This is an optimization exercise on Yosys and OpenROAD, whose aim is small area, not a production implementation. In this exercise RTL edits were held to simulation tests only and were not proved equivalent to the original. Not every run is shown, and edits may drop behaviour that the tests do not exercise. The clock cells of runs 4 to 8 come from the design's own scripts or RTL, not from TritonCTS. The flow treats the clock pin as an ideal source. Dropping or thinning the clock tree relies on that and would not hold on a real chip.

Figure 1. Wire density map (run 1).
The bar under the picture is 100 um long. 27 x 27 tiles, from white (low) to dark blue (high), scaled to the fullest tile. Values are wire area over tile area, all layers added.
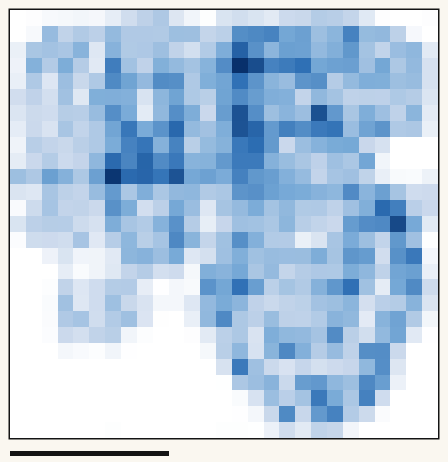
Figure 2. Pin placement (run 1).
The bar under the picture is 100 um long. Pins as bars across the die edge, other pins in gray.
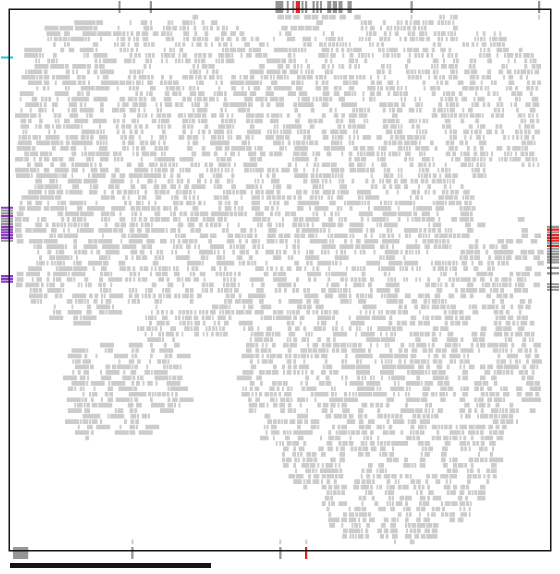
Figure 3. Top view of the die (run 1).
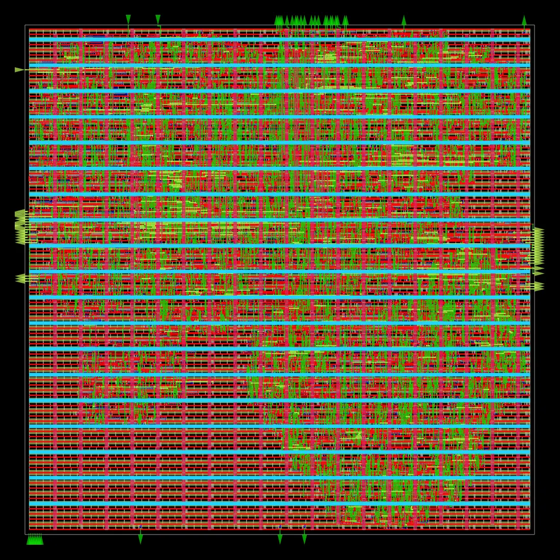
==> flow/design.v <==
module SevenSegment(x, f);
	input [3:0]x;
	output reg [6:0]f;
	always @(x)
	begin
		case(x)
			4'b0000: f = ~(7'b1111110);
			4'b0001: f = ~(7'b0110000);
			4'b0010: f = ~(7'b1101101);
			4'b0011: f = ~(7'b1111001);
			4'b0100: f = ~(7'b0110011);
			4'b0101: f = ~(7'b1011011);
			4'b0110: f = ~(7'b1011111);
			4'b0111: f = ~(7'b1110000);
			4'b1000: f = ~(7'b1111111);
			4'b1001: f = ~(7'b1111011);
			4'b1010: f = ~(7'b1110111);
			4'b1011: f = ~(7'b0011111);
			4'b1100: f = ~(7'b1001110);
			4'b1101: f = ~(7'b0111101);
			4'b1110: f = ~(7'b1001111);
			4'b1111: f = ~(7'b1000111);
		endcase
	end
endmodule
module BCD_decoder(input [13:0]number,
						 output [6:0]HEXOUT_0, output [6:0]HEXOUT_1, output [6:0]HEXOUT_2, output [6:0]HEXOUT_3);
	reg [3:0]digit_0;
	reg [3:0]digit_1;
	reg [3:0]digit_2;
	reg [3:0]digit_3;
	always@(number)
	begin
		digit_3 = number / 1000;
		digit_2 = (number / 100) % 10;
		digit_1 = (number / 10) % 10;
		digit_0 = number % 10;
	end
	SevenSegment HEX0(digit_0[3:0],HEXOUT_0[6:0]);
	SevenSegment HEX1(digit_1[3:0],HEXOUT_1[6:0]);
	SevenSegment HEX2(digit_2[3:0],HEXOUT_2[6:0]);
	SevenSegment HEX3(digit_3[3:0],HEXOUT_3[6:0]);
endmodule
module BCD_counter(input clock, input rst, input tick, input start, input reset, output  reg [13:0]count);
	always@(posedge clock)
	begin
		if(rst == 1)
			count <= 0;
		else if(tick == 1)
		begin
			if(reset == 1)
				count <= 0;
			else if(start == 1)
				count <= (count + 1) % 9999;
		end
	end
endmodule
module Clock_divider(input CLK, input rst, output div_CLK, output tick);
	parameter n = 1000;
	integer clock_count;
	reg new_clock;
	always@(posedge CLK)
	begin
		if(rst)
		begin
			clock_count <= 0;
			new_clock <= 1'b0;
		end
		else if(clock_count < (n/2))
			clock_count <= clock_count + 1;
		else
		begin
			new_clock <= ~new_clock;
			clock_count <= 0;
		end
	end
	assign div_CLK = new_clock;
	assign tick = ~(clock_count < (n/2)) & ~new_clock;
endmodule
module LFSR(input CLK, input rst, input tick, output reg [7:0]number);
	parameter start_state = 8'b01101010;
	always@(posedge CLK)
	begin
		if(rst)
			number <= start_state;
		else if(tick)
		begin
			number <= {number[3] ^ number[5] ^ number[7] ^ number[0], number[7:1]};
		end
	end
endmodule
module go_buffs(input clock, input rst, input step,
					 output reg [7:0]HEX0, output reg [7:0]HEX1, output reg [7:0]HEX2, output reg [7:0]HEX3, output reg [7:0]HEX4, output reg [7:0]HEX5);
	parameter g_HEX = ~(8'b01011111);
	parameter O_HEX = ~(8'b01111110);
	parameter space_HEX = ~(8'b00000000);
	parameter b_HEX = ~(8'b00011111);
	parameter u_HEX = ~(8'b00011100);
	parameter f_HEX = ~(8'b01000111);
	parameter s_HEX = ~(8'b01011011);
	integer state;
	integer next_state;
	always@(*)
		next_state = (state + 1) % 9;
	always@(posedge clock)
	begin
		if(rst)
		begin
			HEX5 <= g_HEX;
			HEX4 <= O_HEX;
			HEX3 <= space_HEX;
			HEX2 <= b_HEX;
			HEX1 <= u_HEX;
			HEX0 <= f_HEX;
			state <= 0;
		end
		else if(step)
		begin
			state <= next_state;
			HEX5 <= HEX4;
			HEX4 <= HEX3;
			HEX3 <= HEX2;
			HEX2 <= HEX1;
			HEX1 <= HEX0;
			case(next_state)
				0: HEX0 <= f_HEX;
				1: HEX0 <= f_HEX;
				2: HEX0 <= s_HEX;
				3: HEX0 <= space_HEX;
				4: HEX0 <= g_HEX;
				5: HEX0 <= O_HEX;
				6: HEX0 <= space_HEX;
				7: HEX0 <= b_HEX;
				8: HEX0 <= u_HEX;
			endcase
		end
	end
endmodule
module MUX(input [4*n-1:0]x, input[1:0]s, output reg [n-1:0]f);
	parameter n = 4;
	always@(x,s)
	begin
		case(s)
			2'b00: f = x[n-1:0];
			2'b01: f = x[2*n-1:n];
			2'b10: f = x[3*n-1:2*n];
			2'b11: f = x[4*n-1:3*n];
		endcase
	end
endmodule
module Project_2( input [1:0]KEY,
						input [9:0]SW,input CLK,input RST,
						output [9:0]LED,
						output [7:0]HEXOUT_0, output [7:0]HEXOUT_1, output [7:0]HEXOUT_2, output [7:0]HEXOUT_3, output [7:0]HEXOUT_4, output [7:0]HEXOUT_5);
	reg [1:0]state;
	parameter ready_state = 2'b00;	 
	parameter delay_state = 2'b01;	 
	parameter timing_state = 2'b10;	 
	parameter finish_state = 2'b11;	 
	parameter ready_HEX0 = ~(8'b00111011);	 
	parameter ready_HEX1 = ~(8'b00111101);	 
	parameter ready_HEX2 = ~(8'b01110111);	 
	parameter ready_HEX3 = ~(8'b01001111);	 
	parameter ready_HEX4 = ~(8'b01000110);	 
	parameter ready_HEX5 = ~(8'b00000000);	 
	parameter ready_all = {ready_HEX5, ready_HEX4, ready_HEX3, ready_HEX2, ready_HEX1, ready_HEX0};
	parameter delay_HEX0 = ~(8'b00111011);	 
	parameter delay_HEX1 = ~(8'b01110111);	 
	parameter delay_HEX2 = ~(8'b00110000);	 
	parameter delay_HEX3 = ~(8'b01001111);	 
	parameter delay_HEX4 = ~(8'b00111101);	 
	parameter delay_HEX5 = ~(8'b00000000);	 
	parameter delay_all = {delay_HEX5, delay_HEX4, delay_HEX3, delay_HEX2, delay_HEX1, delay_HEX0};
	wire clock_1k;
	wire tick_1k;
	Clock_divider clock_division(CLK, RST, clock_1k, tick_1k);
	defparam clock_division.n = 8;	 
	wire clock_5;
	wire tick_5;
	Clock_divider clock_division2(CLK, RST, clock_5, tick_5);
	defparam clock_division2.n = 1998;	 
	wire [8:0]delay;
	reg [8:0]current_delay;
	assign delay[8] = 1'b0;
	LFSR random(CLK, RST, tick_1k, delay[7:0]);
	wire [7:0]react_HEX0;
	wire [7:0]react_HEX1;
	wire [7:0]react_HEX2;
	wire [7:0]react_HEX3;
	wire [47:0]react_all;
	assign react_all[47:0] = {8'b11111111, 8'b11111111, react_HEX3[7:0], react_HEX2[7:0], react_HEX1[7:0], react_HEX0[7:0]};
	assign react_HEX0[7] = 1;
	assign react_HEX1[7] = 1;
	assign react_HEX2[7] = 1;
	assign react_HEX3[7] = 0;
	wire go;
	wire reset;
	assign go = state[1] & ~state[0];
	assign reset = ~state[1] & ~state[0];
	wire [13:0]reaction_count;
	BCD_counter reaction_counter(CLK, RST, tick_1k, go, reset, reaction_count[13:0]);
	BCD_decoder reaction_HEX_block(reaction_count[13:0], react_HEX0[6:0], react_HEX1[6:0], react_HEX2[6:0], react_HEX3[6:0]);
	wire [7:0]high_HEX0;
	wire [7:0]high_HEX1;
	wire [7:0]high_HEX2;
	wire [7:0]high_HEX3;
	assign high_HEX0[7] = 1;
	assign high_HEX1[7] = 1;
	assign high_HEX2[7] = 1;
	assign high_HEX3[7] = 0;
	wire [47:0]high_all;
	assign high_all[47:0] = {8'b11111111, 8'b11111111, high_HEX3[7:0], high_HEX2[7:0], high_HEX1[7:0], high_HEX0[7:0]};
	reg [13:0]high_score_count;
	BCD_decoder high_score_HEX_block(high_score_count[13:0], high_HEX0[6:0], high_HEX1[6:0], high_HEX2[6:0], high_HEX3[6:0]);
	always@(posedge CLK)
	begin
		if(RST)
			high_score_count[13:0] <= 14'b11111111111111;
		else if((state == finish_state) && (reaction_count < high_score_count))
		begin
			high_score_count[13:0] <= reaction_count[13:0];
		end
	end
	reg [1:0]button_state;
	reg key0_last;
	always@(posedge CLK)
	begin
		if(RST)
		begin
			button_state <= 2'b00;
			key0_last <= 1'b1;
		end
		else
		begin
			key0_last <= KEY[0];
			if(~KEY[1])
			begin
				button_state <= 2'b00;
			end
			else if(key0_last & ~KEY[0])
			begin
				button_state <= (button_state + 1) % 3;
			end
		end
	end
	integer delay_count;
	reg delay_flag;
	always@(posedge CLK)
	begin
		if(RST)
		begin
			state <= ready_state;
			delay_count <= 0;
			delay_flag <= 1'b0;
		end
		else if(tick_1k)
		case(button_state)
			2'b00: state <= ready_state;
			2'b01:
			begin
				if((delay_count < ((delay << 1) + 500)) && (delay_flag == 0))
				begin
					state <= delay_state;
					delay_count <= delay_count + 1;
				end
				else
				begin
					state <= timing_state;
					delay_flag <= 1;
					delay_count <= 0;
				end
			end
			2'b10:
			begin
				state <= finish_state;
				delay_flag <= 0;
			end
		endcase
	end
	genvar i;
	generate
		for(i=0; i<10; i=i+1) begin: LED_assignment
			assign LED[i] = state[1];
		end
	endgenerate
	wire [7:0]buff_HEX0;
	wire [7:0]buff_HEX1;
	wire [7:0]buff_HEX2;
	wire [7:0]buff_HEX3;
	wire [7:0]buff_HEX4;
	wire [7:0]buff_HEX5;
	wire [47:0]buff_all;
	assign buff_all[47:0] = {buff_HEX5[7:0],buff_HEX4[7:0],buff_HEX3[7:0],buff_HEX2[7:0],buff_HEX1[7:0],buff_HEX0[7:0]};
	reg buff_gate_last;
	always@(posedge CLK)
	begin
		if(RST)
			buff_gate_last <= 1'b0;
		else
			buff_gate_last <= clock_5 & state[1];
	end
	go_buffs buff_block(CLK, RST, clock_5 & state[1] & ~buff_gate_last, buff_HEX0[7:0], buff_HEX1[7:0], buff_HEX2[7:0], buff_HEX3[7:0], buff_HEX4[7:0], buff_HEX5[7:0]);
	wire [47:0]reaction_total;
	MUX react_HEX_MUX({react_all[47:0],buff_all[47:0],buff_all[47:0],ready_all[47:0]}, state[1:0], reaction_total[47:0]);
	defparam react_HEX_MUX.n = 48;
	MUX final_HEX_MUX({reaction_total[47:0], high_all[47:0], reaction_total[47:0], reaction_total[47:0]}, {SW[9:8] & ~state[1:0]},
		{HEXOUT_5[7:0], HEXOUT_4[7:0], HEXOUT_3[7:0], HEXOUT_2[7:0], HEXOUT_1[7:0], HEXOUT_0[7:0]});
	defparam final_HEX_MUX.n = 48;
endmodule
==> flow/run.sh <==
#!/bin/bash
# synth_recipe.tcl (not shown) runs the flow's synth.tcl, then flattens the netlist and writes it again
# the make line also repeats each setting of config.mk as NAME=value (left out here)
make -C /OpenROAD-flow-scripts/flow DESIGN_CONFIG=/design/flow/config.mk WORK_HOME=/design/flow/orfs CLKGATE_MAP_FILE= SYNTH_SCRIPT=/design/flow/synth_recipe.tcl finish
==> flow/config.mk <==
export PLATFORM = sky130hd
export DESIGN_NAME = Project_2
export DESIGN_NICKNAME = Project_2
export VERILOG_FILES = /design/flow/design.v
export SDC_FILE = /design/flow/constraint.sdc
export NUM_CORES = 4
export LEC_CHECK = 0
export CAP_MARGIN = 20
export CORE_MARGIN = 2
export CORE_UTILIZATION = 40
export SLEW_MARGIN = 20
==> flow/constraint.sdc <==
create_clock -name core_clock -period 30.0 [get_ports {CLK}]
set_input_delay 6.0000 -clock core_clock [delete_from_list [all_inputs] [get_ports {CLK}]]
set_output_delay 6.0000 -clock core_clock [all_outputs]
set_load 0.01 [all_outputs]
==> results.yml, run 1 <==
status:
  status: "no timing/DRC/antenna violations"
placement:
  dp_hpwl_um: 59400
  dp_slack_ns: 7.14
  dpl_cell_area_um2: 29200
  place_congestion: 0.876
  dp_cells: 4909
  io_buffers: 58
sta:
  hold_viol_final: 0
  finalSetupTns_ns: 0
  worst_pin_slew_ns: 1.14
  slew_violations: 0
  setup_ws_ns: 6.81
  rsz0062_at_grt: "no"
  fmax_mhz: 43.1
  hold_ws_ns: 0.445
  finalSetupViolCount: 0
  finalCritPeriodShare_pct: 77.3
  period_needed_ns: 23.19
  final.setup_skew_ns: 0.0105
  slew_headroom_pct: 23.9
clocking:
  worst_setup_hold_path_clk_slew_ns: 0.06
  holdBufCountCts: 0
  cts_setup_buffers: 0
  clk_latency_ns: 0.54
  ctsResizeCount: 0
  cts.path.max_buffers: 3
  cts-buffers-inserted: 26
  clkSinkCount: 209
  cts_tree: "yes"
  cts-root-buf: "clkbuf_16"
  htreeDepth: 1
synth:
  ys_top_cells_by_area: "dfxtp_1, xnor2_1, nor2_1"
  synthFlopType: "dfxtp_1"
  avgSynthCellArea_um2: 6.85
  synthArstFlopShare_pct: 0
  synthTopCellsByCount: "nor2_1, nand2_1, a21oi_1"
  synth_edf_count: 0
  yosys.area.top_type_share_pct: 14.9
  yosys.area.top_type: "dfxtp_1"
  syn_inst: 4096
  synth_area_um2: 28000
  ys_types: 141
  synth_most_common_cell: "nor2_1"
  yosysSeqAreaShare_pct: 14.9
  synth_warnings: 9
  ys_seq_elements: 209
drt:
  via_per_inst: 5.86
  vias: 29037
  dr.pass1.iters: 7
  drt_iter0_markers: 2130
  route.detailed.drc: 0
  route.detailed.wl_per_inst_um: 16.2
  postRouteAntennaNets: 0
  routed_wirelength_um: 80100
critical_path:
  setup.worst_path.class: "reg -> out"
  cpMostUsedCell: "nor2_1"
  r2r-start: "buff_block.state[0]"
  critical_path_buf_inv_count: 10
  critPathArrivalTime_ns: 17.19
  required_ns: 24.00
  ff2ff_path_depth: 76
  regToRegEndpoint: "buff_block.HEX0[5]"
  slowest_delay_ns: 0.75
  critPathLaunchType: "flip-flop"
  end_kind: "output port"
  critical_path.top_delay_family: "compound AO/OA/AOI/OAI gates"
  crit_path_top_delay_cell: "dfxtp_1"
  rrSetupSlack_ns: 8.00
  cp_max_fo: 19
worst_hold_path:
  hold-path-endpoint: "clock_division2.clock_count[0]"
  min-delay-start: "clock_division2.clock_count[0]"
  hp-class: "reg -> reg"
  holdPathStages: 1
layout:
  nets: 4138
  drive_gt1_share_pct: 6.27
  fin_util_pct: 43.2
  stdcell_count: 4958
  diodes: 0
  area_delta_synth_final_pct: 7.41
floorplanning:
  die-area_um2: 72200
  initial_utilization_pct: 40.3
  coreArea_um2: 69700
grt:
  grt_first_pass_wirelength_um: 130000
  grt_max_degree: 55
  overflow: 0
  antenna_found_initial: 0
  grt_usage_pct: 21.1
  grt_pass1_vias: 25495
flow_run:
  drv_cap: 0
Back to the opening pictures, Figure 1:
emptiest ninth of the die: bottom left
densest ninth of the die: top middle
nearly empty tiles: 19%
fullest tile: 0.58
tiles over half the peak: 19%
mean over tiles: 0.18

Back to the opening pictures, Figure 2:
[CLK] cyan | pins: 1 | direction: input | edge: left
[HEXOUT_2] red | pins: 8 | direction: output | edge: 5 right, 2 top, 1 bottom
[LED] purple | pins: 10 | direction: output | edge: left
all pins by edge: 25 top, 19 right, 17 left, 11 bottom

Back to the opening pictures, Figure 3:
die outline width: 269 um
finished layout cell area: 30100 um^2
Ports: 72
Die Ht: 269 um
FP Rows: 97

-- run 1: routing by layer --
layer	GRT usage, %	part of all wire (%)
met5	0	0
met4	5.21	2.3
met3	2.16	4.6
met2	34.4	45
met1	29.7	49
-- run 1: worst max path at each step --
stage	startpoint	to	cells after the start
2_1_floorplan	reaction_counter.count[11]	HEXOUT_1[6]	70
3_3_place_gp	reaction_counter.count[12]	HEXOUT_1[6]	68
3_5_place_dp	reaction_counter.count[12]	HEXOUT_1[6]	68
4_1_cts	reaction_counter.count[12]	HEXOUT_1[6]	68
5_1_grt	reaction_counter.count[12]	HEXOUT_1[6]	66
6_report	reaction_counter.count[12]	HEXOUT_1[6]	68
-- run 1: kinds of logic (layout without fill, tap and decap cells) --
group                      after synthesis  in the layout  synth area share, %
other                                    1              5               0.0134
xor gates and xnor gates               346            346                 10.9
AOI/OAI and AO/OA                     1240           1240                 30.2
adders and majority gates              143            143                 6.23
buffers and inverters                  380            298                 5.58
and+or+nand+nor                       1689           1689                 28.7
DFF                                    209            209                 14.9
muxes                                   88             88                 3.51
-- run 1: flip-flops by register name, summed over array words and instances (netlist names), 8 cells and up --
signal and count:
delay_count 32, high_score_count 14, clock_division.clock_count 32, random.number 8
buff_block.state 32, clock_division2.clock_count 32, reaction_counter.count 14
-- run 1: final cells by class --
class | count | area, um^2
multi-input cells | 3511 | 22400
fillers | 7323 | 39500
clock buffers | 34 | 722
clock inverters | 14 | 193
well taps | 940 | 1180
repair buffers | 103 | 921
flip-flops and latches | 209 | 4180
inverters | 147 | 552
-- run 1: cells in the final DEF (no fill, tap or decap), types with 40 or more instances in the layout --
master,Yosys,final
a31oi_1,64,64
nand2b_1,43,43
nor4_1,40,40
a21oi_1,302,302
xor2_1,114,113
clkdlybuf4s50_1,0,57
ha_1,126,126
nand2_1,489,487
a211oi_1,59,59
and3_1,54,54
o22ai_1,51,51
a22oi_1,45,45
xnor2_1,228,227
nor3_1,102,102
inv_1,132,132
nor2_1,516,515
and2_1,43,43
o211ai_1,54,54
nand4_1,51,51
dfxtp_1,209,209
o21ai_0,250,250
mux2i_1,59,58
buf_4,24,44
nand3_1,151,151
-- run 1: worst reg2reg max path, delay by kind of cell, from the launching register on --
family                     cells  cell delay (ns)
xor gates and xnor gates       8             2.20
adders and majority gates      5             1.40
muxes                          4             1.39
buffers and inverters          4             0.49
AOI/OAI and AO/OA             30             9.73
and+or+nand+nor               25             5.88
DFF                            1             0.77
Figure 4. Logic cells by family (run 1).
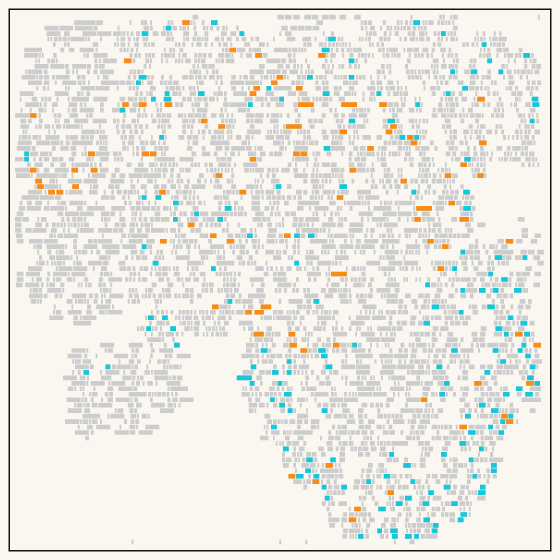

## Run 2: files that changed since run 1, shown whole
removed: flow/run.sh
==> flow/design.v <==
module Project_2( input [1:0]KEY,
						input [9:0]SW,input CLK,input RST,
						output [9:0]LED,
						output [7:0]HEXOUT_0, output [7:0]HEXOUT_1, output [7:0]HEXOUT_2, output [7:0]HEXOUT_3, output [7:0]HEXOUT_4, output [7:0]HEXOUT_5);
	function [3:0] bcd_inc(input [3:0] d, input ci);
		bcd_inc = {d[3] ^ (ci & (d[3] ? d[0] : d[2] & d[1] & d[0])),
		           d[2] ^ (ci & d[1] & d[0]),
		           d[1] ^ (ci & d[0] & ~d[3]),
		           d[0] ^ ci};
	endfunction
	reg [3:0] c1;
	wire tick = c1[2] & ~c1[1] & ~c1[0];
	wire wrap = c1[3] & c1[0];
	always @(posedge CLK)
		c1 <= RST ? 4'd0 : bcd_inc(c1, 1'b1);
	reg [6:0] m;
	reg clock_5;
	wire m_end = m[6] & m[5] & m[1] & m[0];	 
	wire [7:0] mc;	 
	assign mc[0] = wrap & ~m_end;
	genvar gi;
	generate for (gi = 0; gi < 7; gi = gi + 1) begin : mcarry
		assign mc[gi+1] = mc[gi] & m[gi];
	end endgenerate
	always @(posedge CLK) begin
		m <= (RST | (wrap & m_end)) ? 7'd0 : m ^ mc[6:0];
		clock_5 <= ~RST & (clock_5 ^ (wrap & m_end));
	end
	reg [7:0] lfsr;
	always @(posedge CLK)
		if (RST) lfsr <= 8'b01101010;
		else if (tick) lfsr <= {lfsr[3] ^ lfsr[5] ^ lfsr[7] ^ lfsr[0], lfsr[7:1]};
	reg [1:0] button_state;
	reg key0_last;
	wire press = key0_last & ~KEY[0];
	always @(posedge CLK) begin
		key0_last <= RST | KEY[0];
		if (RST | ~KEY[1])
			button_state <= 2'b00;
		else if (press)
			button_state <= {button_state[0], ~button_state[1] & ~button_state[0]};
	end
	reg [1:0] state;
	reg [9:0] dcnt;		 
	reg delay_flag;
	wire [8:0] lt;
	assign lt[0] = 1'b0;
	generate for (gi = 0; gi < 8; gi = gi + 1) begin : cmp
		assign lt[gi+1] = (~dcnt[gi+1] & lfsr[gi]) | (~(dcnt[gi+1] ^ lfsr[gi]) & lt[gi]);
	end endgenerate
	wire in_delay = (~dcnt[9] | lt[8]) & ~delay_flag;
	wire [10:0] dc;
	assign dc[0] = 1'b1;
	generate for (gi = 0; gi < 10; gi = gi + 1) begin : dcarry
		assign dc[gi+1] = dc[gi] & dcnt[gi];
	end endgenerate
	always @(posedge CLK)
		if (RST) begin
			state <= 2'b00;
			dcnt <= 10'd12;
			delay_flag <= 1'b0;
		end else if (tick)
			case (button_state)
				2'b00: state <= 2'b00;
				2'b01:
					if (in_delay) begin
						state <= 2'b01;
						dcnt <= dcnt ^ dc[9:0];
					end else begin
						state <= 2'b10;
						delay_flag <= 1'b1;
						dcnt <= 10'd12;
					end
				default: begin	 
					state <= 2'b11;
					delay_flag <= 1'b0;
				end
			endcase
	reg [3:0] r3, r2, r1, r0;
	wire r_last = r3[3] & r3[0] & r2[3] & r2[0] & r1[3] & r1[0] & r0[3] & ~r0[0];	 
	wire r_go = tick & state[1] & ~state[0];
	wire r_clr = tick & ((~state[1] & ~state[0]) | (state[1] & ~state[0] & r_last));
	wire rc1 = r_go & r0[3] & r0[0];
	wire rc2 = rc1 & r1[3] & r1[0];
	wire rc3 = rc2 & r2[3] & r2[0];
	always @(posedge CLK)
		if (r_clr) begin
			r3 <= 4'd0; r2 <= 4'd0; r1 <= 4'd0; r0 <= 4'd0;
		end else begin
			r0 <= bcd_inc(r0, r_go);
			r1 <= bcd_inc(r1, rc1);
			r2 <= bcd_inc(r2, rc2);
			r3 <= bcd_inc(r3, rc3);
		end
	reg h_max;
	reg [3:0] h3, h2, h1, h0;
	wire [15:0] rv = {r3, r2, r1, r0};
	wire [15:0] hv = {h3, h2, h1, h0};
	wire [16:0] hlt;	 
	assign hlt[0] = 1'b0;
	generate for (gi = 0; gi < 16; gi = gi + 1) begin : hcmp
		assign hlt[gi+1] = (~rv[gi] & hv[gi]) | (~(rv[gi] ^ hv[gi]) & hlt[gi]);
	end endgenerate
	always @(posedge CLK)
		if (RST) begin
			h_max <= 1'b1;
			h3 <= 4'd0; h2 <= 4'd3; h1 <= 4'd8; h0 <= 4'd3;	 
		end else if (state[1] & state[0] & (h_max | hlt[16])) begin
			h_max <= 1'b0;
			h3 <= r3; h2 <= r2; h1 <= r1; h0 <= r0;
		end
	reg buff_gate_last;
	wire buff_gate = clock_5 & state[1];
	always @(posedge CLK)
		buff_gate_last <= buff_gate;
	reg [3:0] bpos;		 
	wire bstep = buff_gate & ~buff_gate_last;
	always @(posedge CLK)
		if (RST | (bstep & bpos[3])) bpos <= 4'd0;
		else if (bstep) bpos <= {bpos[2] & bpos[1] & bpos[0], bpos[2] ^ (bpos[1] & bpos[0]), bpos[1] ^ bpos[0], ~bpos[0]};
	assign LED = {10{state[1]}};
	function [6:0] buff_lit(input [3:0] p);
		reg [8:0] o;
		begin
			o = 9'd1 << p;
			buff_lit = {o[0] | o[1] | o[5] | o[6] | o[7],		 
			            o[1],					 
			            o[0] | o[1] | o[3] | o[4] | o[7],		 
			            o[0] | o[1] | o[3] | o[4] | o[7],		 
			            o[0] | o[1] | o[3] | o[4] | o[5] | o[6],	 
			            o[0] | o[1] | o[3] | o[5] | o[6] | o[7],	 
			            o[0] | o[3] | o[5] | o[6] | o[7]};		 
		end
	endfunction
	function [3:0] add9(input [3:0] a, input [3:0] k);	 
		add9 = (a + k >= 9) ? a + k - 4'd9 : a + k;
	endfunction
	function [6:0] seg_lit(input [3:0] x);
		reg A, B, C, D;
		begin
			{A, B, C, D} = x;
			seg_lit = {A | C | (B & D) | (~B & ~D),
			           ~B | (~C & ~D) | (C & D),
			           B | ~C | D,
			           A | (~B & ~D) | (C & ~D) | (B & ~C & D) | (~B & C),
			           (~B & ~D) | (C & ~D),
			           A | (~C & ~D) | (B & ~C) | (B & ~D),
			           A | (B & ~C) | (~B & C) | (C & ~D)};
		end
	endfunction
	wire show_high = ~state[1] & SW[9] & (~SW[8] | state[0]);
	wire show_num = show_high | (state[1] & state[0]);
	wire ready = ~state[1] & ~state[0];
	wire [15:0] digits = show_high ? hv : rv;
	wire [27:0] num_lit = {seg_lit(digits[15:12]), seg_lit(digits[11:8]), seg_lit(digits[7:4]), seg_lit(digits[3:0])};
	wire [41:0] buff_l = {buff_lit(bpos), buff_lit(add9(bpos, 4'd1)), buff_lit(add9(bpos, 4'd2)),
	                      buff_lit(add9(bpos, 4'd3)), buff_lit(add9(bpos, 4'd4)), buff_lit(add9(bpos, 4'd5))};
	wire [41:0] ready_l = {7'b0000000, 7'b1000110, 7'b1001111, 7'b1110111, 7'b0111101, 7'b0111011};
	wire [41:0] lit = show_num ? {14'd0, num_lit} : ready ? ready_l : buff_l;
	assign HEXOUT_5 = {1'b1, ~lit[41:35]};
	assign HEXOUT_4 = {1'b1, ~lit[34:28]};
	assign HEXOUT_3 = {~show_num, ~lit[27:21]};
	assign HEXOUT_2 = {1'b1, ~lit[20:14]};
	assign HEXOUT_1 = {1'b1, ~lit[13:7]};
	assign HEXOUT_0 = {1'b1, ~lit[6:0]};
endmodule
==> flow/flow/run.sh <==
#!/bin/bash
# Own layout flow: the standard layout with
#  - the standard flow's synthesis script, except that abc maps with flow/abc.script and
#    the full-adder extraction is skipped (ADDER_MAP_FILE empty),
#  - port buffers of the smallest buffer cell.
# Each tool's output goes to the logs ORFS writes under orfs/logs; make's own
# output goes to flow_make.log here.
set -euo pipefail
W=$(pwd)
# flow/abc_proc.tcl is sourced right after synth_recipe.tcl's first line
{ head -n 1 synth_recipe.tcl; echo "source $W/flow/abc_proc.tcl"; tail -n +2 synth_recipe.tcl; } > own_synth.tcl
bash standard.sh "SYNTH_SCRIPT=$W/own_synth.tcl" "ADDER_MAP_FILE=" \
  "BUFFER_PORTS_ARGS=-buffer_cell sky130_fd_sc_hd__buf_1" \
  finish > flow_make.log 2>&1
==> flow/flow/abc.script <==
strash
dc2
strash
&get -n
&dch -f
&nf -R 1000
&put
topo
==> flow/flow/abc_proc.tcl <==
# abc runs flow/abc.script instead of the script ORFS picks
set ::own_abc_script [file join [file dirname [file normalize [info script]]] abc.script]
proc abc {args} {
  set i [lsearch -exact $args -script]
  if {$i >= 0} { lset args [expr {$i + 1}] $::own_abc_script }
  yosys abc {*}$args
}
==> flow/standard.sh <==
#!/bin/bash
# synth_recipe.tcl (not shown) runs the flow's synth.tcl, then flattens the netlist and writes it again
# the make line also repeats each setting of config.mk as NAME=value (left out here)
make -C /OpenROAD-flow-scripts/flow DESIGN_CONFIG=/design/flow/config.mk WORK_HOME=/design/flow/orfs CLKGATE_MAP_FILE= SYNTH_SCRIPT=/design/flow/synth_recipe.tcl "${@:-finish}"
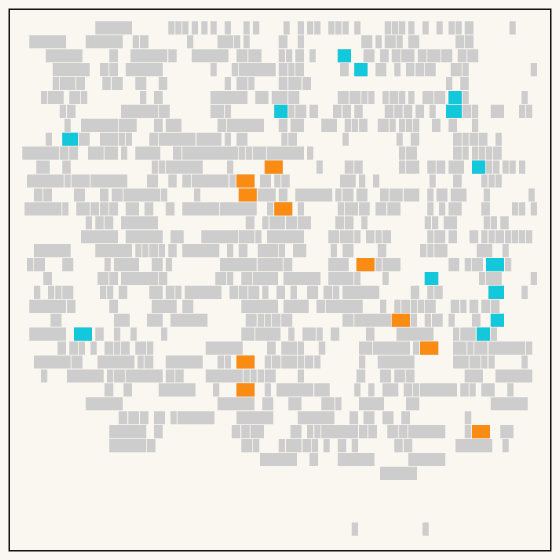
Figure 5: run 2, logic cells by family.
[multiplexers] orange | cells: 10 | most used: mux2i_1 | where: middle
[AND-OR and OR-AND gates] cyan | cells: 13
commonest non-fill, non-tap cell in the layout: nor2_1
fraction of area in multi-input gates: 52.3%
fin cells: 763

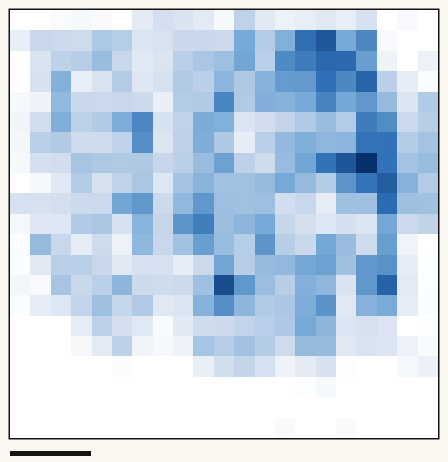
Figure 6: run 2, wire density map.
The bar under the picture is 20 um long. 21 x 21 tiles, from white (low) to dark blue (high), scaled to the fullest tile. Values are wire area over tile area, all layers added.
tiles over half the peak: 14%
nearly empty tiles: 22%
fullest tile: 0.62
mean over tiles: 0.15
emptiest ninth of the die: bottom left

==> results.yml, run 2 <==
synth:
  yosys.area.top_type_share_pct: 36.0
  synthFlopType: "dfxtp_1"
  ys_types: 44
  yosys.area.top_type: "dfxtp_1"
  synth_most_common_cell: "nor2_1"
  synth_area_um2: 4120
  synth_warnings: 1
  synth_edf_count: 0
  syn_inst: 562
  avgSynthCellArea_um2: 7.33
  yosysSeqAreaShare_pct: 36.0
  synthTopCellsByCount: "nor2_1, dfxtp_1, a21oi_1, nand2_1, o21ai_0"
  ys_top_cells_by_area: "dfxtp_1, nor2_1, a21oi_1"
  ys_seq_elements: 74
  synthArstFlopShare_pct: 0
sta:
  worst_pin_slew_ns: 0.729
  finalSetupViolCount: 0
  finalSetupTns_ns: 0
  setup_ws_ns: 15.60
  slew_headroom_pct: 51.3
  finalCritPeriodShare_pct: 48.0
  final.setup_skew_ns: 0.00750
  rsz0062_at_grt: "no"
  hold_ws_ns: 0.444
  fmax_mhz: 69.5
drt:
  vias: 4199
  route.detailed.wl_per_inst_um: 14.0
  dr.pass1.iters: 6
  postRouteAntennaNets: 0
  via_per_inst: 5.50
  drt_iter0_markers: 214
  routed_wirelength_um: 10700
layout:
  final_cell_mix: "nor2_1, dfxtp_1, buf_1"
  regArea_um2: 1480
  multi_input_area_um2: 2430
  fillCellCount: 1073
  diodes: 0
  reg_top3: "dcnt (10), lfsr (8), m (7)"
  nets: 636
  drive_gt1_share_pct: 3.35
  largest_reg_flops: 10
  finalInstanceArea_um2: 4640
grt:
  grt_pass1_vias: 3848
  overflow: 0
  antenna_found_initial: 0
  grt_first_pass_wirelength_um: 17800
  grt_max_degree: 34
clocking:
  holdBufCountCts: 0
  cts_tree: "yes"
  cts_setup_buffers: 0
  htreeDepth: 3
  clkSinkCount: 74
  cts-root-buf: "clkbuf_8"
  clk_latency_ns: 0.35
  cts-buffers-inserted: 9
floorplanning:
  ios: 72
  initial_utilization_pct: 40.6
  coreArea_um2: 10100
critical_path:
  critPathArrivalTime_ns: 8.40
  cp_max_fo: 33
  critical_path_buf_inv_count: 4
  cpMostUsedCell: "buf_1"
  slowest_delay_ns: 0.49
  crit_path_top_delay_cell: "nand2_1"
  setup.worst_path.class: "in -> out"
  critPathLaunchType: "input pin"
  required_ns: 24.00
  end_kind: "output port"
  critical_path.top_delay_family: "simple AND/OR/NAND/NOR gates"
placement:
  dpl_cell_area_um2: 4420
  place_congestion: 0.948
  dp_slack_ns: 15.63
status:
  status: "no timing/DRC/antenna violations"
flow_run:
  drv_cap: 0
worst_hold_path:
  hp-class: "reg -> reg"
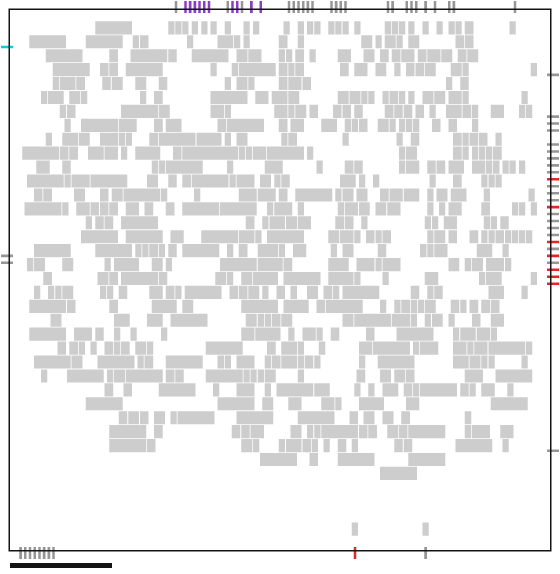
Figure 7: run 2, pin placement.
The bar under the picture is 20 um long. Pins as bars across the die edge, other pins in gray.
[CLK] cyan | pins: 1 | direction: input | edge: left
[LED] purple | pins: 10 | direction: output | edge: top
[HEXOUT_2] red | pins: 8 | direction: output | edge: 7 right, 1 bottom
# port buffers: 58
Die Ht: 105 um
die outline width: 105 um

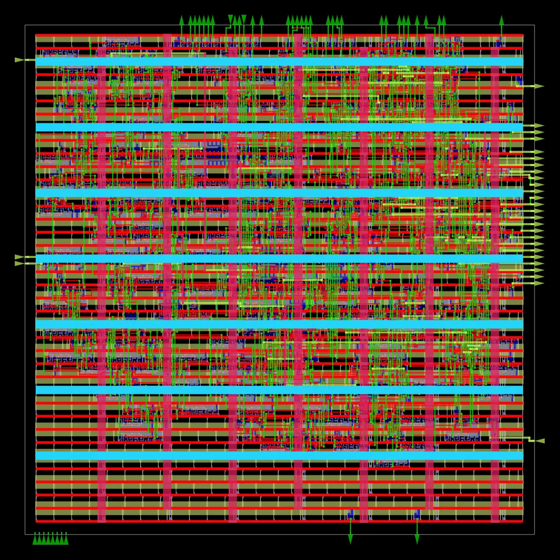
Figure 8: run 2, top view of the die.
die area: 11100 um^2
final core occ: 45.8%

## run 2: kinds of logic after synthesis
group / synth area share, %
adder cells (fa/ha/maj): 1.46
buffers and inverters: 5.65
AO/OA/AOI/OAI: 24.6
XOR/XNOR: 2.13
AND/OR/NAND/NOR: 27.7
multiplexers: 2.43
other: 0.0910
flip-flops: 36.0
## run 2: layer usage
layer	share of wire, %	track usage [%]	vias to the layer above
met4	1.6	6.20	0
met1	46	23.9	1938
met3	5.4	4.02	15
met2	47	33.1	113
li1	-	-	2133
met5	0	0	-
## run 2: path summary, 6_finish.rpt
| kind | slack, ns | startpoint | cells after the start | endpoint |
|---|---|---|---|---|
| setup / recovery | 15.60 | SW[8] | 11 | HEXOUT_0[0] |
| hold / removal | 0.44 | h_max | 2 | h_max |
| setup reg to reg | 25.86 | r0[0] | 19 | h1[1] |
| hold reg to reg | 0.44 | h_max | 2 | h_max |
## run 2: tightest hold or removal path, cell delays in order, from the launching register on
cell and delay [ns]:
dfxtp_1 0.31, nand2_1 0.05, nand2_1 0.04
## run 2: cell type report
class | instances | share of cell area (%)
sequential | 74 | 31.9
clock buffer | 9 | 2.67
tap | 136 | 3.67
inverter | 28 | 2.26
timing repair buffer | 62 | 5.34
clock inverter | 7 | 1.83
multi-input combinational | 447 | 52.3
## run 2: stage by stage
stage | instances
global placement | 746
floorplan | 566
CTS | 762
global route | 763
finish | 763
detailed placement | 746
Figure 9. Met4 routing (run 2).
Cells faint in the background.
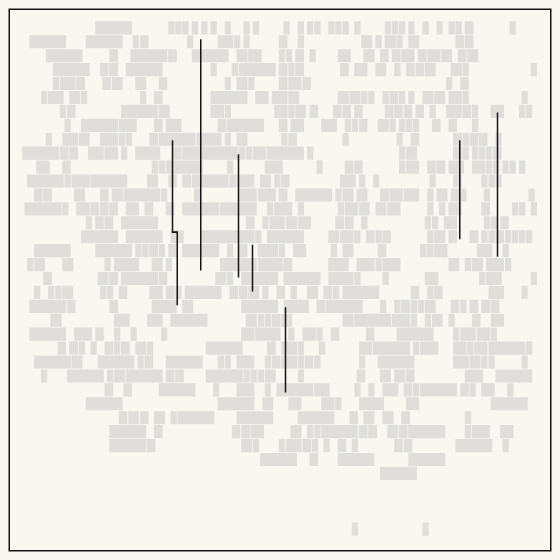

## Run 3: what changed since run 2
==> flow/run.sh (new file) <==
#!/bin/bash
# synth_recipe.tcl (not shown) runs the flow's synth.tcl, then flattens the netlist and writes it again
# the make line also repeats each setting of config.mk as NAME=value (left out here)
make -C /OpenROAD-flow-scripts/flow DESIGN_CONFIG=/design/flow/config.mk WORK_HOME=/design/flow/orfs CLKGATE_MAP_FILE= SYNTH_SCRIPT=/design/flow/synth_recipe.tcl finish
removed: flow/flow/run.sh
removed: flow/flow/abc.script
removed: flow/flow/abc_proc.tcl
removed: flow/standard.sh
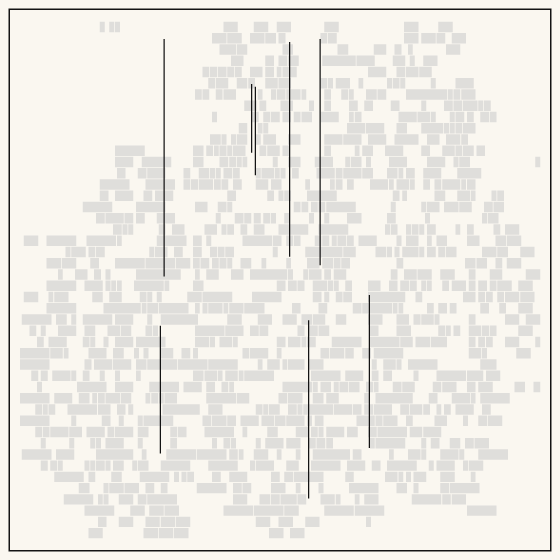
Figure 10: run 3, met4 routing.
Cells faint in the background.
share of all routed wire: 1.9%
wire length on this layer: 311 um
longest straight run: 57.1 um
nets with wire on the layer: 7

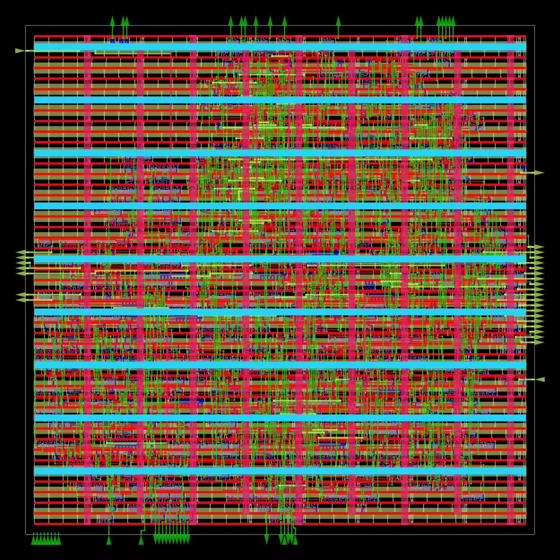
Figure 11: run 3, top view of the die.
die outline width: 131 um
Die Ht: 131 um

==> results.yml, run 3 <==
status:
  status: "no timing/DRC/antenna violations"
critical_path:
  end_kind: "output port"
  ff2ff_path_depth: 10
  crit_path_top_delay_cell: "nand2_1"
  cp_cell_sequence: "clkdlybuf4s50_1 -> nand2b_1 -> nand3b_2 -> nand2_1 -> clkinv_1 -> nand2_1 -> a21oi_1 -> or2_2 -> clkdlybuf4s50_1"
  slowest_delay_ns: 0.73
  critPathLaunchType: "input pin"
  setup.worst_path.class: "in -> out"
  required_ns: 24.00
  critical_path_buf_inv_count: 3
  critPathArrivalTime_ns: 9.98
  cp_max_fo: 21
  path_depth: 9
  critical_path.top_delay_family: "simple AND/OR/NAND/NOR gates"
drt:
  route.detailed.wl_per_inst_um: 15.3
  drt_iter0_markers: 461
  postRouteAntennaNets: 0
  route.detailed.drc: 0
  dr.pass1.iters: 5
  via_per_inst: 5.44
  routed_wirelength_um: 16500
  vias: 5832
sta:
  period_needed_ns: 15.98
  slew_violations: 0
  worst_pin_slew_ns: 1.04
  hold_viol_final: 0
  slew_headroom_pct: 31.0
  finalSetupViolCount: 0
  finalCritPeriodShare_pct: 53.3
  rsz0062_at_grt: "no"
  fmax_mhz: 62.6
  final.setup_skew_ns: 0.0102
  finalSetupTns_ns: 0
layout:
  nets: 923
  fillCellCount: 1647
  layout_commonest_cell: "nor2_1"
  final_cell_mix: "nor2_1, dfxtp_1, nand2_1"
  drive_gt1_share_pct: 5.95
  reg_top3: "dcnt (10), lfsr (8), m (7)"
  regMostFlops: "dcnt"
  largest_reg_flops: 10
  diodes: 0
  area_delta_synth_final_pct: 14.1
clocking:
  ctsResizeCount: 0
  clkSinkCount: 74
  cts_setup_buffers: 0
  worst_setup_hold_path_clk_slew_ns: 0.06
  cts_tree: "yes"
  clk_latency_ns: 0.34
  cts.path.max_buffers: 2
  holdBufCountCts: 0
  htreeDepth: 3
  cts-buffers-inserted: 9
  cts-root-buf: "clkbuf_16"
grt:
  antenna_found_initial: 0
  grt_usage_pct: 19.5
  grt_max_degree: 66
  grt_pass1_vias: 5287
  overflow: 0
  grt_first_pass_wirelength_um: 26600
synth:
  synth_warnings: 1
  avgSynthCellArea_um2: 7.72
  yosys.area.top_type: "dfxtp_1"
  synth_edf_count: 0
  synthArstFlopShare_pct: 0
  synthFlopType: "dfxtp_1"
  synth_most_common_cell: "nor2_1"
  ys_types: 80
  syn_inst: 830
  yosys.area.top_type_share_pct: 23.1
  ys_top_cells_by_area: "dfxtp_1, ha_1, mux2i_1"
  synth_area_um2: 6410
  ys_seq_elements: 74
  synthTopCellsByCount: "nor2_1, dfxtp_1, nand2_1"
  yosysSeqAreaShare_pct: 23.1
placement:
  io_buffers: 58
  dp_cells: 1057
  dp_hpwl_um: 11800
  place_congestion: 0.863
worst_hold_path:
  hp-class: "reg -> reg"
  holdPathStages: 1
floorplanning:
  die-area_um2: 17100
  initial_utilization_pct: 40.7
  ios: 72
  rows: 46
  coreArea_um2: 15800
flow_run:
  drv_cap: 0
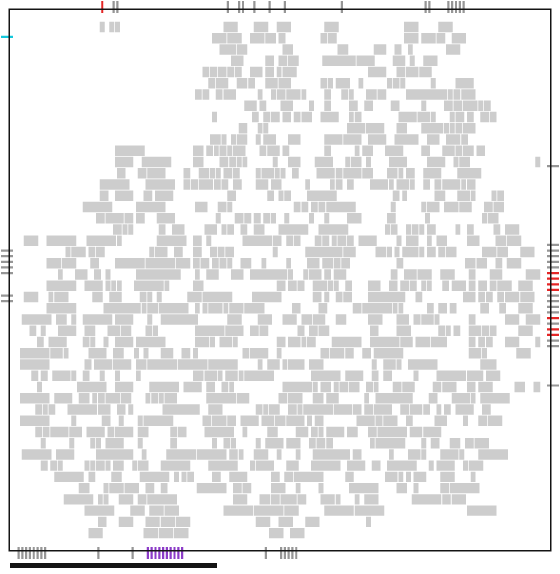
Figure 12: run 3, pin placement.
The bar under the picture is 50 um long. Pins as bars across the die edge, other pins in gray.
[CLK] cyan | pins: 1 | direction: input | edge: left
[LED] purple | pins: 10 | direction: output | edge: bottom
[HEXOUT_2] red | pins: 8 | direction: output | edge: 7 right, 1 top

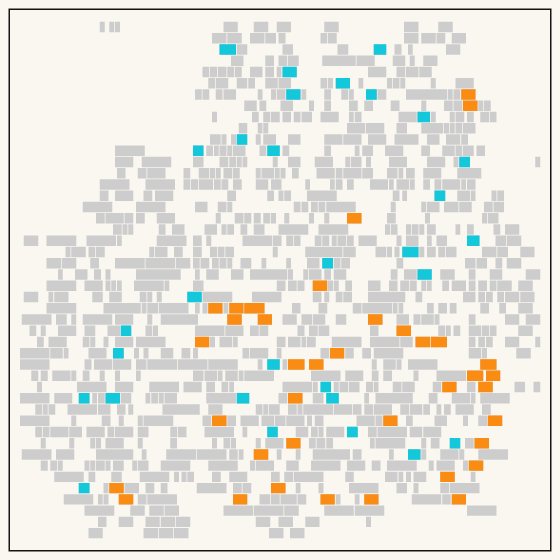
Figure 13: run 3, logic cells by family.
fraction of area in multi-input gates: 61.4%
fin cells: 1073

==> run 3: cell count changes in the layout (fill, tap and decap cells not counted), sizes merged, moves of 22 or more <==
cell           previous run  this run
clkdlybuf4s50             0        57
mux2i                    10        34
buf                      62         8
xnor2                     6        37
ha                        0        57
inv                       4        37
clkinv                   28         6
nand2b                    8        33
==> run 3: per-stage QoR <==
stage	instance area, um^2	util [%]	hold slack [ns]	setup WS (ns)
3_5_place_dp	7010	44.5	0.448	14.03
6_report	7310	46.4	0.460	14.02
5_1_grt	7310	46.4	0.492	13.75
2_1_floorplan	6430	-	0.428	16.57
4_1_cts	7310	46.3	0.462	14.01
3_3_place_gp	7010	44.5	0.442	14.03
==> run 3: path summary, 6_finish.rpt <==
check | start | endpoint | slack, ns
max | SW[8] | HEXOUT_1[3] | 14.02
min | h_max | h_max | 0.46
max reg2reg | r0[1] | h1[1] | 27.33
min reg2reg | h_max | h_max | 0.46
==> run 3: kinds of logic (layout without fill, tap and decap cells) <==
kind of cell / count (synthesis) / count (layout) / share of synthesized area [%]
compound gates: 220 / 220 / 22.8
other cells: 1 / 5 / 0.0585
buf+inv: 97 / 120 / 7.14
xor+xnor: 43 / 43 / 6.50
flops: 74 / 74 / 23.1
fa+ha+maj: 59 / 59 / 11.4
simple gates: 298 / 298 / 22.9
mux: 38 / 38 / 6.07
==> run 3: area by class of cell <==
class / instances / area [um^2] / area share, %
flip-flops and latches: 74 / 1480 / 20.3
inverters: 39 / 146 / 2.00
repair buffers: 65 / 628 / 8.59
well taps: 216 / 270 / 3.69
clock buffers: 10 / 229 / 3.13
multi-input cells: 663 / 4490 / 61.4
clock inverters: 6 / 65.1 / 0.889
==> run 3: metal layers <==
layer  vias to the layer above  track usage [%]  share of wire [%]
li1                       2994                -                  -
met2                       127             30.6                 45
met4                         0             6.26                1.9
met1                      2693             27.0                 49
met5                         -                0                  0
met3                        18             3.71                4.3
==> run 3: worst register-to-register path, stage by stage, from the launching register on <==
cell and delay, ns:
dfxtp_1 0.42, inv_1 0.07, ha_1 0.28, and3b_1 0.16, o21ai_0 0.17, a21oi_1 0.09
a211oi_1 0.26, o21ai_0 0.16, a21oi_2 0.44, buf_4 0.35, mux2i_1 0.21
Figure 14. Wire density map (run 3).
The bar under the picture is 50 um long. 26 x 26 tiles, from white (low) to dark blue (high), scaled to the fullest tile. Values are wire area over tile area, all layers added.
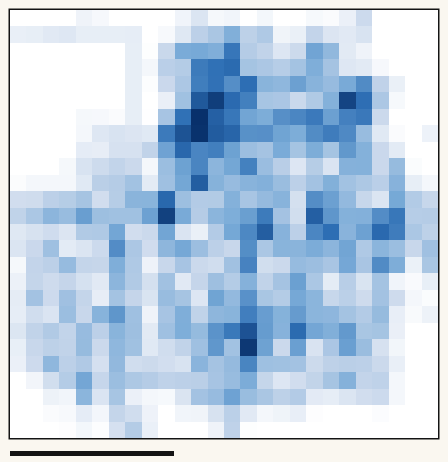

## Run 4: what changed since run 3
==> flow/flow/run.sh (new file) <==
#!/bin/bash
# Own layout flow: the standard layout (standard.sh), with
#  - the standard flow's synthesis script, except that abc maps with flow/abc.script and
#    the full-adder extraction is skipped (ADDER_MAP_FILE empty),
#  - port buffers of the smallest buffer cell,
#  - a clock tree built by flow/cts.tcl in place of the CTS step: a root
#    buffer and four leaf buffers, each for a group of nearby flip-flops.
# Logs: make's output in flow_place.log and flow_finish.log, the clock tree
# step's in flow_cts.log, and each ORFS step's in orfs/logs.
set -euo pipefail
W=$(pwd)
# flow/abc_proc.tcl is sourced right after synth_recipe.tcl's first line
{ head -n 1 synth_recipe.tcl; echo "source $W/flow/abc_proc.tcl"; tail -n +2 synth_recipe.tcl; } > own_synth.tcl
VARS=("SYNTH_SCRIPT=$W/own_synth.tcl" "ADDER_MAP_FILE="
  "BUFFER_PORTS_ARGS=-buffer_cell sky130_fd_sc_hd__buf_1"
  "CORE_UTILIZATION=70" "PLACE_DENSITY=0.8")
bash standard.sh "${VARS[@]}" place > flow_place.log 2>&1
R=$W/orfs/results/$FLOW_PLATFORM/Project_2/base
LIB=$FLOW_HOME/platforms/$FLOW_PLATFORM/lib/sky130_fd_sc_hd__tt_025C_1v80.lib \
PLATFORM_DIR=$FLOW_HOME/platforms/$FLOW_PLATFORM \
CTS_IN=$R/3_place.odb CTS_SDC_IN=$R/3_place.sdc CTS_OUT=$R/4_1_cts.odb \
CTS_GROUPS=4 CTS_LEAF_BUF=sky130_fd_sc_hd__clkbuf_8 CTS_ROOT_BUF=sky130_fd_sc_hd__clkbuf_4 \
  openroad -no_init -exit $W/flow/cts.tcl > flow_cts.log 2>&1
sleep 1
cp $R/4_1_cts.odb $R/4_cts.odb
sleep 1
cp $R/3_place.sdc $R/4_cts.sdc
bash standard.sh "${VARS[@]}" finish > flow_finish.log 2>&1
==> flow/flow/abc.script (new file) <==
strash
dc2
strash
&get -n
&dch -f
&nf -R 1000
&put
topo
==> flow/flow/abc_proc.tcl (new file) <==
# abc runs flow/abc.script instead of the script ORFS picks
set ::own_abc_script [file join [file dirname [file normalize [info script]]] abc.script]
proc abc {args} {
  set i [lsearch -exact $args -script]
  if {$i >= 0} { lset args [expr {$i + 1}] $::own_abc_script }
  yosys abc {*}$args
}
==> flow/flow/cts.tcl (new file) <==
# Clock tree for a small design: CLK drives a root clock buffer, which drives a
# few leaf buffers, each for one group of nearby flip-flops, placed at the middle
# of its group; then the placement is legalised.
# Reads $::env(CTS_IN) (odb) and $::env(CTS_SDC_IN); writes $::env(CTS_OUT).
read_liberty $::env(LIB)
read_db $::env(CTS_IN)
read_sdc $::env(CTS_SDC_IN)
source $::env(PLATFORM_DIR)/setRC.tcl
set db [ord::get_db]
set block [ord::get_db_block]
set clk_net [$block findNet CLK]
set leaf_master [$db findMaster $::env(CTS_LEAF_BUF)]
set ngroups $::env(CTS_GROUPS)

# clock sinks and their positions
set sinks {}
foreach it [$clk_net getITerms] {
  set inst [$it getInst]
  lassign [$inst getLocation] x y
  lappend sinks [list $it $x $y]
}
puts "clock sinks: [llength $sinks]"

# split the sinks into ngroups groups: k-means on their positions, started from
# strips sorted by x
set sorted [lsort -real -index 1 $sinks]
set n [llength $sorted]
set cents {}
for {set g 0} {$g < $ngroups} {incr g} {
  set lo [expr {$g * $n / $ngroups}]
  set hi [expr {($g + 1) * $n / $ngroups - 1}]
  set sx 0; set sy 0
  foreach s [lrange $sorted $lo $hi] { set sx [expr {$sx + [lindex $s 1]}]; set sy [expr {$sy + [lindex $s 2]}] }
  set k [expr {$hi - $lo + 1}]
  lappend cents [list [expr {$sx / $k}] [expr {$sy / $k}]]
}
# k-means with groups of at most cap sinks: each round, sinks pick their
# nearest centroid that still has room, the closest sink-centroid pairs first
set cap [expr {($n + $ngroups - 1) / $ngroups}]
for {set iter 0} {$iter < 30} {incr iter} {
  set pairs {}
  set si 0
  foreach s $sinks {
    for {set g 0} {$g < $ngroups} {incr g} {
      lassign [lindex $cents $g] cx cy
      lappend pairs [list [expr {abs([lindex $s 1] - $cx) + abs([lindex $s 2] - $cy)}] $si $g]
    }
    incr si
  }
  set pairs [lsort -real -index 0 $pairs]
  set groups {}
  set room {}
  for {set g 0} {$g < $ngroups} {incr g} { lappend groups {}; lappend room $cap }
  set done {}
  foreach p $pairs {
    lassign $p d si g
    if {[dict exists $done $si] || [lindex $room $g] <= 0} continue
    dict set done $si 1
    lset room $g [expr {[lindex $room $g] - 1}]
    lset groups $g [concat [lindex $groups $g] [list [lindex $sinks $si]]]
  }
  set cents {}
  foreach grp $groups {
    set sx 0; set sy 0
    foreach s $grp { set sx [expr {$sx + [lindex $s 1]}]; set sy [expr {$sy + [lindex $s 2]}] }
    set k [expr {max(1, [llength $grp])}]
    lappend cents [list [expr {$sx / $k}] [expr {$sy / $k}]]
  }
}
set groups [lsearch -all -inline -not -exact $groups {}]
foreach grp $groups { puts "group of [llength $grp]" }

proc centroid {items} {
  set sx 0; set sy 0
  foreach s $items { set sx [expr {$sx + [lindex $s 1]}]; set sy [expr {$sy + [lindex $s 2]}] }
  set k [llength $items]
  return [list [expr {int($sx / $k)}] [expr {int($sy / $k)}]]
}

proc add_buf {block master name in_net out_name x y} {
  set inst [odb::dbInst_create $block $master $name]
  set out [odb::dbNet_create $block $out_name]
  $out setSigType CLOCK
  [$inst findITerm A] connect $in_net
  [$inst findITerm X] connect $out
  $inst setLocation $x $y
  $inst setPlacementStatus PLACED
  return $out
}

if {$ngroups == 1} {
  lassign [centroid $sinks] cx cy
  foreach s $sinks { [lindex $s 0] disconnect }
  set out [add_buf $block $leaf_master clkbuf_leaf_0 $clk_net clknet_leaf_0 $cx $cy]
  foreach s $sinks { [lindex $s 0] connect $out }
} else {
  set root_master [$db findMaster $::env(CTS_ROOT_BUF)]
  lassign [centroid $sinks] cx cy
  foreach s $sinks { [lindex $s 0] disconnect }
  set root [add_buf $block $root_master clkbuf_root $clk_net clknet_root $cx $cy]
  set g 0
  foreach grp $groups {
    lassign [centroid $grp] gx gy
    set out [add_buf $block $leaf_master clkbuf_leaf_$g $root clknet_leaf_$g $gx $gy]
    foreach s $grp { [lindex $s 0] connect $out }
    incr g
  }
}
detailed_placement
check_placement
set_propagated_clock [all_clocks]
estimate_parasitics -placement
report_clock_skew
set w 0
foreach p [get_pins -hierarchical */CLK] { set s [get_property $p slew_max]; if {$s > $w} {set w $s} }
puts "max clock pin slew $w"
report_worst_slack -min
report_worst_slack -max
write_db $::env(CTS_OUT)
==> flow/standard.sh (new file) <==
#!/bin/bash
# synth_recipe.tcl (not shown) runs the flow's synth.tcl, then flattens the netlist and writes it again
# the make line also repeats each setting of config.mk as NAME=value (left out here)
make -C /OpenROAD-flow-scripts/flow DESIGN_CONFIG=/design/flow/config.mk WORK_HOME=/design/flow/orfs CLKGATE_MAP_FILE= SYNTH_SCRIPT=/design/flow/synth_recipe.tcl "${@:-finish}"
removed: flow/run.sh
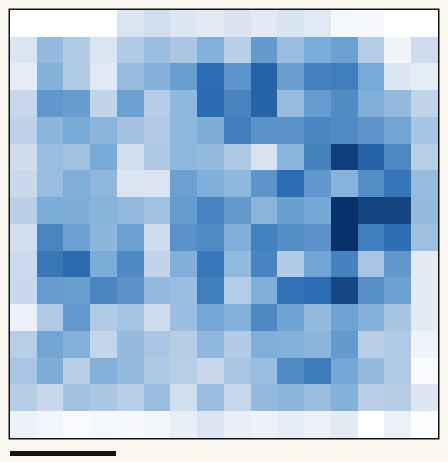
Figure 15: run 4, wire density map.
The bar under the picture is 20 um long. 16 x 16 tiles, from white (low) to dark blue (high), scaled to the fullest tile. Values are wire area over tile area, all layers added.
nearly empty tiles: 3.1%
tiles over half the peak: 32%
mean over tiles: 0.26
fullest tile: 0.64
densest ninth of the die: right middle

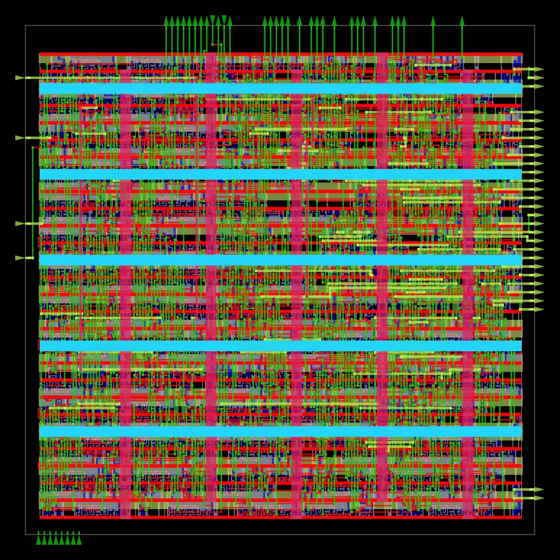
Figure 16: run 4, top view of the die.
finished layout cell area: 4400 um^2
final core occ: 78.5%

==> results.yml, run 4 <==
status:
  status: "no timing/DRC/antenna violations"
drt:
  routed_wirelength_um: 10500
  vias: 4290
  via_per_inst: 6.24
  drt_iter0_markers: 364
  dr.pass1.iters: 5
  postRouteAntennaNets: 0
  route.detailed.wl_per_inst_um: 15.3
critical_path:
  required_ns: 24.00
  crit_path_top_delay_cell: "nor2_1"
  ff2ff_path_depth: 20
  critPathArrivalTime_ns: 8.90
  cp_max_fo: 33
  setup.worst_path.class: "in -> out"
  cp_cell_sequence: "buf_1 -> nand2b_1 -> nand3b_1 -> buf_4 -> nand2_1 -> nor2_1 -> nand2_1 -> or3_1 -> a21oi_1 -> nand2_1 -> o31ai_1 -> buf_1"
  path_depth: 12
  slowest_delay_ns: 0.79
  critical_path.top_delay_family: "simple AND/OR/NAND/NOR gates"
  critical_path_buf_inv_count: 3
synth:
  yosys.area.top_type_share_pct: 36.0
  synthArstFlopShare_pct: 0
  ys_types: 44
  yosysSeqAreaShare_pct: 36.0
  synthTopCellsByCount: "nor2_1, dfxtp_1, a21oi_1, nand2_1, o21ai_0"
  synth_warnings: 1
  synth_area_um2: 4120
  ys_seq_elements: 74
  ys_top_cells_by_area: "dfxtp_1, nor2_1, a21oi_1"
  syn_inst: 562
sta:
  final.setup_skew_ns: 0.0121
  slew_headroom_pct: 26.7
  rsz0062_at_grt: "no"
  period_needed_ns: 14.90
  slew_violations: 0
  hold_viol_final: 0
  finalSetupViolCount: 0
  finalSetupTns_ns: 0
  finalCritPeriodShare_pct: 49.7
layout:
  drive_gt1_share_pct: 1.30
  fillCellCount: 419
  final_cell_mix: "nor2_1, dfxtp_1, buf_1"
  layout_commonest_cell: "nor2_1"
  diodes: 0
  nets: 631
  largest_reg_flops: 10
floorplanning:
  rows: 27
  coreArea_um2: 5610
  ios: 72
  dieWidth_um: 80.7
  die-area_um2: 6520
  die_h_um: 80.7
placement:
  place_congestion: 0.974
  dpl_cell_area_um2: 4340
grt:
  grt_pass1_vias: 3912
  grt_max_degree: 34
  grt_usage_pct: 31.9
  overflow: 0
worst_hold_path:
  hp-class: "reg -> reg"
  holdPathStages: 2
clocking:
  worst_setup_hold_path_clk_slew_ns: 0.10
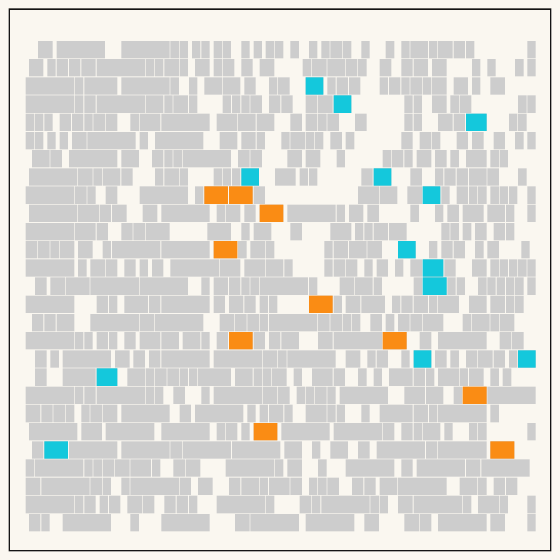
Figure 17: run 4, logic cells by family.
fraction of area in multi-input gates: 55.0%
fin cells: 687

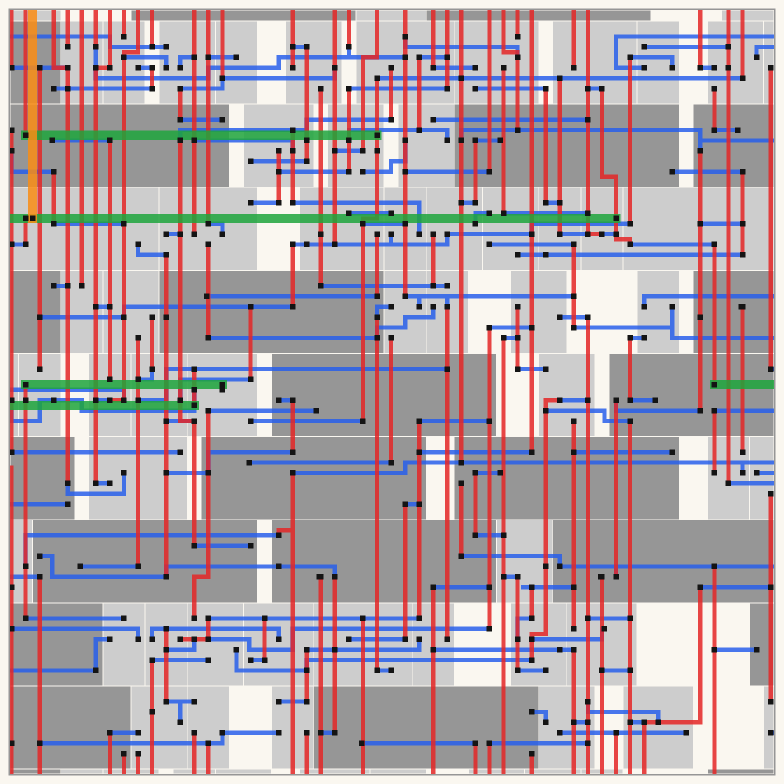
Figure 18: run 4, layout detail.
Window x 8 to 33, y 8 to 33 um. Cells in gray, sequential cells in the stronger gray; small squares are vias.
[met4] orange
[met3] green
[met1] blue
[met2] red
most frequent: dfxtp_1 (12), nor2_1 (11), a21oi_1 (6)
cells with their middle in the window: 61
sequential cells in the window: 12
netlist names of flops here include: m (5), lfsr (3)

-- run 4: final timing paths --
| check | start | end | slack [ns] |
|---|---|---|---|
| min reg2reg | h_max | h_max | 0.46 |
| max reg2reg | r0[0] | h1[2] | 25.51 |
| max | SW[8] | HEXOUT_3[6] | 15.10 |
| min | h_max | h_max | 0.46 |
-- run 4: logic make-up after synthesis --
kind of cell	share of synthesized area (%)
AOI/OAI and AO/OA	24.6
and+or+nand+nor	27.7
adders and majority gates	1.46
xor gates and xnor gates	2.13
buffers and inverters	5.65
other	0.0910
muxes	2.43
DFF	36.0
-- run 4: worst reg2reg max path: cells and delay by family (launching register included) --
kind                     cells  cell delay, ns
AO/OA/AOI/OAI               11            1.35
adder cells (fa/ha/maj)      3            1.09
AND/OR/NAND/NOR              4            0.99
flip-flops                   1            0.37
buffers and inverters        1            0.35
multiplexers                 1            0.23
-- run 4: cell type report --
class | count | area [um^2] | area share (%)
multi-input cells | 447 | 2420 | 55.0
flip-flops and latches | 74 | 1480 | 33.7
repair buffers | 61 | 240 | 5.46
inverters | 28 | 105 | 2.39
well taps | 72 | 90.1 | 2.05
plain buffers | 5 | 62.6 | 1.42
-- run 4: per-layer routing --
metal | track usage [%] | vias up | routed length, um
met2 | 62.6 | 159 | 5420
met3 | 2.92 | 8 | 711
met4 | 5.93 | 0 | 111
li1 | - | 2109 | -
met5 | 0 | - | 0
met1 | 37.5 | 2014 | 4270
-- run 4: stage by stage --
| stage | worst slack, ns | hold WS (ns) |
|---|---|---|
| 2_1_floorplan | 15.42 | 0.417 |
| 3_3_place_gp | 15.25 | 0.430 |
| 3_5_place_dp | 15.21 | 0.433 |
| 5_1_grt | 14.90 | 0.476 |
| 6_report | 15.10 | 0.460 |
Figure 19. Pin placement (run 4).
The bar under the picture is 20 um long. Pins as bars across the die edge, other pins in gray.
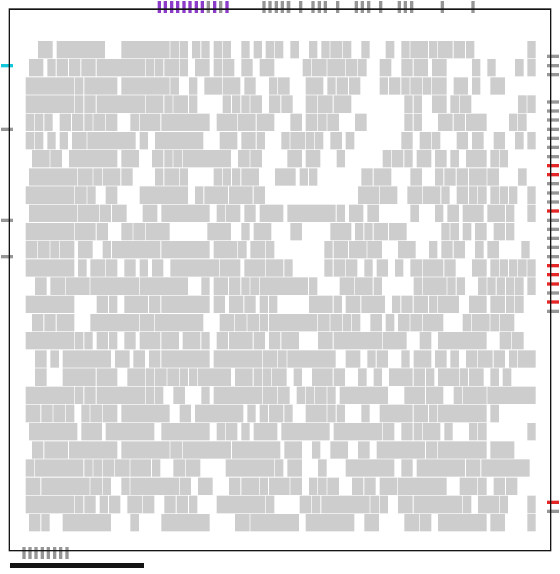

## Run 5: what changed since run 4
--- a/flow/design.v
+++ b/flow/design.v
@@ -92,7 +92,6 @@
 			r2 <= bcd_inc(r2, rc2);
 			r3 <= bcd_inc(r3, rc3);
 		end
-	reg h_max;
 	reg [3:0] h3, h2, h1, h0;
 	wire [15:0] rv = {r3, r2, r1, r0};
 	wire [15:0] hv = {h3, h2, h1, h0};
@@ -103,10 +102,8 @@
 	end endgenerate
 	always @(posedge CLK)
 		if (RST) begin
-			h_max <= 1'b1;
-			h3 <= 4'd0; h2 <= 4'd3; h1 <= 4'd8; h0 <= 4'd3;	 
-		end else if (state[1] & state[0] & (h_max | hlt[16])) begin
-			h_max <= 1'b0;
+			h3 <= 4'd12; h2 <= 4'd3; h1 <= 4'd8; h0 <= 4'd3;
+		end else if (state[1] & state[0] & hlt[16]) begin
 			h3 <= r3; h2 <= r2; h1 <= r1; h0 <= r0;
 		end
 	reg buff_gate_last;
@@ -116,36 +113,18 @@
 	reg [3:0] bpos;		 
 	wire bstep = buff_gate & ~buff_gate_last;
 	always @(posedge CLK)
-		if (RST | (bstep & bpos[3])) bpos <= 4'd0;
+		if (RST | (bstep & bpos[3])) bpos <= 4'd0;	 
 		else if (bstep) bpos <= {bpos[2] & bpos[1] & bpos[0], bpos[2] ^ (bpos[1] & bpos[0]), bpos[1] ^ bpos[0], ~bpos[0]};
 	assign LED = {10{state[1]}};
-	function [6:0] buff_lit(input [3:0] p);
-		reg [8:0] o;
+	localparam [335:0] BUFF_M = 336'he3029b9b7bebe971014d4d3d7574b800a6a69ebabadc80d3d3cfdd5d6e406969676e2e3720b4b4b3b797;
+	localparam [41:0] BUFF_8 = 42'b000000010111111111110000000000111110011100;
+	localparam [55:0] SEG_M = 56'hed9ffb6d45717c;
+	localparam [6:0] SEG_0 = 7'h7E, SEG_8 = 7'h7F, SEG_9 = 7'h7B;
+	function [6:0] seg_lit(input [3:0] x);
+		integer k;
 		begin
-			o = 9'd1 << p;
-			buff_lit = {o[0] | o[1] | o[5] | o[6] | o[7],		 
-			            o[1],					 
-			            o[0] | o[1] | o[3] | o[4] | o[7],		 
-			            o[0] | o[1] | o[3] | o[4] | o[7],		 
-			            o[0] | o[1] | o[3] | o[4] | o[5] | o[6],	 
-			            o[0] | o[1] | o[3] | o[5] | o[6] | o[7],	 
-			            o[0] | o[3] | o[5] | o[6] | o[7]};		 
-		end
-	endfunction
-	function [3:0] add9(input [3:0] a, input [3:0] k);	 
-		add9 = (a + k >= 9) ? a + k - 4'd9 : a + k;
-	endfunction
-	function [6:0] seg_lit(input [3:0] x);
-		reg A, B, C, D;
-		begin
-			{A, B, C, D} = x;
-			seg_lit = {A | C | (B & D) | (~B & ~D),
-			           ~B | (~C & ~D) | (C & D),
-			           B | ~C | D,
-			           A | (~B & ~D) | (C & ~D) | (B & ~C & D) | (~B & C),
-			           (~B & ~D) | (C & ~D),
-			           A | (~C & ~D) | (B & ~C) | (B & ~D),
-			           A | (B & ~C) | (~B & C) | (C & ~D)};
+			for (k = 0; k < 7; k = k + 1)
+				seg_lit[k] = x[3] ? (x[2] ? SEG_0[k] : x[0] ? SEG_9[k] : SEG_8[k]) : SEG_M[k*8 + x[2:0]];
 		end
 	endfunction
 	wire show_high = ~state[1] & SW[9] & (~SW[8] | state[0]);
@@ -153,8 +132,10 @@
 	wire ready = ~state[1] & ~state[0];
 	wire [15:0] digits = show_high ? hv : rv;
 	wire [27:0] num_lit = {seg_lit(digits[15:12]), seg_lit(digits[11:8]), seg_lit(digits[7:4]), seg_lit(digits[3:0])};
-	wire [41:0] buff_l = {buff_lit(bpos), buff_lit(add9(bpos, 4'd1)), buff_lit(add9(bpos, 4'd2)),
-	                      buff_lit(add9(bpos, 4'd3)), buff_lit(add9(bpos, 4'd4)), buff_lit(add9(bpos, 4'd5))};
+	wire [41:0] buff_l;
+	generate for (gi = 0; gi < 42; gi = gi + 1) begin : buffdec
+		assign buff_l[gi] = bpos[3] ? BUFF_8[gi] : BUFF_M[gi*8 + bpos[2:0]];
+	end endgenerate
 	wire [41:0] ready_l = {7'b0000000, 7'b1000110, 7'b1001111, 7'b1110111, 7'b0111101, 7'b0111011};
 	wire [41:0] lit = show_num ? {14'd0, num_lit} : ready ? ready_l : buff_l;
 	assign HEXOUT_5 = {1'b1, ~lit[41:35]};
--- a/flow/flow/run.sh
+++ b/flow/flow/run.sh
@@ -1,10 +1,10 @@
 #!/bin/bash
 # Own layout flow: the standard layout (standard.sh), with
-#  - the standard flow's synthesis script, except that abc maps with flow/abc.script and
+#  - the standard flow's synthesis script, except that abc maps with flow/abc.script (deepsyn, then dch and nf) and
 #    the full-adder extraction is skipped (ADDER_MAP_FILE empty),
 #  - port buffers of the smallest buffer cell,
 #  - a clock tree built by flow/cts.tcl in place of the CTS step: a root
-#    buffer and four leaf buffers, each for a group of nearby flip-flops.
+#    buffer and eight leaf buffers, each for a group of nearby flip-flops.
 # Logs: make's output in flow_place.log and flow_finish.log, the clock tree
 # step's in flow_cts.log, and each ORFS step's in orfs/logs.
 set -euo pipefail
@@ -19,7 +19,7 @@
 LIB=$FLOW_HOME/platforms/$FLOW_PLATFORM/lib/sky130_fd_sc_hd__tt_025C_1v80.lib \
 PLATFORM_DIR=$FLOW_HOME/platforms/$FLOW_PLATFORM \
 CTS_IN=$R/3_place.odb CTS_SDC_IN=$R/3_place.sdc CTS_OUT=$R/4_1_cts.odb \
-CTS_GROUPS=4 CTS_LEAF_BUF=sky130_fd_sc_hd__clkbuf_8 CTS_ROOT_BUF=sky130_fd_sc_hd__clkbuf_4 \
+CTS_GROUPS=8 CTS_LEAF_BUF=sky130_fd_sc_hd__clkbuf_4 CTS_ROOT_BUF=sky130_fd_sc_hd__clkbuf_2 \
   openroad -no_init -exit $W/flow/cts.tcl > flow_cts.log 2>&1
 sleep 1
 cp $R/4_1_cts.odb $R/4_cts.odb
==> flow/flow/abc.script (replaced) <==
strash
&get -n
&deepsyn -T 60
&put
dc2
strash
&get -n
&dch -f
&nf -R 1000
&put
topo
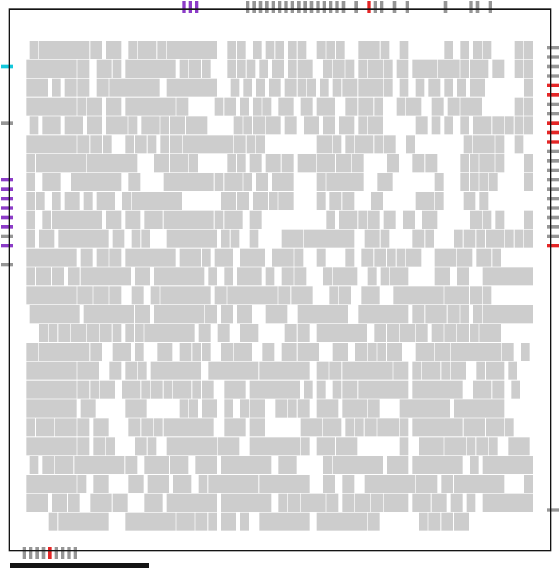
Figure 20: run 5, pin placement.
The bar under the picture is 20 um long. Pins as bars across the die edge, other pins in gray.
[LED] purple | pins: 10 | direction: output | edge: 7 left, 3 top
[CLK] cyan | pins: 1 | direction: input | edge: left
[HEXOUT_2] red | pins: 8 | direction: output | edge: 6 right, 1 top, 1 bottom
die outline width: 77.8 um
Die Ht: 77.8 um

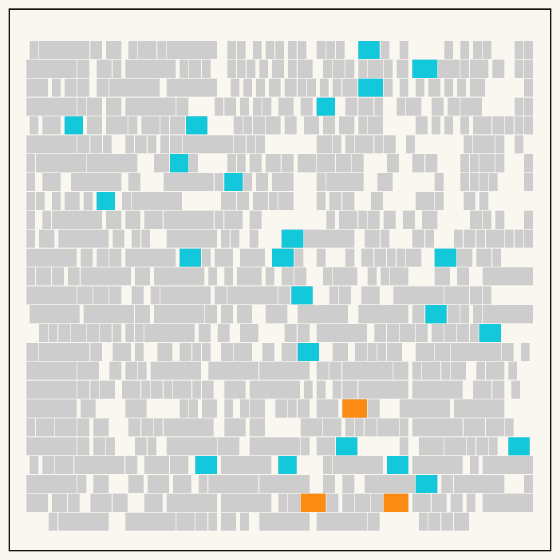
Figure 21: run 5, logic cells by family.
[AND-OR and OR-AND gates] cyan | cells: 23 | most used: a22o_1
[multiplexers] orange | cells: 3 | most used: mux2i_1

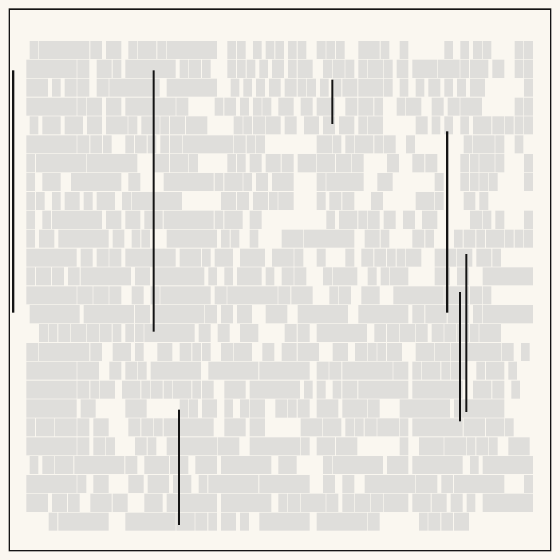
Figure 22: run 5, met4 routing.
Cells faint in the background.
wire length on this layer: 161 um
longest straight run: 37.4 um
nets with wire on the layer: 6
main direction: vertical
share of all routed wire: 1.9%
vias: 3700
Total Wirelength: 8580 um

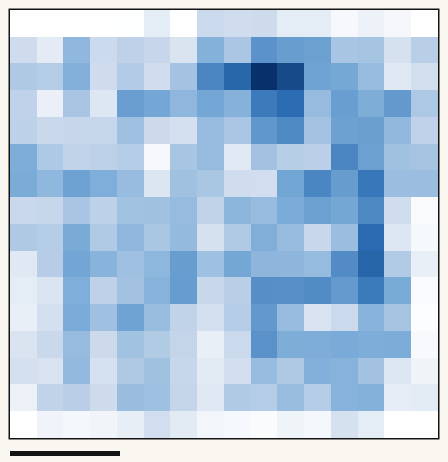
Figure 23: run 5, wire density map.
The bar under the picture is 20 um long. 16 x 16 tiles, from white (low) to dark blue (high), scaled to the fullest tile. Values are wire area over tile area, all layers added.
gr usage total: 27.9%
DR WL/cell: 13.6 um

==> results.yml, run 5 <==
status:
  status: "no timing/DRC/antenna violations"
layout:
  drive_gt1_share_pct: 2.33
  layout_commonest_cell: "dfxtp_1"
  fillCellCount: 389
  nets: 575
  multi_input_area_um2: 2090
  final_cell_mix: "dfxtp_1, buf_1, a21oi_1"
  regArea_um2: 1460
  fin_util_pct: 79.5
  largest_reg_flops: 10
  regMostFlops: "dcnt"
  finalInstanceArea_um2: 4110
drt:
  dr.pass1.iters: 7
  postRouteAntennaNets: 0
  via_per_inst: 5.88
  drt_iter0_markers: 296
clocking:
  worst_setup_hold_path_clk_slew_ns: 0.09
critical_path:
  required_ns: 24.00
  critPathArrivalTime_ns: 9.52
  cp_cell_sequence: "buf_1 -> clkinv_1 -> o21ai_0 -> nand3b_1 -> nand2_1 -> clkinv_1 -> o21ai_0 -> nor2_1 -> nand2_1 -> a21oi_1 -> nor2_1 -> nand2_1 -> nand2_1 -> nand2b_1 -> nand2_1 -> o21ai_0 -> o21ai_0 -> nand2_1 -> buf_1"
  critical_path_buf_inv_count: 4
  slowest_delay_ns: 0.42
  critical_path.top_delay_family: "simple AND/OR/NAND/NOR gates"
  critPathLaunchType: "input pin"
  cp_max_fo: 13
  setup.worst_path.start: "SW[9]"
  setup.worst_path.class: "in -> out"
  crit_path_top_delay_cell: "nand3b_1"
  r2r-start: "r0[0]"
sta:
  finalSetupViolCount: 0
  period_needed_ns: 15.52
  final.setup_skew_ns: 0.0238
  finalCritPeriodShare_pct: 51.7
  rsz0062_at_grt: "no"
  slew_headroom_pct: 27.3
  finalSetupTns_ns: 0
  hold_viol_final: 0
  slew_violations: 0
grt:
  antenna_found_initial: 0
  overflow: 0
  grt_pass1_vias: 3283
  grt_max_degree: 31
worst_hold_path:
  hp-class: "reg -> reg"
  min-delay-start: "h0[0]"
placement:
  place_congestion: 0.961
  dpl_cell_area_um2: 4030
synth:
  ys_seq_elements: 73
  synth_area_um2: 3820
  syn_inst: 501
  synth_warnings: 1
  ys_types: 45
  synth_edf_count: 0
  synthArstFlopShare_pct: 0
  yosys.area.top_type_share_pct: 38.3
  yosysSeqAreaShare_pct: 38.3
  synthTopCellsByCount: "dfxtp_1, a21oi_1, nor2_1"
  ys_top_cells_by_area: "dfxtp_1, a21oi_1, nor2_1"
floorplanning:
  coreArea_um2: 5170
  initial_utilization_pct: 73.8
  ios: 72
  die-area_um2: 6060
  rows: 26
[run 5: cell count changes in the layout (fill, tap and decap cells not counted), sizes merged, moves of 6 or more]
cell | previous run | this run
a22o | 1 | 10
clkinv | 28 | 42
nor2 | 90 | 52
mux2i | 10 | 3
a22oi | 2 | 10
o31ai | 7 | 1
a211oi | 11 | 3
and3 | 13 | 21
o21ai | 48 | 25
[run 5: layout make-up]
type	count	share of cell area [%]
buffer	9	1.58
inverter	42	3.83
tap	70	2.13
timing repair buffer	62	6.21
sequential	73	35.5
multi-input combinational	373	50.7
[run 5: per-layer routing]
layer	vias up	part of all wire, %	global-route usage, %
met5	-	0	0
met4	0	1.9	4.82
met3	16	5.9	1.98
met2	136	48	50.4
met1	1649	45	36.9
li1	1899	-	-
[run 5: final timing paths]
check | endpoint | slack [ns] | cells past startpoint
max | HEXOUT_2[0] | 14.48 | 19
min | h0[0] | 0.47 | 2
max reg2reg | h2[0] | 25.79 | 18
min reg2reg | h0[0] | 0.47 | 2
[run 5: cells by family after synthesis]
group	count (synthesis)	share of synthesized area [%]
AO/OA/AOI/OAI	150	24.9
AND/OR/NAND/NOR	201	25.1
flip-flops	73	38.3
adder cells (fa/ha/maj)	5	1.31
buffers and inverters	59	7.47
multiplexers	3	0.787
XOR/XNOR	9	2.07
other	1	0.0982
[run 5: worst register-to-register path, cell delays in order (launching register included)]
cell	delay [ns]
dfxtp_1	0.39
maj3_1	0.37
maj3_1	0.35
a21oi_1	0.12
a21oi_1	0.06
maj3_1	0.38
maj3_1	0.35
o21ai_0	0.07
o21ai_0	0.09
a21oi_1	0.11
o21ai_0	0.11
o221ai_1	0.09
a222oi_1	0.09
o2bb2ai_1	0.16
o221ai_1	0.13
o221ai_1	0.09
nand2_1	0.09
nor2_1	0.82
a22oi_1	0.17
[run 5: stage by stage]
stage | hold slack, ns | setup WS [ns] | instances
6_report | 0.472 | 14.48 | 629
5_1_grt | 0.476 | 13.97 | 629
3_5_place_dp | 0.452 | 14.02 | 618
3_3_place_gp | 0.445 | 14.05 | 618
2_1_floorplan | 0.430 | 14.91 | 505
Figure 24. Top view of the die (run 5).
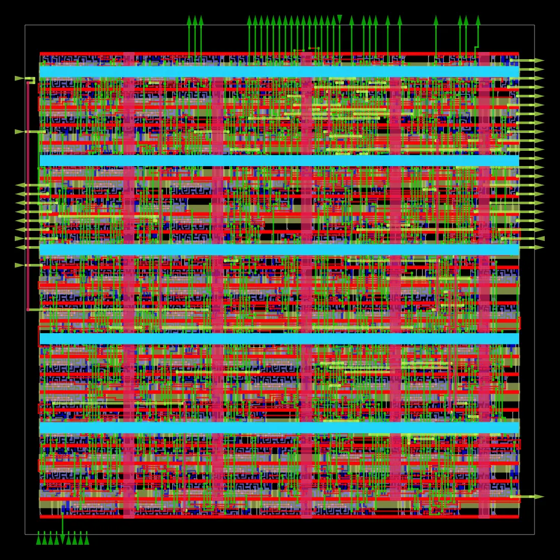

## Run 6: what changed since run 5
--- a/flow/design.v
+++ b/flow/design.v
@@ -79,7 +79,7 @@
 	reg [3:0] r3, r2, r1, r0;
 	wire r_last = r3[3] & r3[0] & r2[3] & r2[0] & r1[3] & r1[0] & r0[3] & ~r0[0];	 
 	wire r_go = tick & state[1] & ~state[0];
-	wire r_clr = tick & ((~state[1] & ~state[0]) | (state[1] & ~state[0] & r_last));
+	wire r_clr = (~state[1] & ~state[0]) | (r_go & r_last);
 	wire rc1 = r_go & r0[3] & r0[0];
 	wire rc2 = rc1 & r1[3] & r1[0];
 	wire rc3 = rc2 & r2[3] & r2[0];
@@ -130,7 +130,7 @@
 	wire show_high = ~state[1] & SW[9] & (~SW[8] | state[0]);
 	wire show_num = show_high | (state[1] & state[0]);
 	wire ready = ~state[1] & ~state[0];
-	wire [15:0] digits = show_high ? hv : rv;
+	wire [15:0] digits = state[1] ? rv : hv;
 	wire [27:0] num_lit = {seg_lit(digits[15:12]), seg_lit(digits[11:8]), seg_lit(digits[7:4]), seg_lit(digits[3:0])};
 	wire [41:0] buff_l;
 	generate for (gi = 0; gi < 42; gi = gi + 1) begin : buffdec
--- a/flow/flow/run.sh
+++ b/flow/flow/run.sh
@@ -1,6 +1,6 @@
 #!/bin/bash
 # Own layout flow: the standard layout (standard.sh), with
-#  - the standard flow's synthesis script, except that abc maps with flow/abc.script (deepsyn, then dch and nf) and
+#  - the standard flow's synthesis script, except that abc maps with flow/abc.script (deepsyn, then dch and amap) and
 #    the full-adder extraction is skipped (ADDER_MAP_FILE empty),
 #  - port buffers of the smallest buffer cell,
 #  - a clock tree built by flow/cts.tcl in place of the CTS step: a root
==> flow/flow/abc.script (replaced) <==
strash
&get -n
&deepsyn -T 90
&put
strash
dch -f
amap
topo
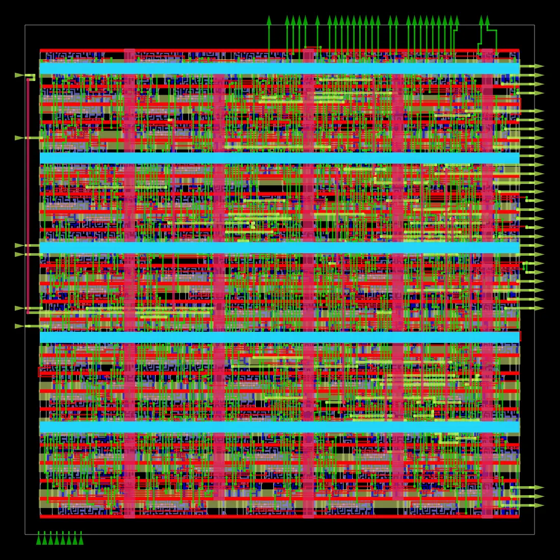
Figure 25: run 6, top view of the die.
FP Rows: 26
Total Wirelength: 9130 um
finished layout cell area: 4040 um^2

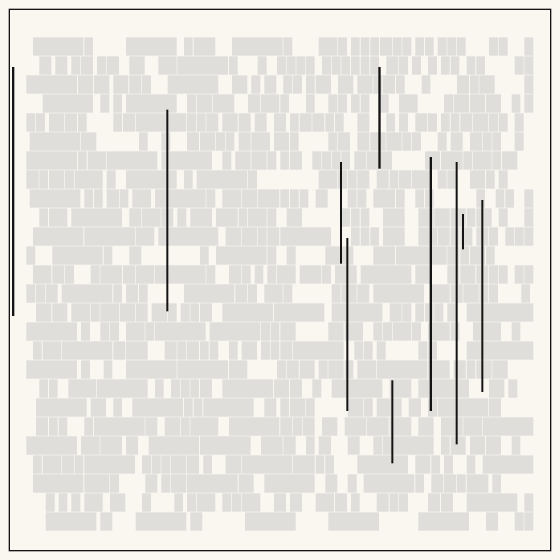
Figure 26: run 6, met4 routing.
Cells faint in the background.
share of all routed wire: 2.6%
main direction: vertical

==> results.yml, run 6 <==
sta:
  period_needed_ns: 15.76
  fmax_mhz: 63.4
  slew_headroom_pct: 32.9
  finalSetupViolCount: 0
  slew_violations: 0
  finalCritPeriodShare_pct: 52.5
  hold_ws_ns: 0.468
  worst_pin_slew_ns: 1.01
  setup_ws_ns: 14.24
  final.setup_skew_ns: 0.0255
  finalSetupTns_ns: 0
  rsz0062_at_grt: "no"
  hold_viol_final: 0
grt:
  grt_max_degree: 32
  overflow: 0
  antenna_found_initial: 0
  grt_first_pass_wirelength_um: 15400
  grt_pass1_vias: 3573
placement:
  dp_slack_ns: 14.40
  io_buffers: 58
  place_congestion: 0.951
  dp_cells: 638
  dp_hpwl_um: 6940
  dpl_cell_area_um2: 3970
critical_path:
  end_kind: "output port"
  critPathArrivalTime_ns: 9.76
  ff2ff_path_depth: 23
  critPathLaunchType: "input pin"
  required_ns: 24.00
  rrSetupSlack_ns: 25.90
  cp_max_fo: 10
  setup.worst_path.class: "in -> out"
worst_hold_path:
  hp-class: "reg -> reg"
  holdPathStages: 2
drt:
  route.detailed.drc: 0
  postRouteAntennaNets: 0
  drt_iter0_markers: 294
  via_per_inst: 6.05
  dr.pass1.iters: 6
synth:
  synth_warnings: 1
  yosysSeqAreaShare_pct: 38.8
  ys_seq_elements: 73
  avgSynthCellArea_um2: 7.22
  syn_inst: 521
  ys_top_cells_by_area: "dfxtp_1, nor2_1, clkinv_1"
  synth_area_um2: 3760
  synthTopCellsByCount: "nor2_1, clkinv_1, dfxtp_1"
  yosys.area.top_type_share_pct: 38.8
  synthArstFlopShare_pct: 0
  synthFlopType: "dfxtp_1"
  yosys.area.top_type: "dfxtp_1"
  synth_most_common_cell: "nor2_1"
  ys_types: 38
  synth_edf_count: 0
status:
  status: "no timing/DRC/antenna violations"
clocking:
  worst_setup_hold_path_clk_slew_ns: 0.10
  clk_latency_ns: 0.49
layout:
  fin_util_pct: 78.5
  nets: 593
  layout_commonest_cell: "nor2_1"
  stdcell_count: 647
  area_delta_synth_final_pct: 7.25
  largest_reg_flops: 10
  drive_gt1_share_pct: 1.91
  diodes: 0
  final_cell_mix: "nor2_1, clkinv_1, dfxtp_1"
  regMostFlops: "dcnt"
  reg_top3: "dcnt (10), lfsr (8), m (7)"
floorplanning:
  initial_utilization_pct: 73.2
  ios: 72
  coreArea_um2: 5140
  die-area_um2: 5980
flow_run:
  drv_cap: 0
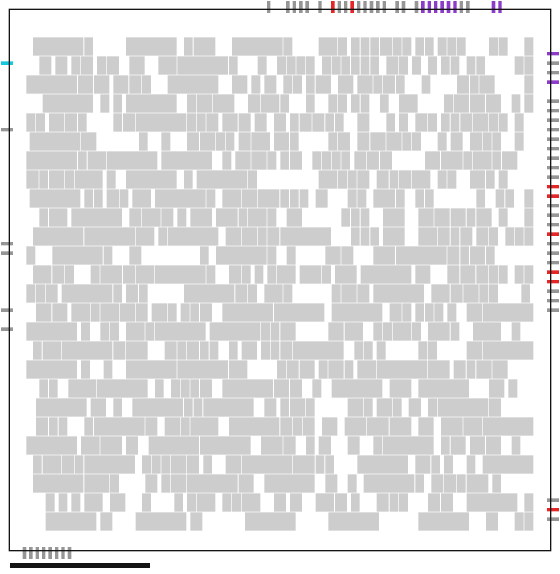
Figure 27: run 6, pin placement.
The bar under the picture is 20 um long. Pins as bars across the die edge, other pins in gray.
Die Ht: 77.3 um
die outline width: 77.3 um

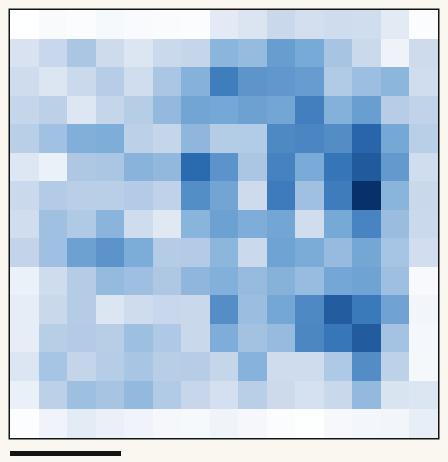
Figure 28: run 6, wire density map.
The bar under the picture is 20 um long. 15 x 15 tiles, from white (low) to dark blue (high), scaled to the fullest tile. Values are wire area over tile area, all layers added.
mean over tiles: 0.25
fullest tile: 0.74
nearly empty tiles: 3.1%
tiles over half the peak: 21%
gr usage total: 30.1%
DR WL/cell: 14.1 um
vias: 3915

## run 6: cell count changes in the layout (fill, tap and decap cells not counted), sizes merged, moves of 8 or more
cell and change:
clkinv +37, a211oi +9, o21ai +12, nand3 -9, nand2b -10, nand2 -21
a22o -10, a21oi -35, nor2 +51, o22ai +27, xnor2 -8, and3 -16
## run 6: logic make-up after synthesis
kind of cell,Yosys count,synth area share (%)
AO/OA/AOI/OAI,149,25.9
AND/OR/NAND/NOR,202,23.9
other,1,0.0997
buffers and inverters,96,11.3
flip-flops,73,38.8
## run 6: final timing paths
kind,end,from
max,HEXOUT_2[5],SW[8]
min,buff_gate_last,clock_5
min reg2reg,buff_gate_last,clock_5
max reg2reg,h1[1],r0[3]
## run 6: routing by layer
| layer | vias to the layer above | routed length, um | GRT usage [%] |
|---|---|---|---|
| met2 | 159 | 4450 | 53.2 |
| met5 | - | 0 | 0 |
| met4 | 0 | 236 | 11.8 |
| li1 | 1940 | - | - |
| met1 | 1795 | 3860 | 37.7 |
| met3 | 21 | 586 | 2.82 |
## run 6: area by class of cell
type	count	area, um^2
flip-flops and latches	73	1460
repair buffers	60	233
well taps	70	87.6
inverters	79	297
plain buffers	9	65.1
multi-input cells	356	1890
fillers	412	1100
## run 6: worst max-delay path, stage by stage
cell	delay, ns
buf_1	0.08
o21ai_0	0.07
o21ai_0	0.07
buf_4	0.19
clkinv_1	0.25
nor2_1	0.25
nand2_1	0.25
clkinv_1	0.14
o21ai_0	0.30
nor2_1	0.19
nor2_1	0.07
o21ai_0	0.43
nor2_1	0.07
o21ai_0	0.22
nor2b_1	0.42
nor2_1	0.08
nor2_1	0.26
o311ai_0	0.21
buf_1	0.20
Figure 29. Logic cells by family (run 6).
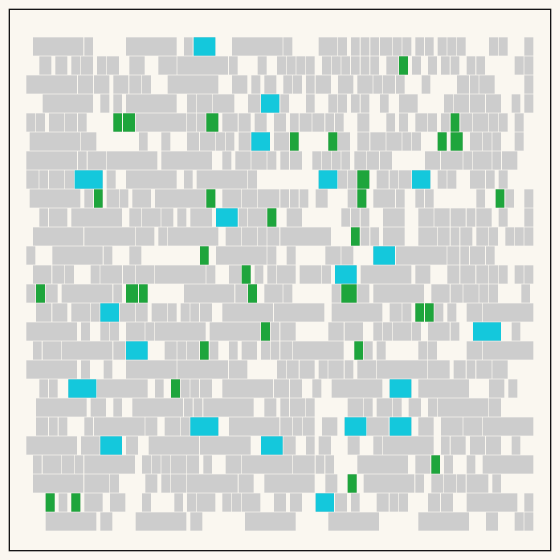

## Run 7: what changed since run 6
--- a/flow/flow/run.sh
+++ b/flow/flow/run.sh
@@ -1,6 +1,6 @@
 #!/bin/bash
 # Own layout flow: the standard layout (standard.sh), with
-#  - the standard flow's synthesis script, except that abc maps with flow/abc.script (deepsyn, then dch and amap) and
+#  - the standard flow's synthesis script, except that abc maps with flow/abc.script (deepsyn, then dch and amap), keeping the best of four seeds, and
 #    the full-adder extraction is skipped (ADDER_MAP_FILE empty),
 #  - port buffers of the smallest buffer cell,
 #  - a clock tree built by flow/cts.tcl in place of the CTS step: a root
==> flow/flow/abc.script (replaced) <==
strash
&get -n
&deepsyn -T 45 -S @SEED@
&put
strash
dch -f
amap
topo
==> flow/flow/abc_proc.tcl (replaced) <==
# abc maps with flow/abc.script instead of the script ORFS picks. The script is
# run once per seed in ::own_abc_seeds (its @SEED@ replaced by the seed), each
# time from the same design, and the run with the smallest cell area is kept.
set ::own_flow_dir [file dirname [file normalize [info script]]]
set ::own_abc_seeds {0 1 2 3}
proc own_area {} {
  set lib [lindex $::env(LIB_FILES) 0]
  set s [tee -q -s result.string stat -liberty $lib]
  if {[regexp {Chip area for module[^:]*:\s*([0-9.]+)} $s -> a]} { return $a }
  return 1e30
}
proc abc {args} {
  set i [lsearch -exact $args -script]
  if {$i < 0} { yosys abc {*}$args; return }
  set tmpl [read [open [file join $::own_flow_dir abc.script]]]
  yosys design -save own_abc_pre
  set best 1e30
  set best_seed -1
  foreach seed $::own_abc_seeds {
    yosys design -load own_abc_pre
    set f [file join $::env(OBJECTS_DIR) own_abc_$seed.script]
    set fh [open $f w]
    puts $fh [string map [list @SEED@ $seed] $tmpl]
    close $fh
    lset args [expr {$i + 1}] $f
    yosys abc {*}$args
    set a [own_area]
    puts "own abc seed $seed: area $a"
    if {$a < $best} { set best $a; set best_seed $seed; yosys design -save own_abc_best }
  }
  puts "own abc: kept seed $best_seed, area $best"
  yosys design -load own_abc_best
}
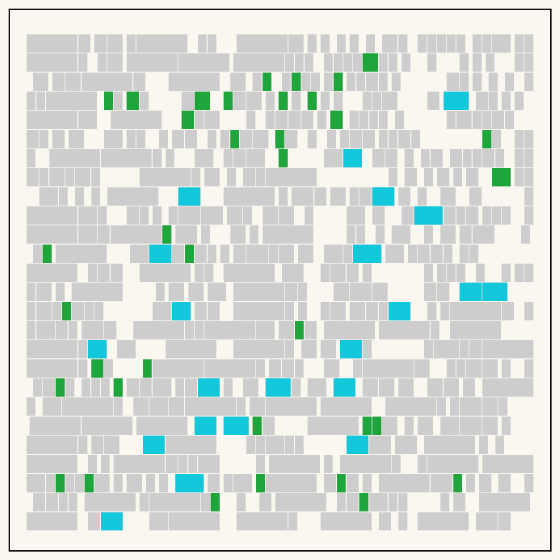
Figure 30: run 7, logic cells by family.
[AND-OR and OR-AND gates] cyan | cells: 22 | most used: o22a_1
[NAND gates] green | cells: 36 | most used: nand2_1
fin cells: 638
fraction of area in multi-input gates: 46.3%

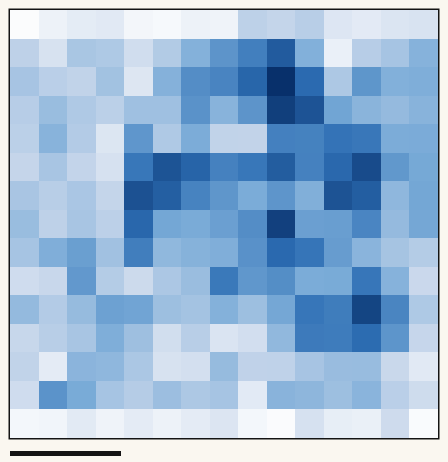
Figure 31: run 7, wire density map.
The bar under the picture is 20 um long. 15 x 15 tiles, from white (low) to dark blue (high), scaled to the fullest tile. Values are wire area over tile area, all layers added.
tiles over half the peak: 31%
mean over tiles: 0.24
densest ninth of the die: middle
fullest tile: 0.58
vias: 3861
DR WL/cell: 13.8 um

==> results.yml, run 7 <==
status:
  status: "no timing/DRC/antenna violations"
grt:
  use_met2_pct: 52.4
  overflow: 0
  grt_usage_pct: 28.9
  grt_pass1_vias: 3476
  met3_usage_pct: 2.59
  gr-usage-met1_pct: 37.3
  antenna_found_initial: 0
  grt_max_degree: 35
sta:
  finalSetupViolCount: 0
  worst_pin_slew_ns: 1.02
  finalSetupTns_ns: 0
  period_needed_ns: 15.88
  slew_violations: 0
  slew_headroom_pct: 31.9
critical_path:
  cpMostUsedCell: "nor2_1"
  cp_cell_sequence: "buf_1 -> o21ai_0 -> o21ai_0 -> buf_4 -> o21ai_0 -> nor2_1 -> clkinv_1 -> nor2_1 -> nor2_1 -> nor3_1 -> nor2_1 -> nor2_1 -> a21oi_1 -> nor2_1 -> nor2_1 -> nor3_1 -> clkinv_1 -> nand2_1 -> nor3_1 -> a211oi_1 -> buf_1"
  critPathArrivalTime_ns: 9.88
  regToRegEndpoint: "h2[2]"
  cp_max_fo: 14
  critical_path_buf_inv_count: 5
  required_ns: 24.00
  r2r-start: "r0[3]"
  ff2ff_path_depth: 16
  rrSetupSlack_ns: 26.36
layout:
  drive_gt1_share_pct: 1.94
  fillCellCount: 411
  multi_input_area_um2: 1840
  area_delta_synth_final_pct: 7.34
  final_cell_mix: "nor2_1, clkinv_1, dfxtp_1"
  nets: 584
  layout_commonest_cell: "nor2_1"
  diodes: 0
synth:
  synth_most_common_cell: "nor2_1"
  yosysSeqAreaShare_pct: 39.3
  yosys.area.top_type_share_pct: 39.3
  yosys.area.top_type: "dfxtp_1"
  synth_area_um2: 3710
  avgSynthCellArea_um2: 7.26
  syn_inst: 512
  ys_top_cells_by_area: "dfxtp_1, nor2_1, clkinv_1"
  synthFlopType: "dfxtp_1"
  synth_edf_count: 0
  ys_types: 38
placement:
  dp_hpwl_um: 6770
  io_buffers: 58
  place_congestion: 0.979
clocking:
  clk_latency_ns: 0.46
  worst_setup_hold_path_clk_slew_ns: 0.09
worst_hold_path:
  holdPathStages: 2
  hold-path-endpoint: "buff_gate_last"
  min-delay-start: "clock_5"
drt:
  route.detailed.drc: 0
  drt_iter0_markers: 303
  via_per_inst: 6.05
  dr.pass1.iters: 6
flow_run:
  drv_cap: 0
floorplanning:
  coreArea_um2: 5110
  ios: 72
  initial_utilization_pct: 72.7
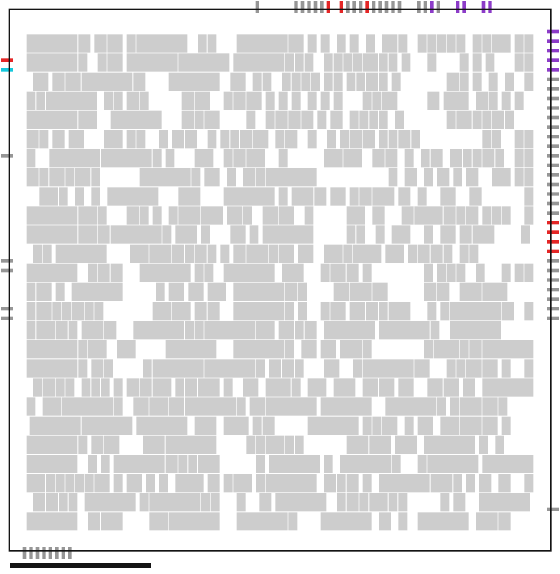
Figure 32: run 7, pin placement.
The bar under the picture is 20 um long. Pins as bars across the die edge, other pins in gray.
Die Ht: 76.9 um
die outline width: 76.9 um

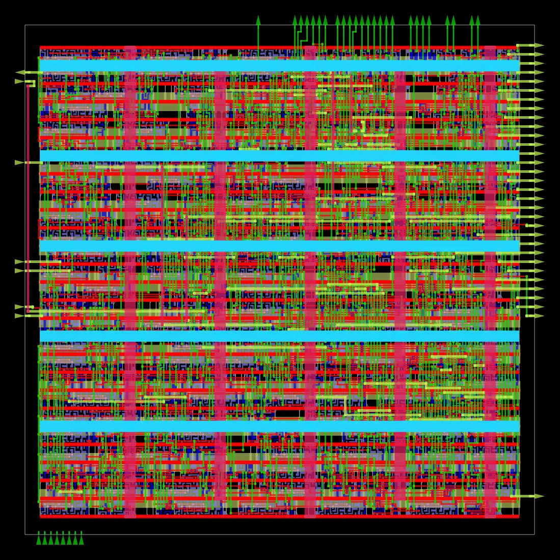
Figure 33: run 7, top view of the die.
Total Wirelength: 8810 um
finished layout cell area: 3990 um^2
final core occ: 78.1%
die area: 5910 um^2

==> run 7: cell types whose count changed after synthesis, sizes merged, moves of 3 or more <==
cell and change:
o221ai +4, a221o +3, a31oi +3, nor3 +4, a21oi -3, o221a -3
or2 -4, or3 -6, o32ai -3, o22a +3, nor2b -5
==> run 7: kinds of logic (layout without fill, tap and decap cells) <==
| logic type | Yosys count | count (layout) | share of synthesized area, % |
|---|---|---|---|
| AOI/OAI and AO/OA | 151 | 151 | 27.1 |
| buffers and inverters | 96 | 148 | 11.4 |
| DFF | 73 | 73 | 39.3 |
| other | 1 | 5 | 0.101 |
| and+or+nand+nor | 191 | 191 | 22.0 |
==> run 7: how the worst max path moves through the flow <==
| stage | cells after the start | endpoint | startpoint |
|---|---|---|---|
| 3_5_place_dp | 21 | HEXOUT_1[0] | SW[8] |
| 5_1_grt | 20 | HEXOUT_1[0] | SW[9] |
| 2_1_floorplan | 17 | HEXOUT_1[0] | SW[9] |
| 6_report | 21 | HEXOUT_1[0] | SW[8] |
| 3_3_place_gp | 20 | HEXOUT_1[0] | SW[9] |
==> run 7: layout make-up <==
cell class | instances | area share [%]
Buffer | 9 | 1.63
Inverter | 79 | 7.44
Multi-Input combinational cell | 347 | 46.3
Sequential cell | 73 | 36.6
Tap cell | 70 | 2.20
Timing Repair Buffer | 60 | 5.84
==> run 7: worst min-delay path: cells and delay by family, from the launching register on <==
| kind | cells | cell delay (ns) |
|---|---|---|
| flops | 1 | 0.30 |
| buf+inv | 1 | 0.07 |
| simple gates | 1 | 0.04 |
==> run 7: metal layers <==
metal,vias up,part of all wire (%)
li1,1916,-
met4,0,1.1
met2,153,49
met5,-,0
met3,10,6.8
met1,1782,43
==> run 7: stage by stage <==
| stage | hold slack [ns] | cell area, um^2 | setup WS [ns] |
|---|---|---|---|
| detailed placement | 0.451 | 3920 | 14.27 |
| finish | 0.442 | 3990 | 14.12 |
| global route | 0.462 | 3990 | 13.60 |
| global placement | 0.436 | 3920 | 14.32 |
| floorplan | 0.427 | 3730 | 14.01 |
## Run 8: what changed since run 7
--- a/flow/design.v
+++ b/flow/design.v
@@ -79,7 +79,7 @@
 	reg [3:0] r3, r2, r1, r0;
 	wire r_last = r3[3] & r3[0] & r2[3] & r2[0] & r1[3] & r1[0] & r0[3] & ~r0[0];	 
 	wire r_go = tick & state[1] & ~state[0];
-	wire r_clr = (~state[1] & ~state[0]) | (r_go & r_last);
+	wire r_clr = RST | (~state[1] & ~state[0]) | (r_go & r_last);
 	wire rc1 = r_go & r0[3] & r0[0];
 	wire rc2 = rc1 & r1[3] & r1[0];
 	wire rc3 = rc2 & r2[3] & r2[0];
@@ -109,7 +109,7 @@
 	reg buff_gate_last;
 	wire buff_gate = clock_5 & state[1];
 	always @(posedge CLK)
-		buff_gate_last <= buff_gate;
+		buff_gate_last <= ~RST & buff_gate;
 	reg [3:0] bpos;		 
 	wire bstep = buff_gate & ~buff_gate_last;
 	always @(posedge CLK)
@@ -124,20 +124,29 @@
 		integer k;
 		begin
 			for (k = 0; k < 7; k = k + 1)
-				seg_lit[k] = x[3] ? (x[2] ? SEG_0[k] : x[0] ? SEG_9[k] : SEG_8[k]) : SEG_M[k*8 + x[2:0]];
+				seg_lit[k] = x[3] ? (x[0] ? SEG_9[k] : SEG_8[k]) : SEG_M[k*8 + x[2:0]];
+		end
+	endfunction
+	function [6:0] seg_lit3(input [3:0] x);
+		integer k;
+		begin
+			for (k = 0; k < 7; k = k + 1)
+				seg_lit3[k] = x[3] ? (x[2] ? SEG_0[k] : x[0] ? SEG_9[k] : SEG_8[k]) : SEG_M[k*8 + x[2:0]];
 		end
 	endfunction
 	wire show_high = ~state[1] & SW[9] & (~SW[8] | state[0]);
 	wire show_num = show_high | (state[1] & state[0]);
 	wire ready = ~state[1] & ~state[0];
 	wire [15:0] digits = state[1] ? rv : hv;
-	wire [27:0] num_lit = {seg_lit(digits[15:12]), seg_lit(digits[11:8]), seg_lit(digits[7:4]), seg_lit(digits[3:0])};
-	wire [41:0] buff_l;
-	generate for (gi = 0; gi < 42; gi = gi + 1) begin : buffdec
-		assign buff_l[gi] = bpos[3] ? BUFF_8[gi] : BUFF_M[gi*8 + bpos[2:0]];
+	wire [27:0] num_lit = {seg_lit3(digits[15:12]), seg_lit(digits[11:8]), seg_lit(digits[7:4]), seg_lit(digits[3:0])};
+	localparam [41:0] READY_L = {7'b0000000, 7'b1000110, 7'b1001111, 7'b1110111, 7'b0111101, 7'b0111011};
+	wire tp3 = bpos[3] | ready;
+	wire tp0 = bpos[0] | ready;
+	wire [41:0] text_l;
+	generate for (gi = 0; gi < 42; gi = gi + 1) begin : textdec
+		assign text_l[gi] = tp3 ? (tp0 ? READY_L[gi] : BUFF_8[gi]) : BUFF_M[gi*8 + bpos[2:0]];
 	end endgenerate
-	wire [41:0] ready_l = {7'b0000000, 7'b1000110, 7'b1001111, 7'b1110111, 7'b0111101, 7'b0111011};
-	wire [41:0] lit = show_num ? {14'd0, num_lit} : ready ? ready_l : buff_l;
+	wire [41:0] lit = show_num ? {14'd0, num_lit} : text_l;
 	assign HEXOUT_5 = {1'b1, ~lit[41:35]};
 	assign HEXOUT_4 = {1'b1, ~lit[34:28]};
 	assign HEXOUT_3 = {~show_num, ~lit[27:21]};
--- a/flow/flow/run.sh
+++ b/flow/flow/run.sh
@@ -1,6 +1,6 @@
 #!/bin/bash
 # Own layout flow: the standard layout (standard.sh), with
-#  - the standard flow's synthesis script, except that abc maps with flow/abc.script (deepsyn, then dch and amap), keeping the best of four seeds, and
+#  - the standard flow's synthesis script, except that abc maps with flow/abc.script (deepsyn, then dch and amap), keeping the best of eight seeds, and
 #    the full-adder extraction is skipped (ADDER_MAP_FILE empty),
 #  - port buffers of the smallest buffer cell,
 #  - a clock tree built by flow/cts.tcl in place of the CTS step: a root
--- a/flow/flow/abc_proc.tcl
+++ b/flow/flow/abc_proc.tcl
@@ -2,7 +2,7 @@
 # run once per seed in ::own_abc_seeds (its @SEED@ replaced by the seed), each
 # time from the same design, and the run with the smallest cell area is kept.
 set ::own_flow_dir [file dirname [file normalize [info script]]]
-set ::own_abc_seeds {0 1 2 3}
+set ::own_abc_seeds {0 1 2 3 4 5 6 7}
 proc own_area {} {
   set lib [lindex $::env(LIB_FILES) 0]
   set s [tee -q -s result.string stat -liberty $lib]
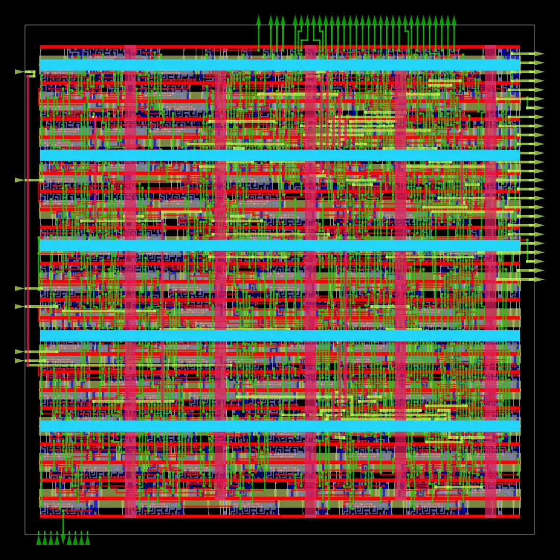
Figure 34: run 8, top view of the die.
Total Wirelength: 8630 um
die outline width: 76.8 um
fin cells: 637

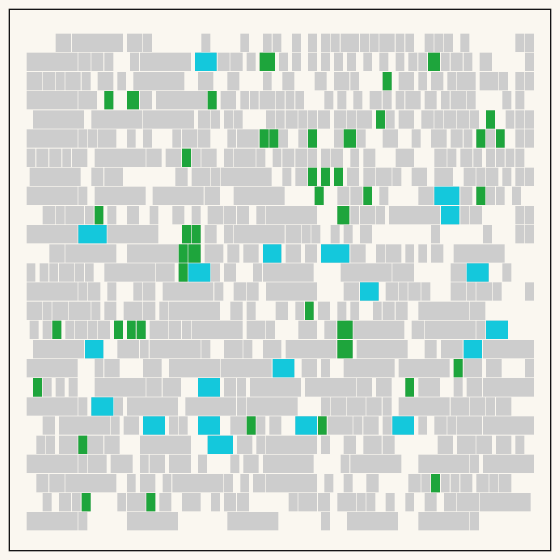
Figure 35: run 8, logic cells by family.
fraction of area in multi-input gates: 45.9%

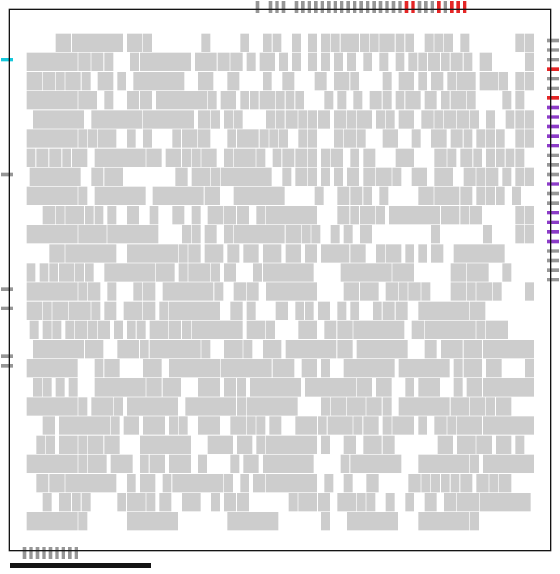
Figure 36: run 8, pin placement.
The bar under the picture is 20 um long. Pins as bars across the die edge, other pins in gray.
Die Ht: 76.8 um

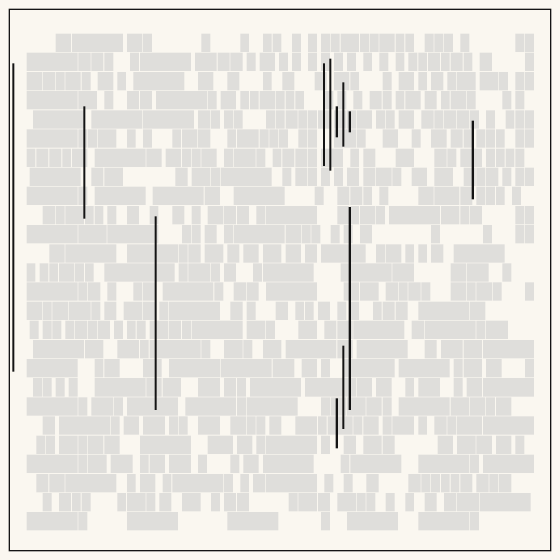
Figure 37: run 8, met4 routing.
Cells faint in the background.
vias: 3754

==> results.yml, run 8 <==
placement:
  place_congestion: 1.00
  io_buffers: 58
  dp_hpwl_um: 6470
grt:
  grt_first_pass_wirelength_um: 14800
  grt_max_degree: 31
  grt_pass1_vias: 3422
  grt_usage_pct: 29.0
  antenna_found_initial: 0
  overflow: 0
synth:
  synthArstFlopShare_pct: 0
  synth_warnings: 1
  synth_edf_count: 0
  yosysSeqAreaShare_pct: 39.4
  syn_inst: 511
  synth_area_um2: 3700
  avgSynthCellArea_um2: 7.25
  yosys.area.top_type: "dfxtp_1"
  ys_types: 35
  ys_seq_elements: 73
  ys_top_cells_by_area: "dfxtp_1, nor2_1, clkinv_1"
  synth_most_common_cell: "nor2_1"
  yosys.area.top_type_share_pct: 39.4
  synthTopCellsByCount: "nor2_1, clkinv_1, dfxtp_1"
  synthFlopType: "dfxtp_1"
floorplanning:
  ios: 72
  rows: 26
  initial_utilization_pct: 72.5
  die-area_um2: 5890
  coreArea_um2: 5110
drt:
  route.detailed.drc: 0
  route.detailed.wl_per_inst_um: 13.5
  drt_iter0_markers: 383
  via_per_inst: 5.89
  postRouteAntennaNets: 0
  dr.pass1.iters: 7
layout:
  drive_gt1_share_pct: 1.94
  layout_commonest_cell: "nor2_1"
  fin_util_pct: 77.9
  final_cell_mix: "nor2_1, clkinv_1, dfxtp_1"
  fillCellCount: 410
  reg_top3: "dcnt (10), lfsr (8), m (7)"
  largest_reg_flops: 10
  regMostFlops: "dcnt"
  nets: 583
  diodes: 0
  area_delta_synth_final_pct: 7.36
critical_path:
  crit_path_top_delay_cell: "nor3_1"
  end_kind: "output port"
  cpMostUsedCell: "o21ai_0"
  setup.worst_path.class: "in -> out"
  critPathLaunchType: "input pin"
  slowest_delay_ns: 0.43
  critPathArrivalTime_ns: 8.73
  cp_cell_sequence: "buf_1 -> o21ai_0 -> o21ai_0 -> buf_4 -> o21ai_0 -> nor2_1 -> clkinv_1 -> nor3_1 -> nor3_1 -> o22ai_1 -> o31ai_1 -> nor2_1 -> or2_0 -> buf_1"
  r2r-start: "r0[2]"
  cp_max_fo: 13
  required_ns: 24.00
  ff2ff_path_depth: 19
  rrSetupSlack_ns: 26.32
  regToRegEndpoint: "h0[0]"
sta:
  finalSetupViolCount: 0
  hold_viol_final: 0
  worst_pin_slew_ns: 0.970
  slew_headroom_pct: 35.2
  fmax_mhz: 67.9
  finalCritPeriodShare_pct: 49.1
  rsz0062_at_grt: "no"
  period_needed_ns: 14.73
  slew_violations: 0
  finalSetupTns_ns: 0
  final.setup_skew_ns: 0.0297
clocking:
  worst_setup_hold_path_clk_slew_ns: 0.10
  clk_latency_ns: 0.48
status:
  status: "no timing/DRC/antenna violations"
worst_hold_path:
  holdPathStages: 2
  hp-class: "reg -> reg"
  hold-path-endpoint: "buff_gate_last"
  min-delay-start: "clock_5"
flow_run:
  drv_cap: 0
run 8: cell types whose count changed after synthesis, sizes merged, moves of 3 or more:
cell,previous run,this run
nor3,33,36
o221ai,10,1
o32ai,0,3
a22oi,1,4
nand2,29,36
nor2,104,85
or3,1,6
and3,4,7
run 8: logic make-up after synthesis:
logic type	Yosys count	synth area share [%]
AOI/OAI and AO/OA	147	25.9
and+or+nand+nor	192	22.9
buffers and inverters	98	11.7
DFF	73	39.4
other	1	0.101
run 8: stage by stage:
step | area (um^2) | worst slack (ns) | std cells | hold slack [ns]
after global routing | 3980 | 14.94 | 637 | 0.506
final | 3980 | 15.27 | 637 | 0.470
after global placement | 3910 | 15.42 | 628 | 0.449
after floorplan | 3720 | 15.13 | 515 | 0.434
after detailed placement | 3910 | 15.36 | 628 | 0.459
run 8: cell type report:
type / instances / area [um^2] / area share, %
buffer: 9 / 65.1 / 1.64
tap: 70 / 87.6 / 2.20
multi-input combinational: 344 / 1830 / 45.9
inverter: 81 / 304 / 7.64
sequential: 73 / 1460 / 36.7
timing repair buffer: 60 / 233 / 5.85
run 8: how the worst max path moves through the flow:
stage	startpoint	to	cells after the start
floorplan	SW[9]	HEXOUT_0[6]	9
global placement	SW[8]	HEXOUT_0[6]	13
detailed placement	SW[8]	HEXOUT_0[1]	14
global route	SW[8]	HEXOUT_0[1]	14
finish	SW[8]	HEXOUT_0[1]	14
run 8: critical path, delay by kind of cell:
| family | cells | cell delay (ns) |
|---|---|---|
| buf+inv | 4 | 0.65 |
| compound gates | 5 | 0.79 |
| simple gates | 5 | 1.28 |
run 8: routing by layer:
layer	wire length (um)	global-route usage, %	part of all wire [%]	vias up
li1	-	-	-	1900
met1	3750	38.2	43	1670
met2	4090	51.8	47	160
met3	597	2.24	6.9	24
met4	189	6.73	2.2	0
met5	0	0	0	-

[re-timing with driven ports]
No port has a modelled driver above. Below, the same layouts with a new extraction and two added sets of constraints.
Step 1 sets driving cells, clkbuf_16 on the clock port and buf_2 on the other inputs (assumed; they add their load-dependent delay and slew).
Step 2 moves the port delays by t, midway between the first and last clock arrival at a register: inputs arrive t later, outputs are due t later. That takes back most of the time a late clock gives input paths.
a / b / c = no drivers / after step 1 / after step 2; a / b = the first two.
run | t (ns) | slack for setup (ns) | worst hold slack (ns) | latest minus earliest clock arrival (ns) | pins driven straight from the clock port
run 1 | 0.596 | 6.812 / 6.756 / 7.352 | 0.445 / 0.445 / 0.445 | 0.012 / 0.012 | 1
run 2 | 0.376 | 15.603 / 15.580 / 15.580 | 0.444 / 0.444 / 0.444 | 0.008 / 0.009 | 1
run 3 | 0.370 | 14.021 / 13.997 / 13.997 | 0.460 / 0.460 / 0.460 | 0.010 / 0.011 | 1
run 4 | 0.402 | 15.102 / 15.074 / 15.074 | 0.460 / 0.460 / 0.460 | 0.014 / 0.013 | 1
run 5 | 0.490 | 14.477 / 14.456 / 14.456 | 0.472 / 0.472 / 0.472 | 0.031 / 0.031 | 1
run 6 | 0.499 | 14.235 / 14.214 / 14.214 | 0.468 / 0.468 / 0.468 | 0.025 / 0.025 | 1
run 7 | 0.471 | 14.117 / 14.090 / 14.090 | 0.442 / 0.442 / 0.442 | 0.028 / 0.028 | 1
run 8 | 0.495 | 15.268 / 15.246 / 15.246 | 0.470 / 0.470 / 0.470 | 0.030 / 0.030 | 1
After both steps every run listed still meets setup and hold. The setup slack of run 4, which loses most, moves by -0.028 ns with the drivers and by -0.028 ns with both steps.
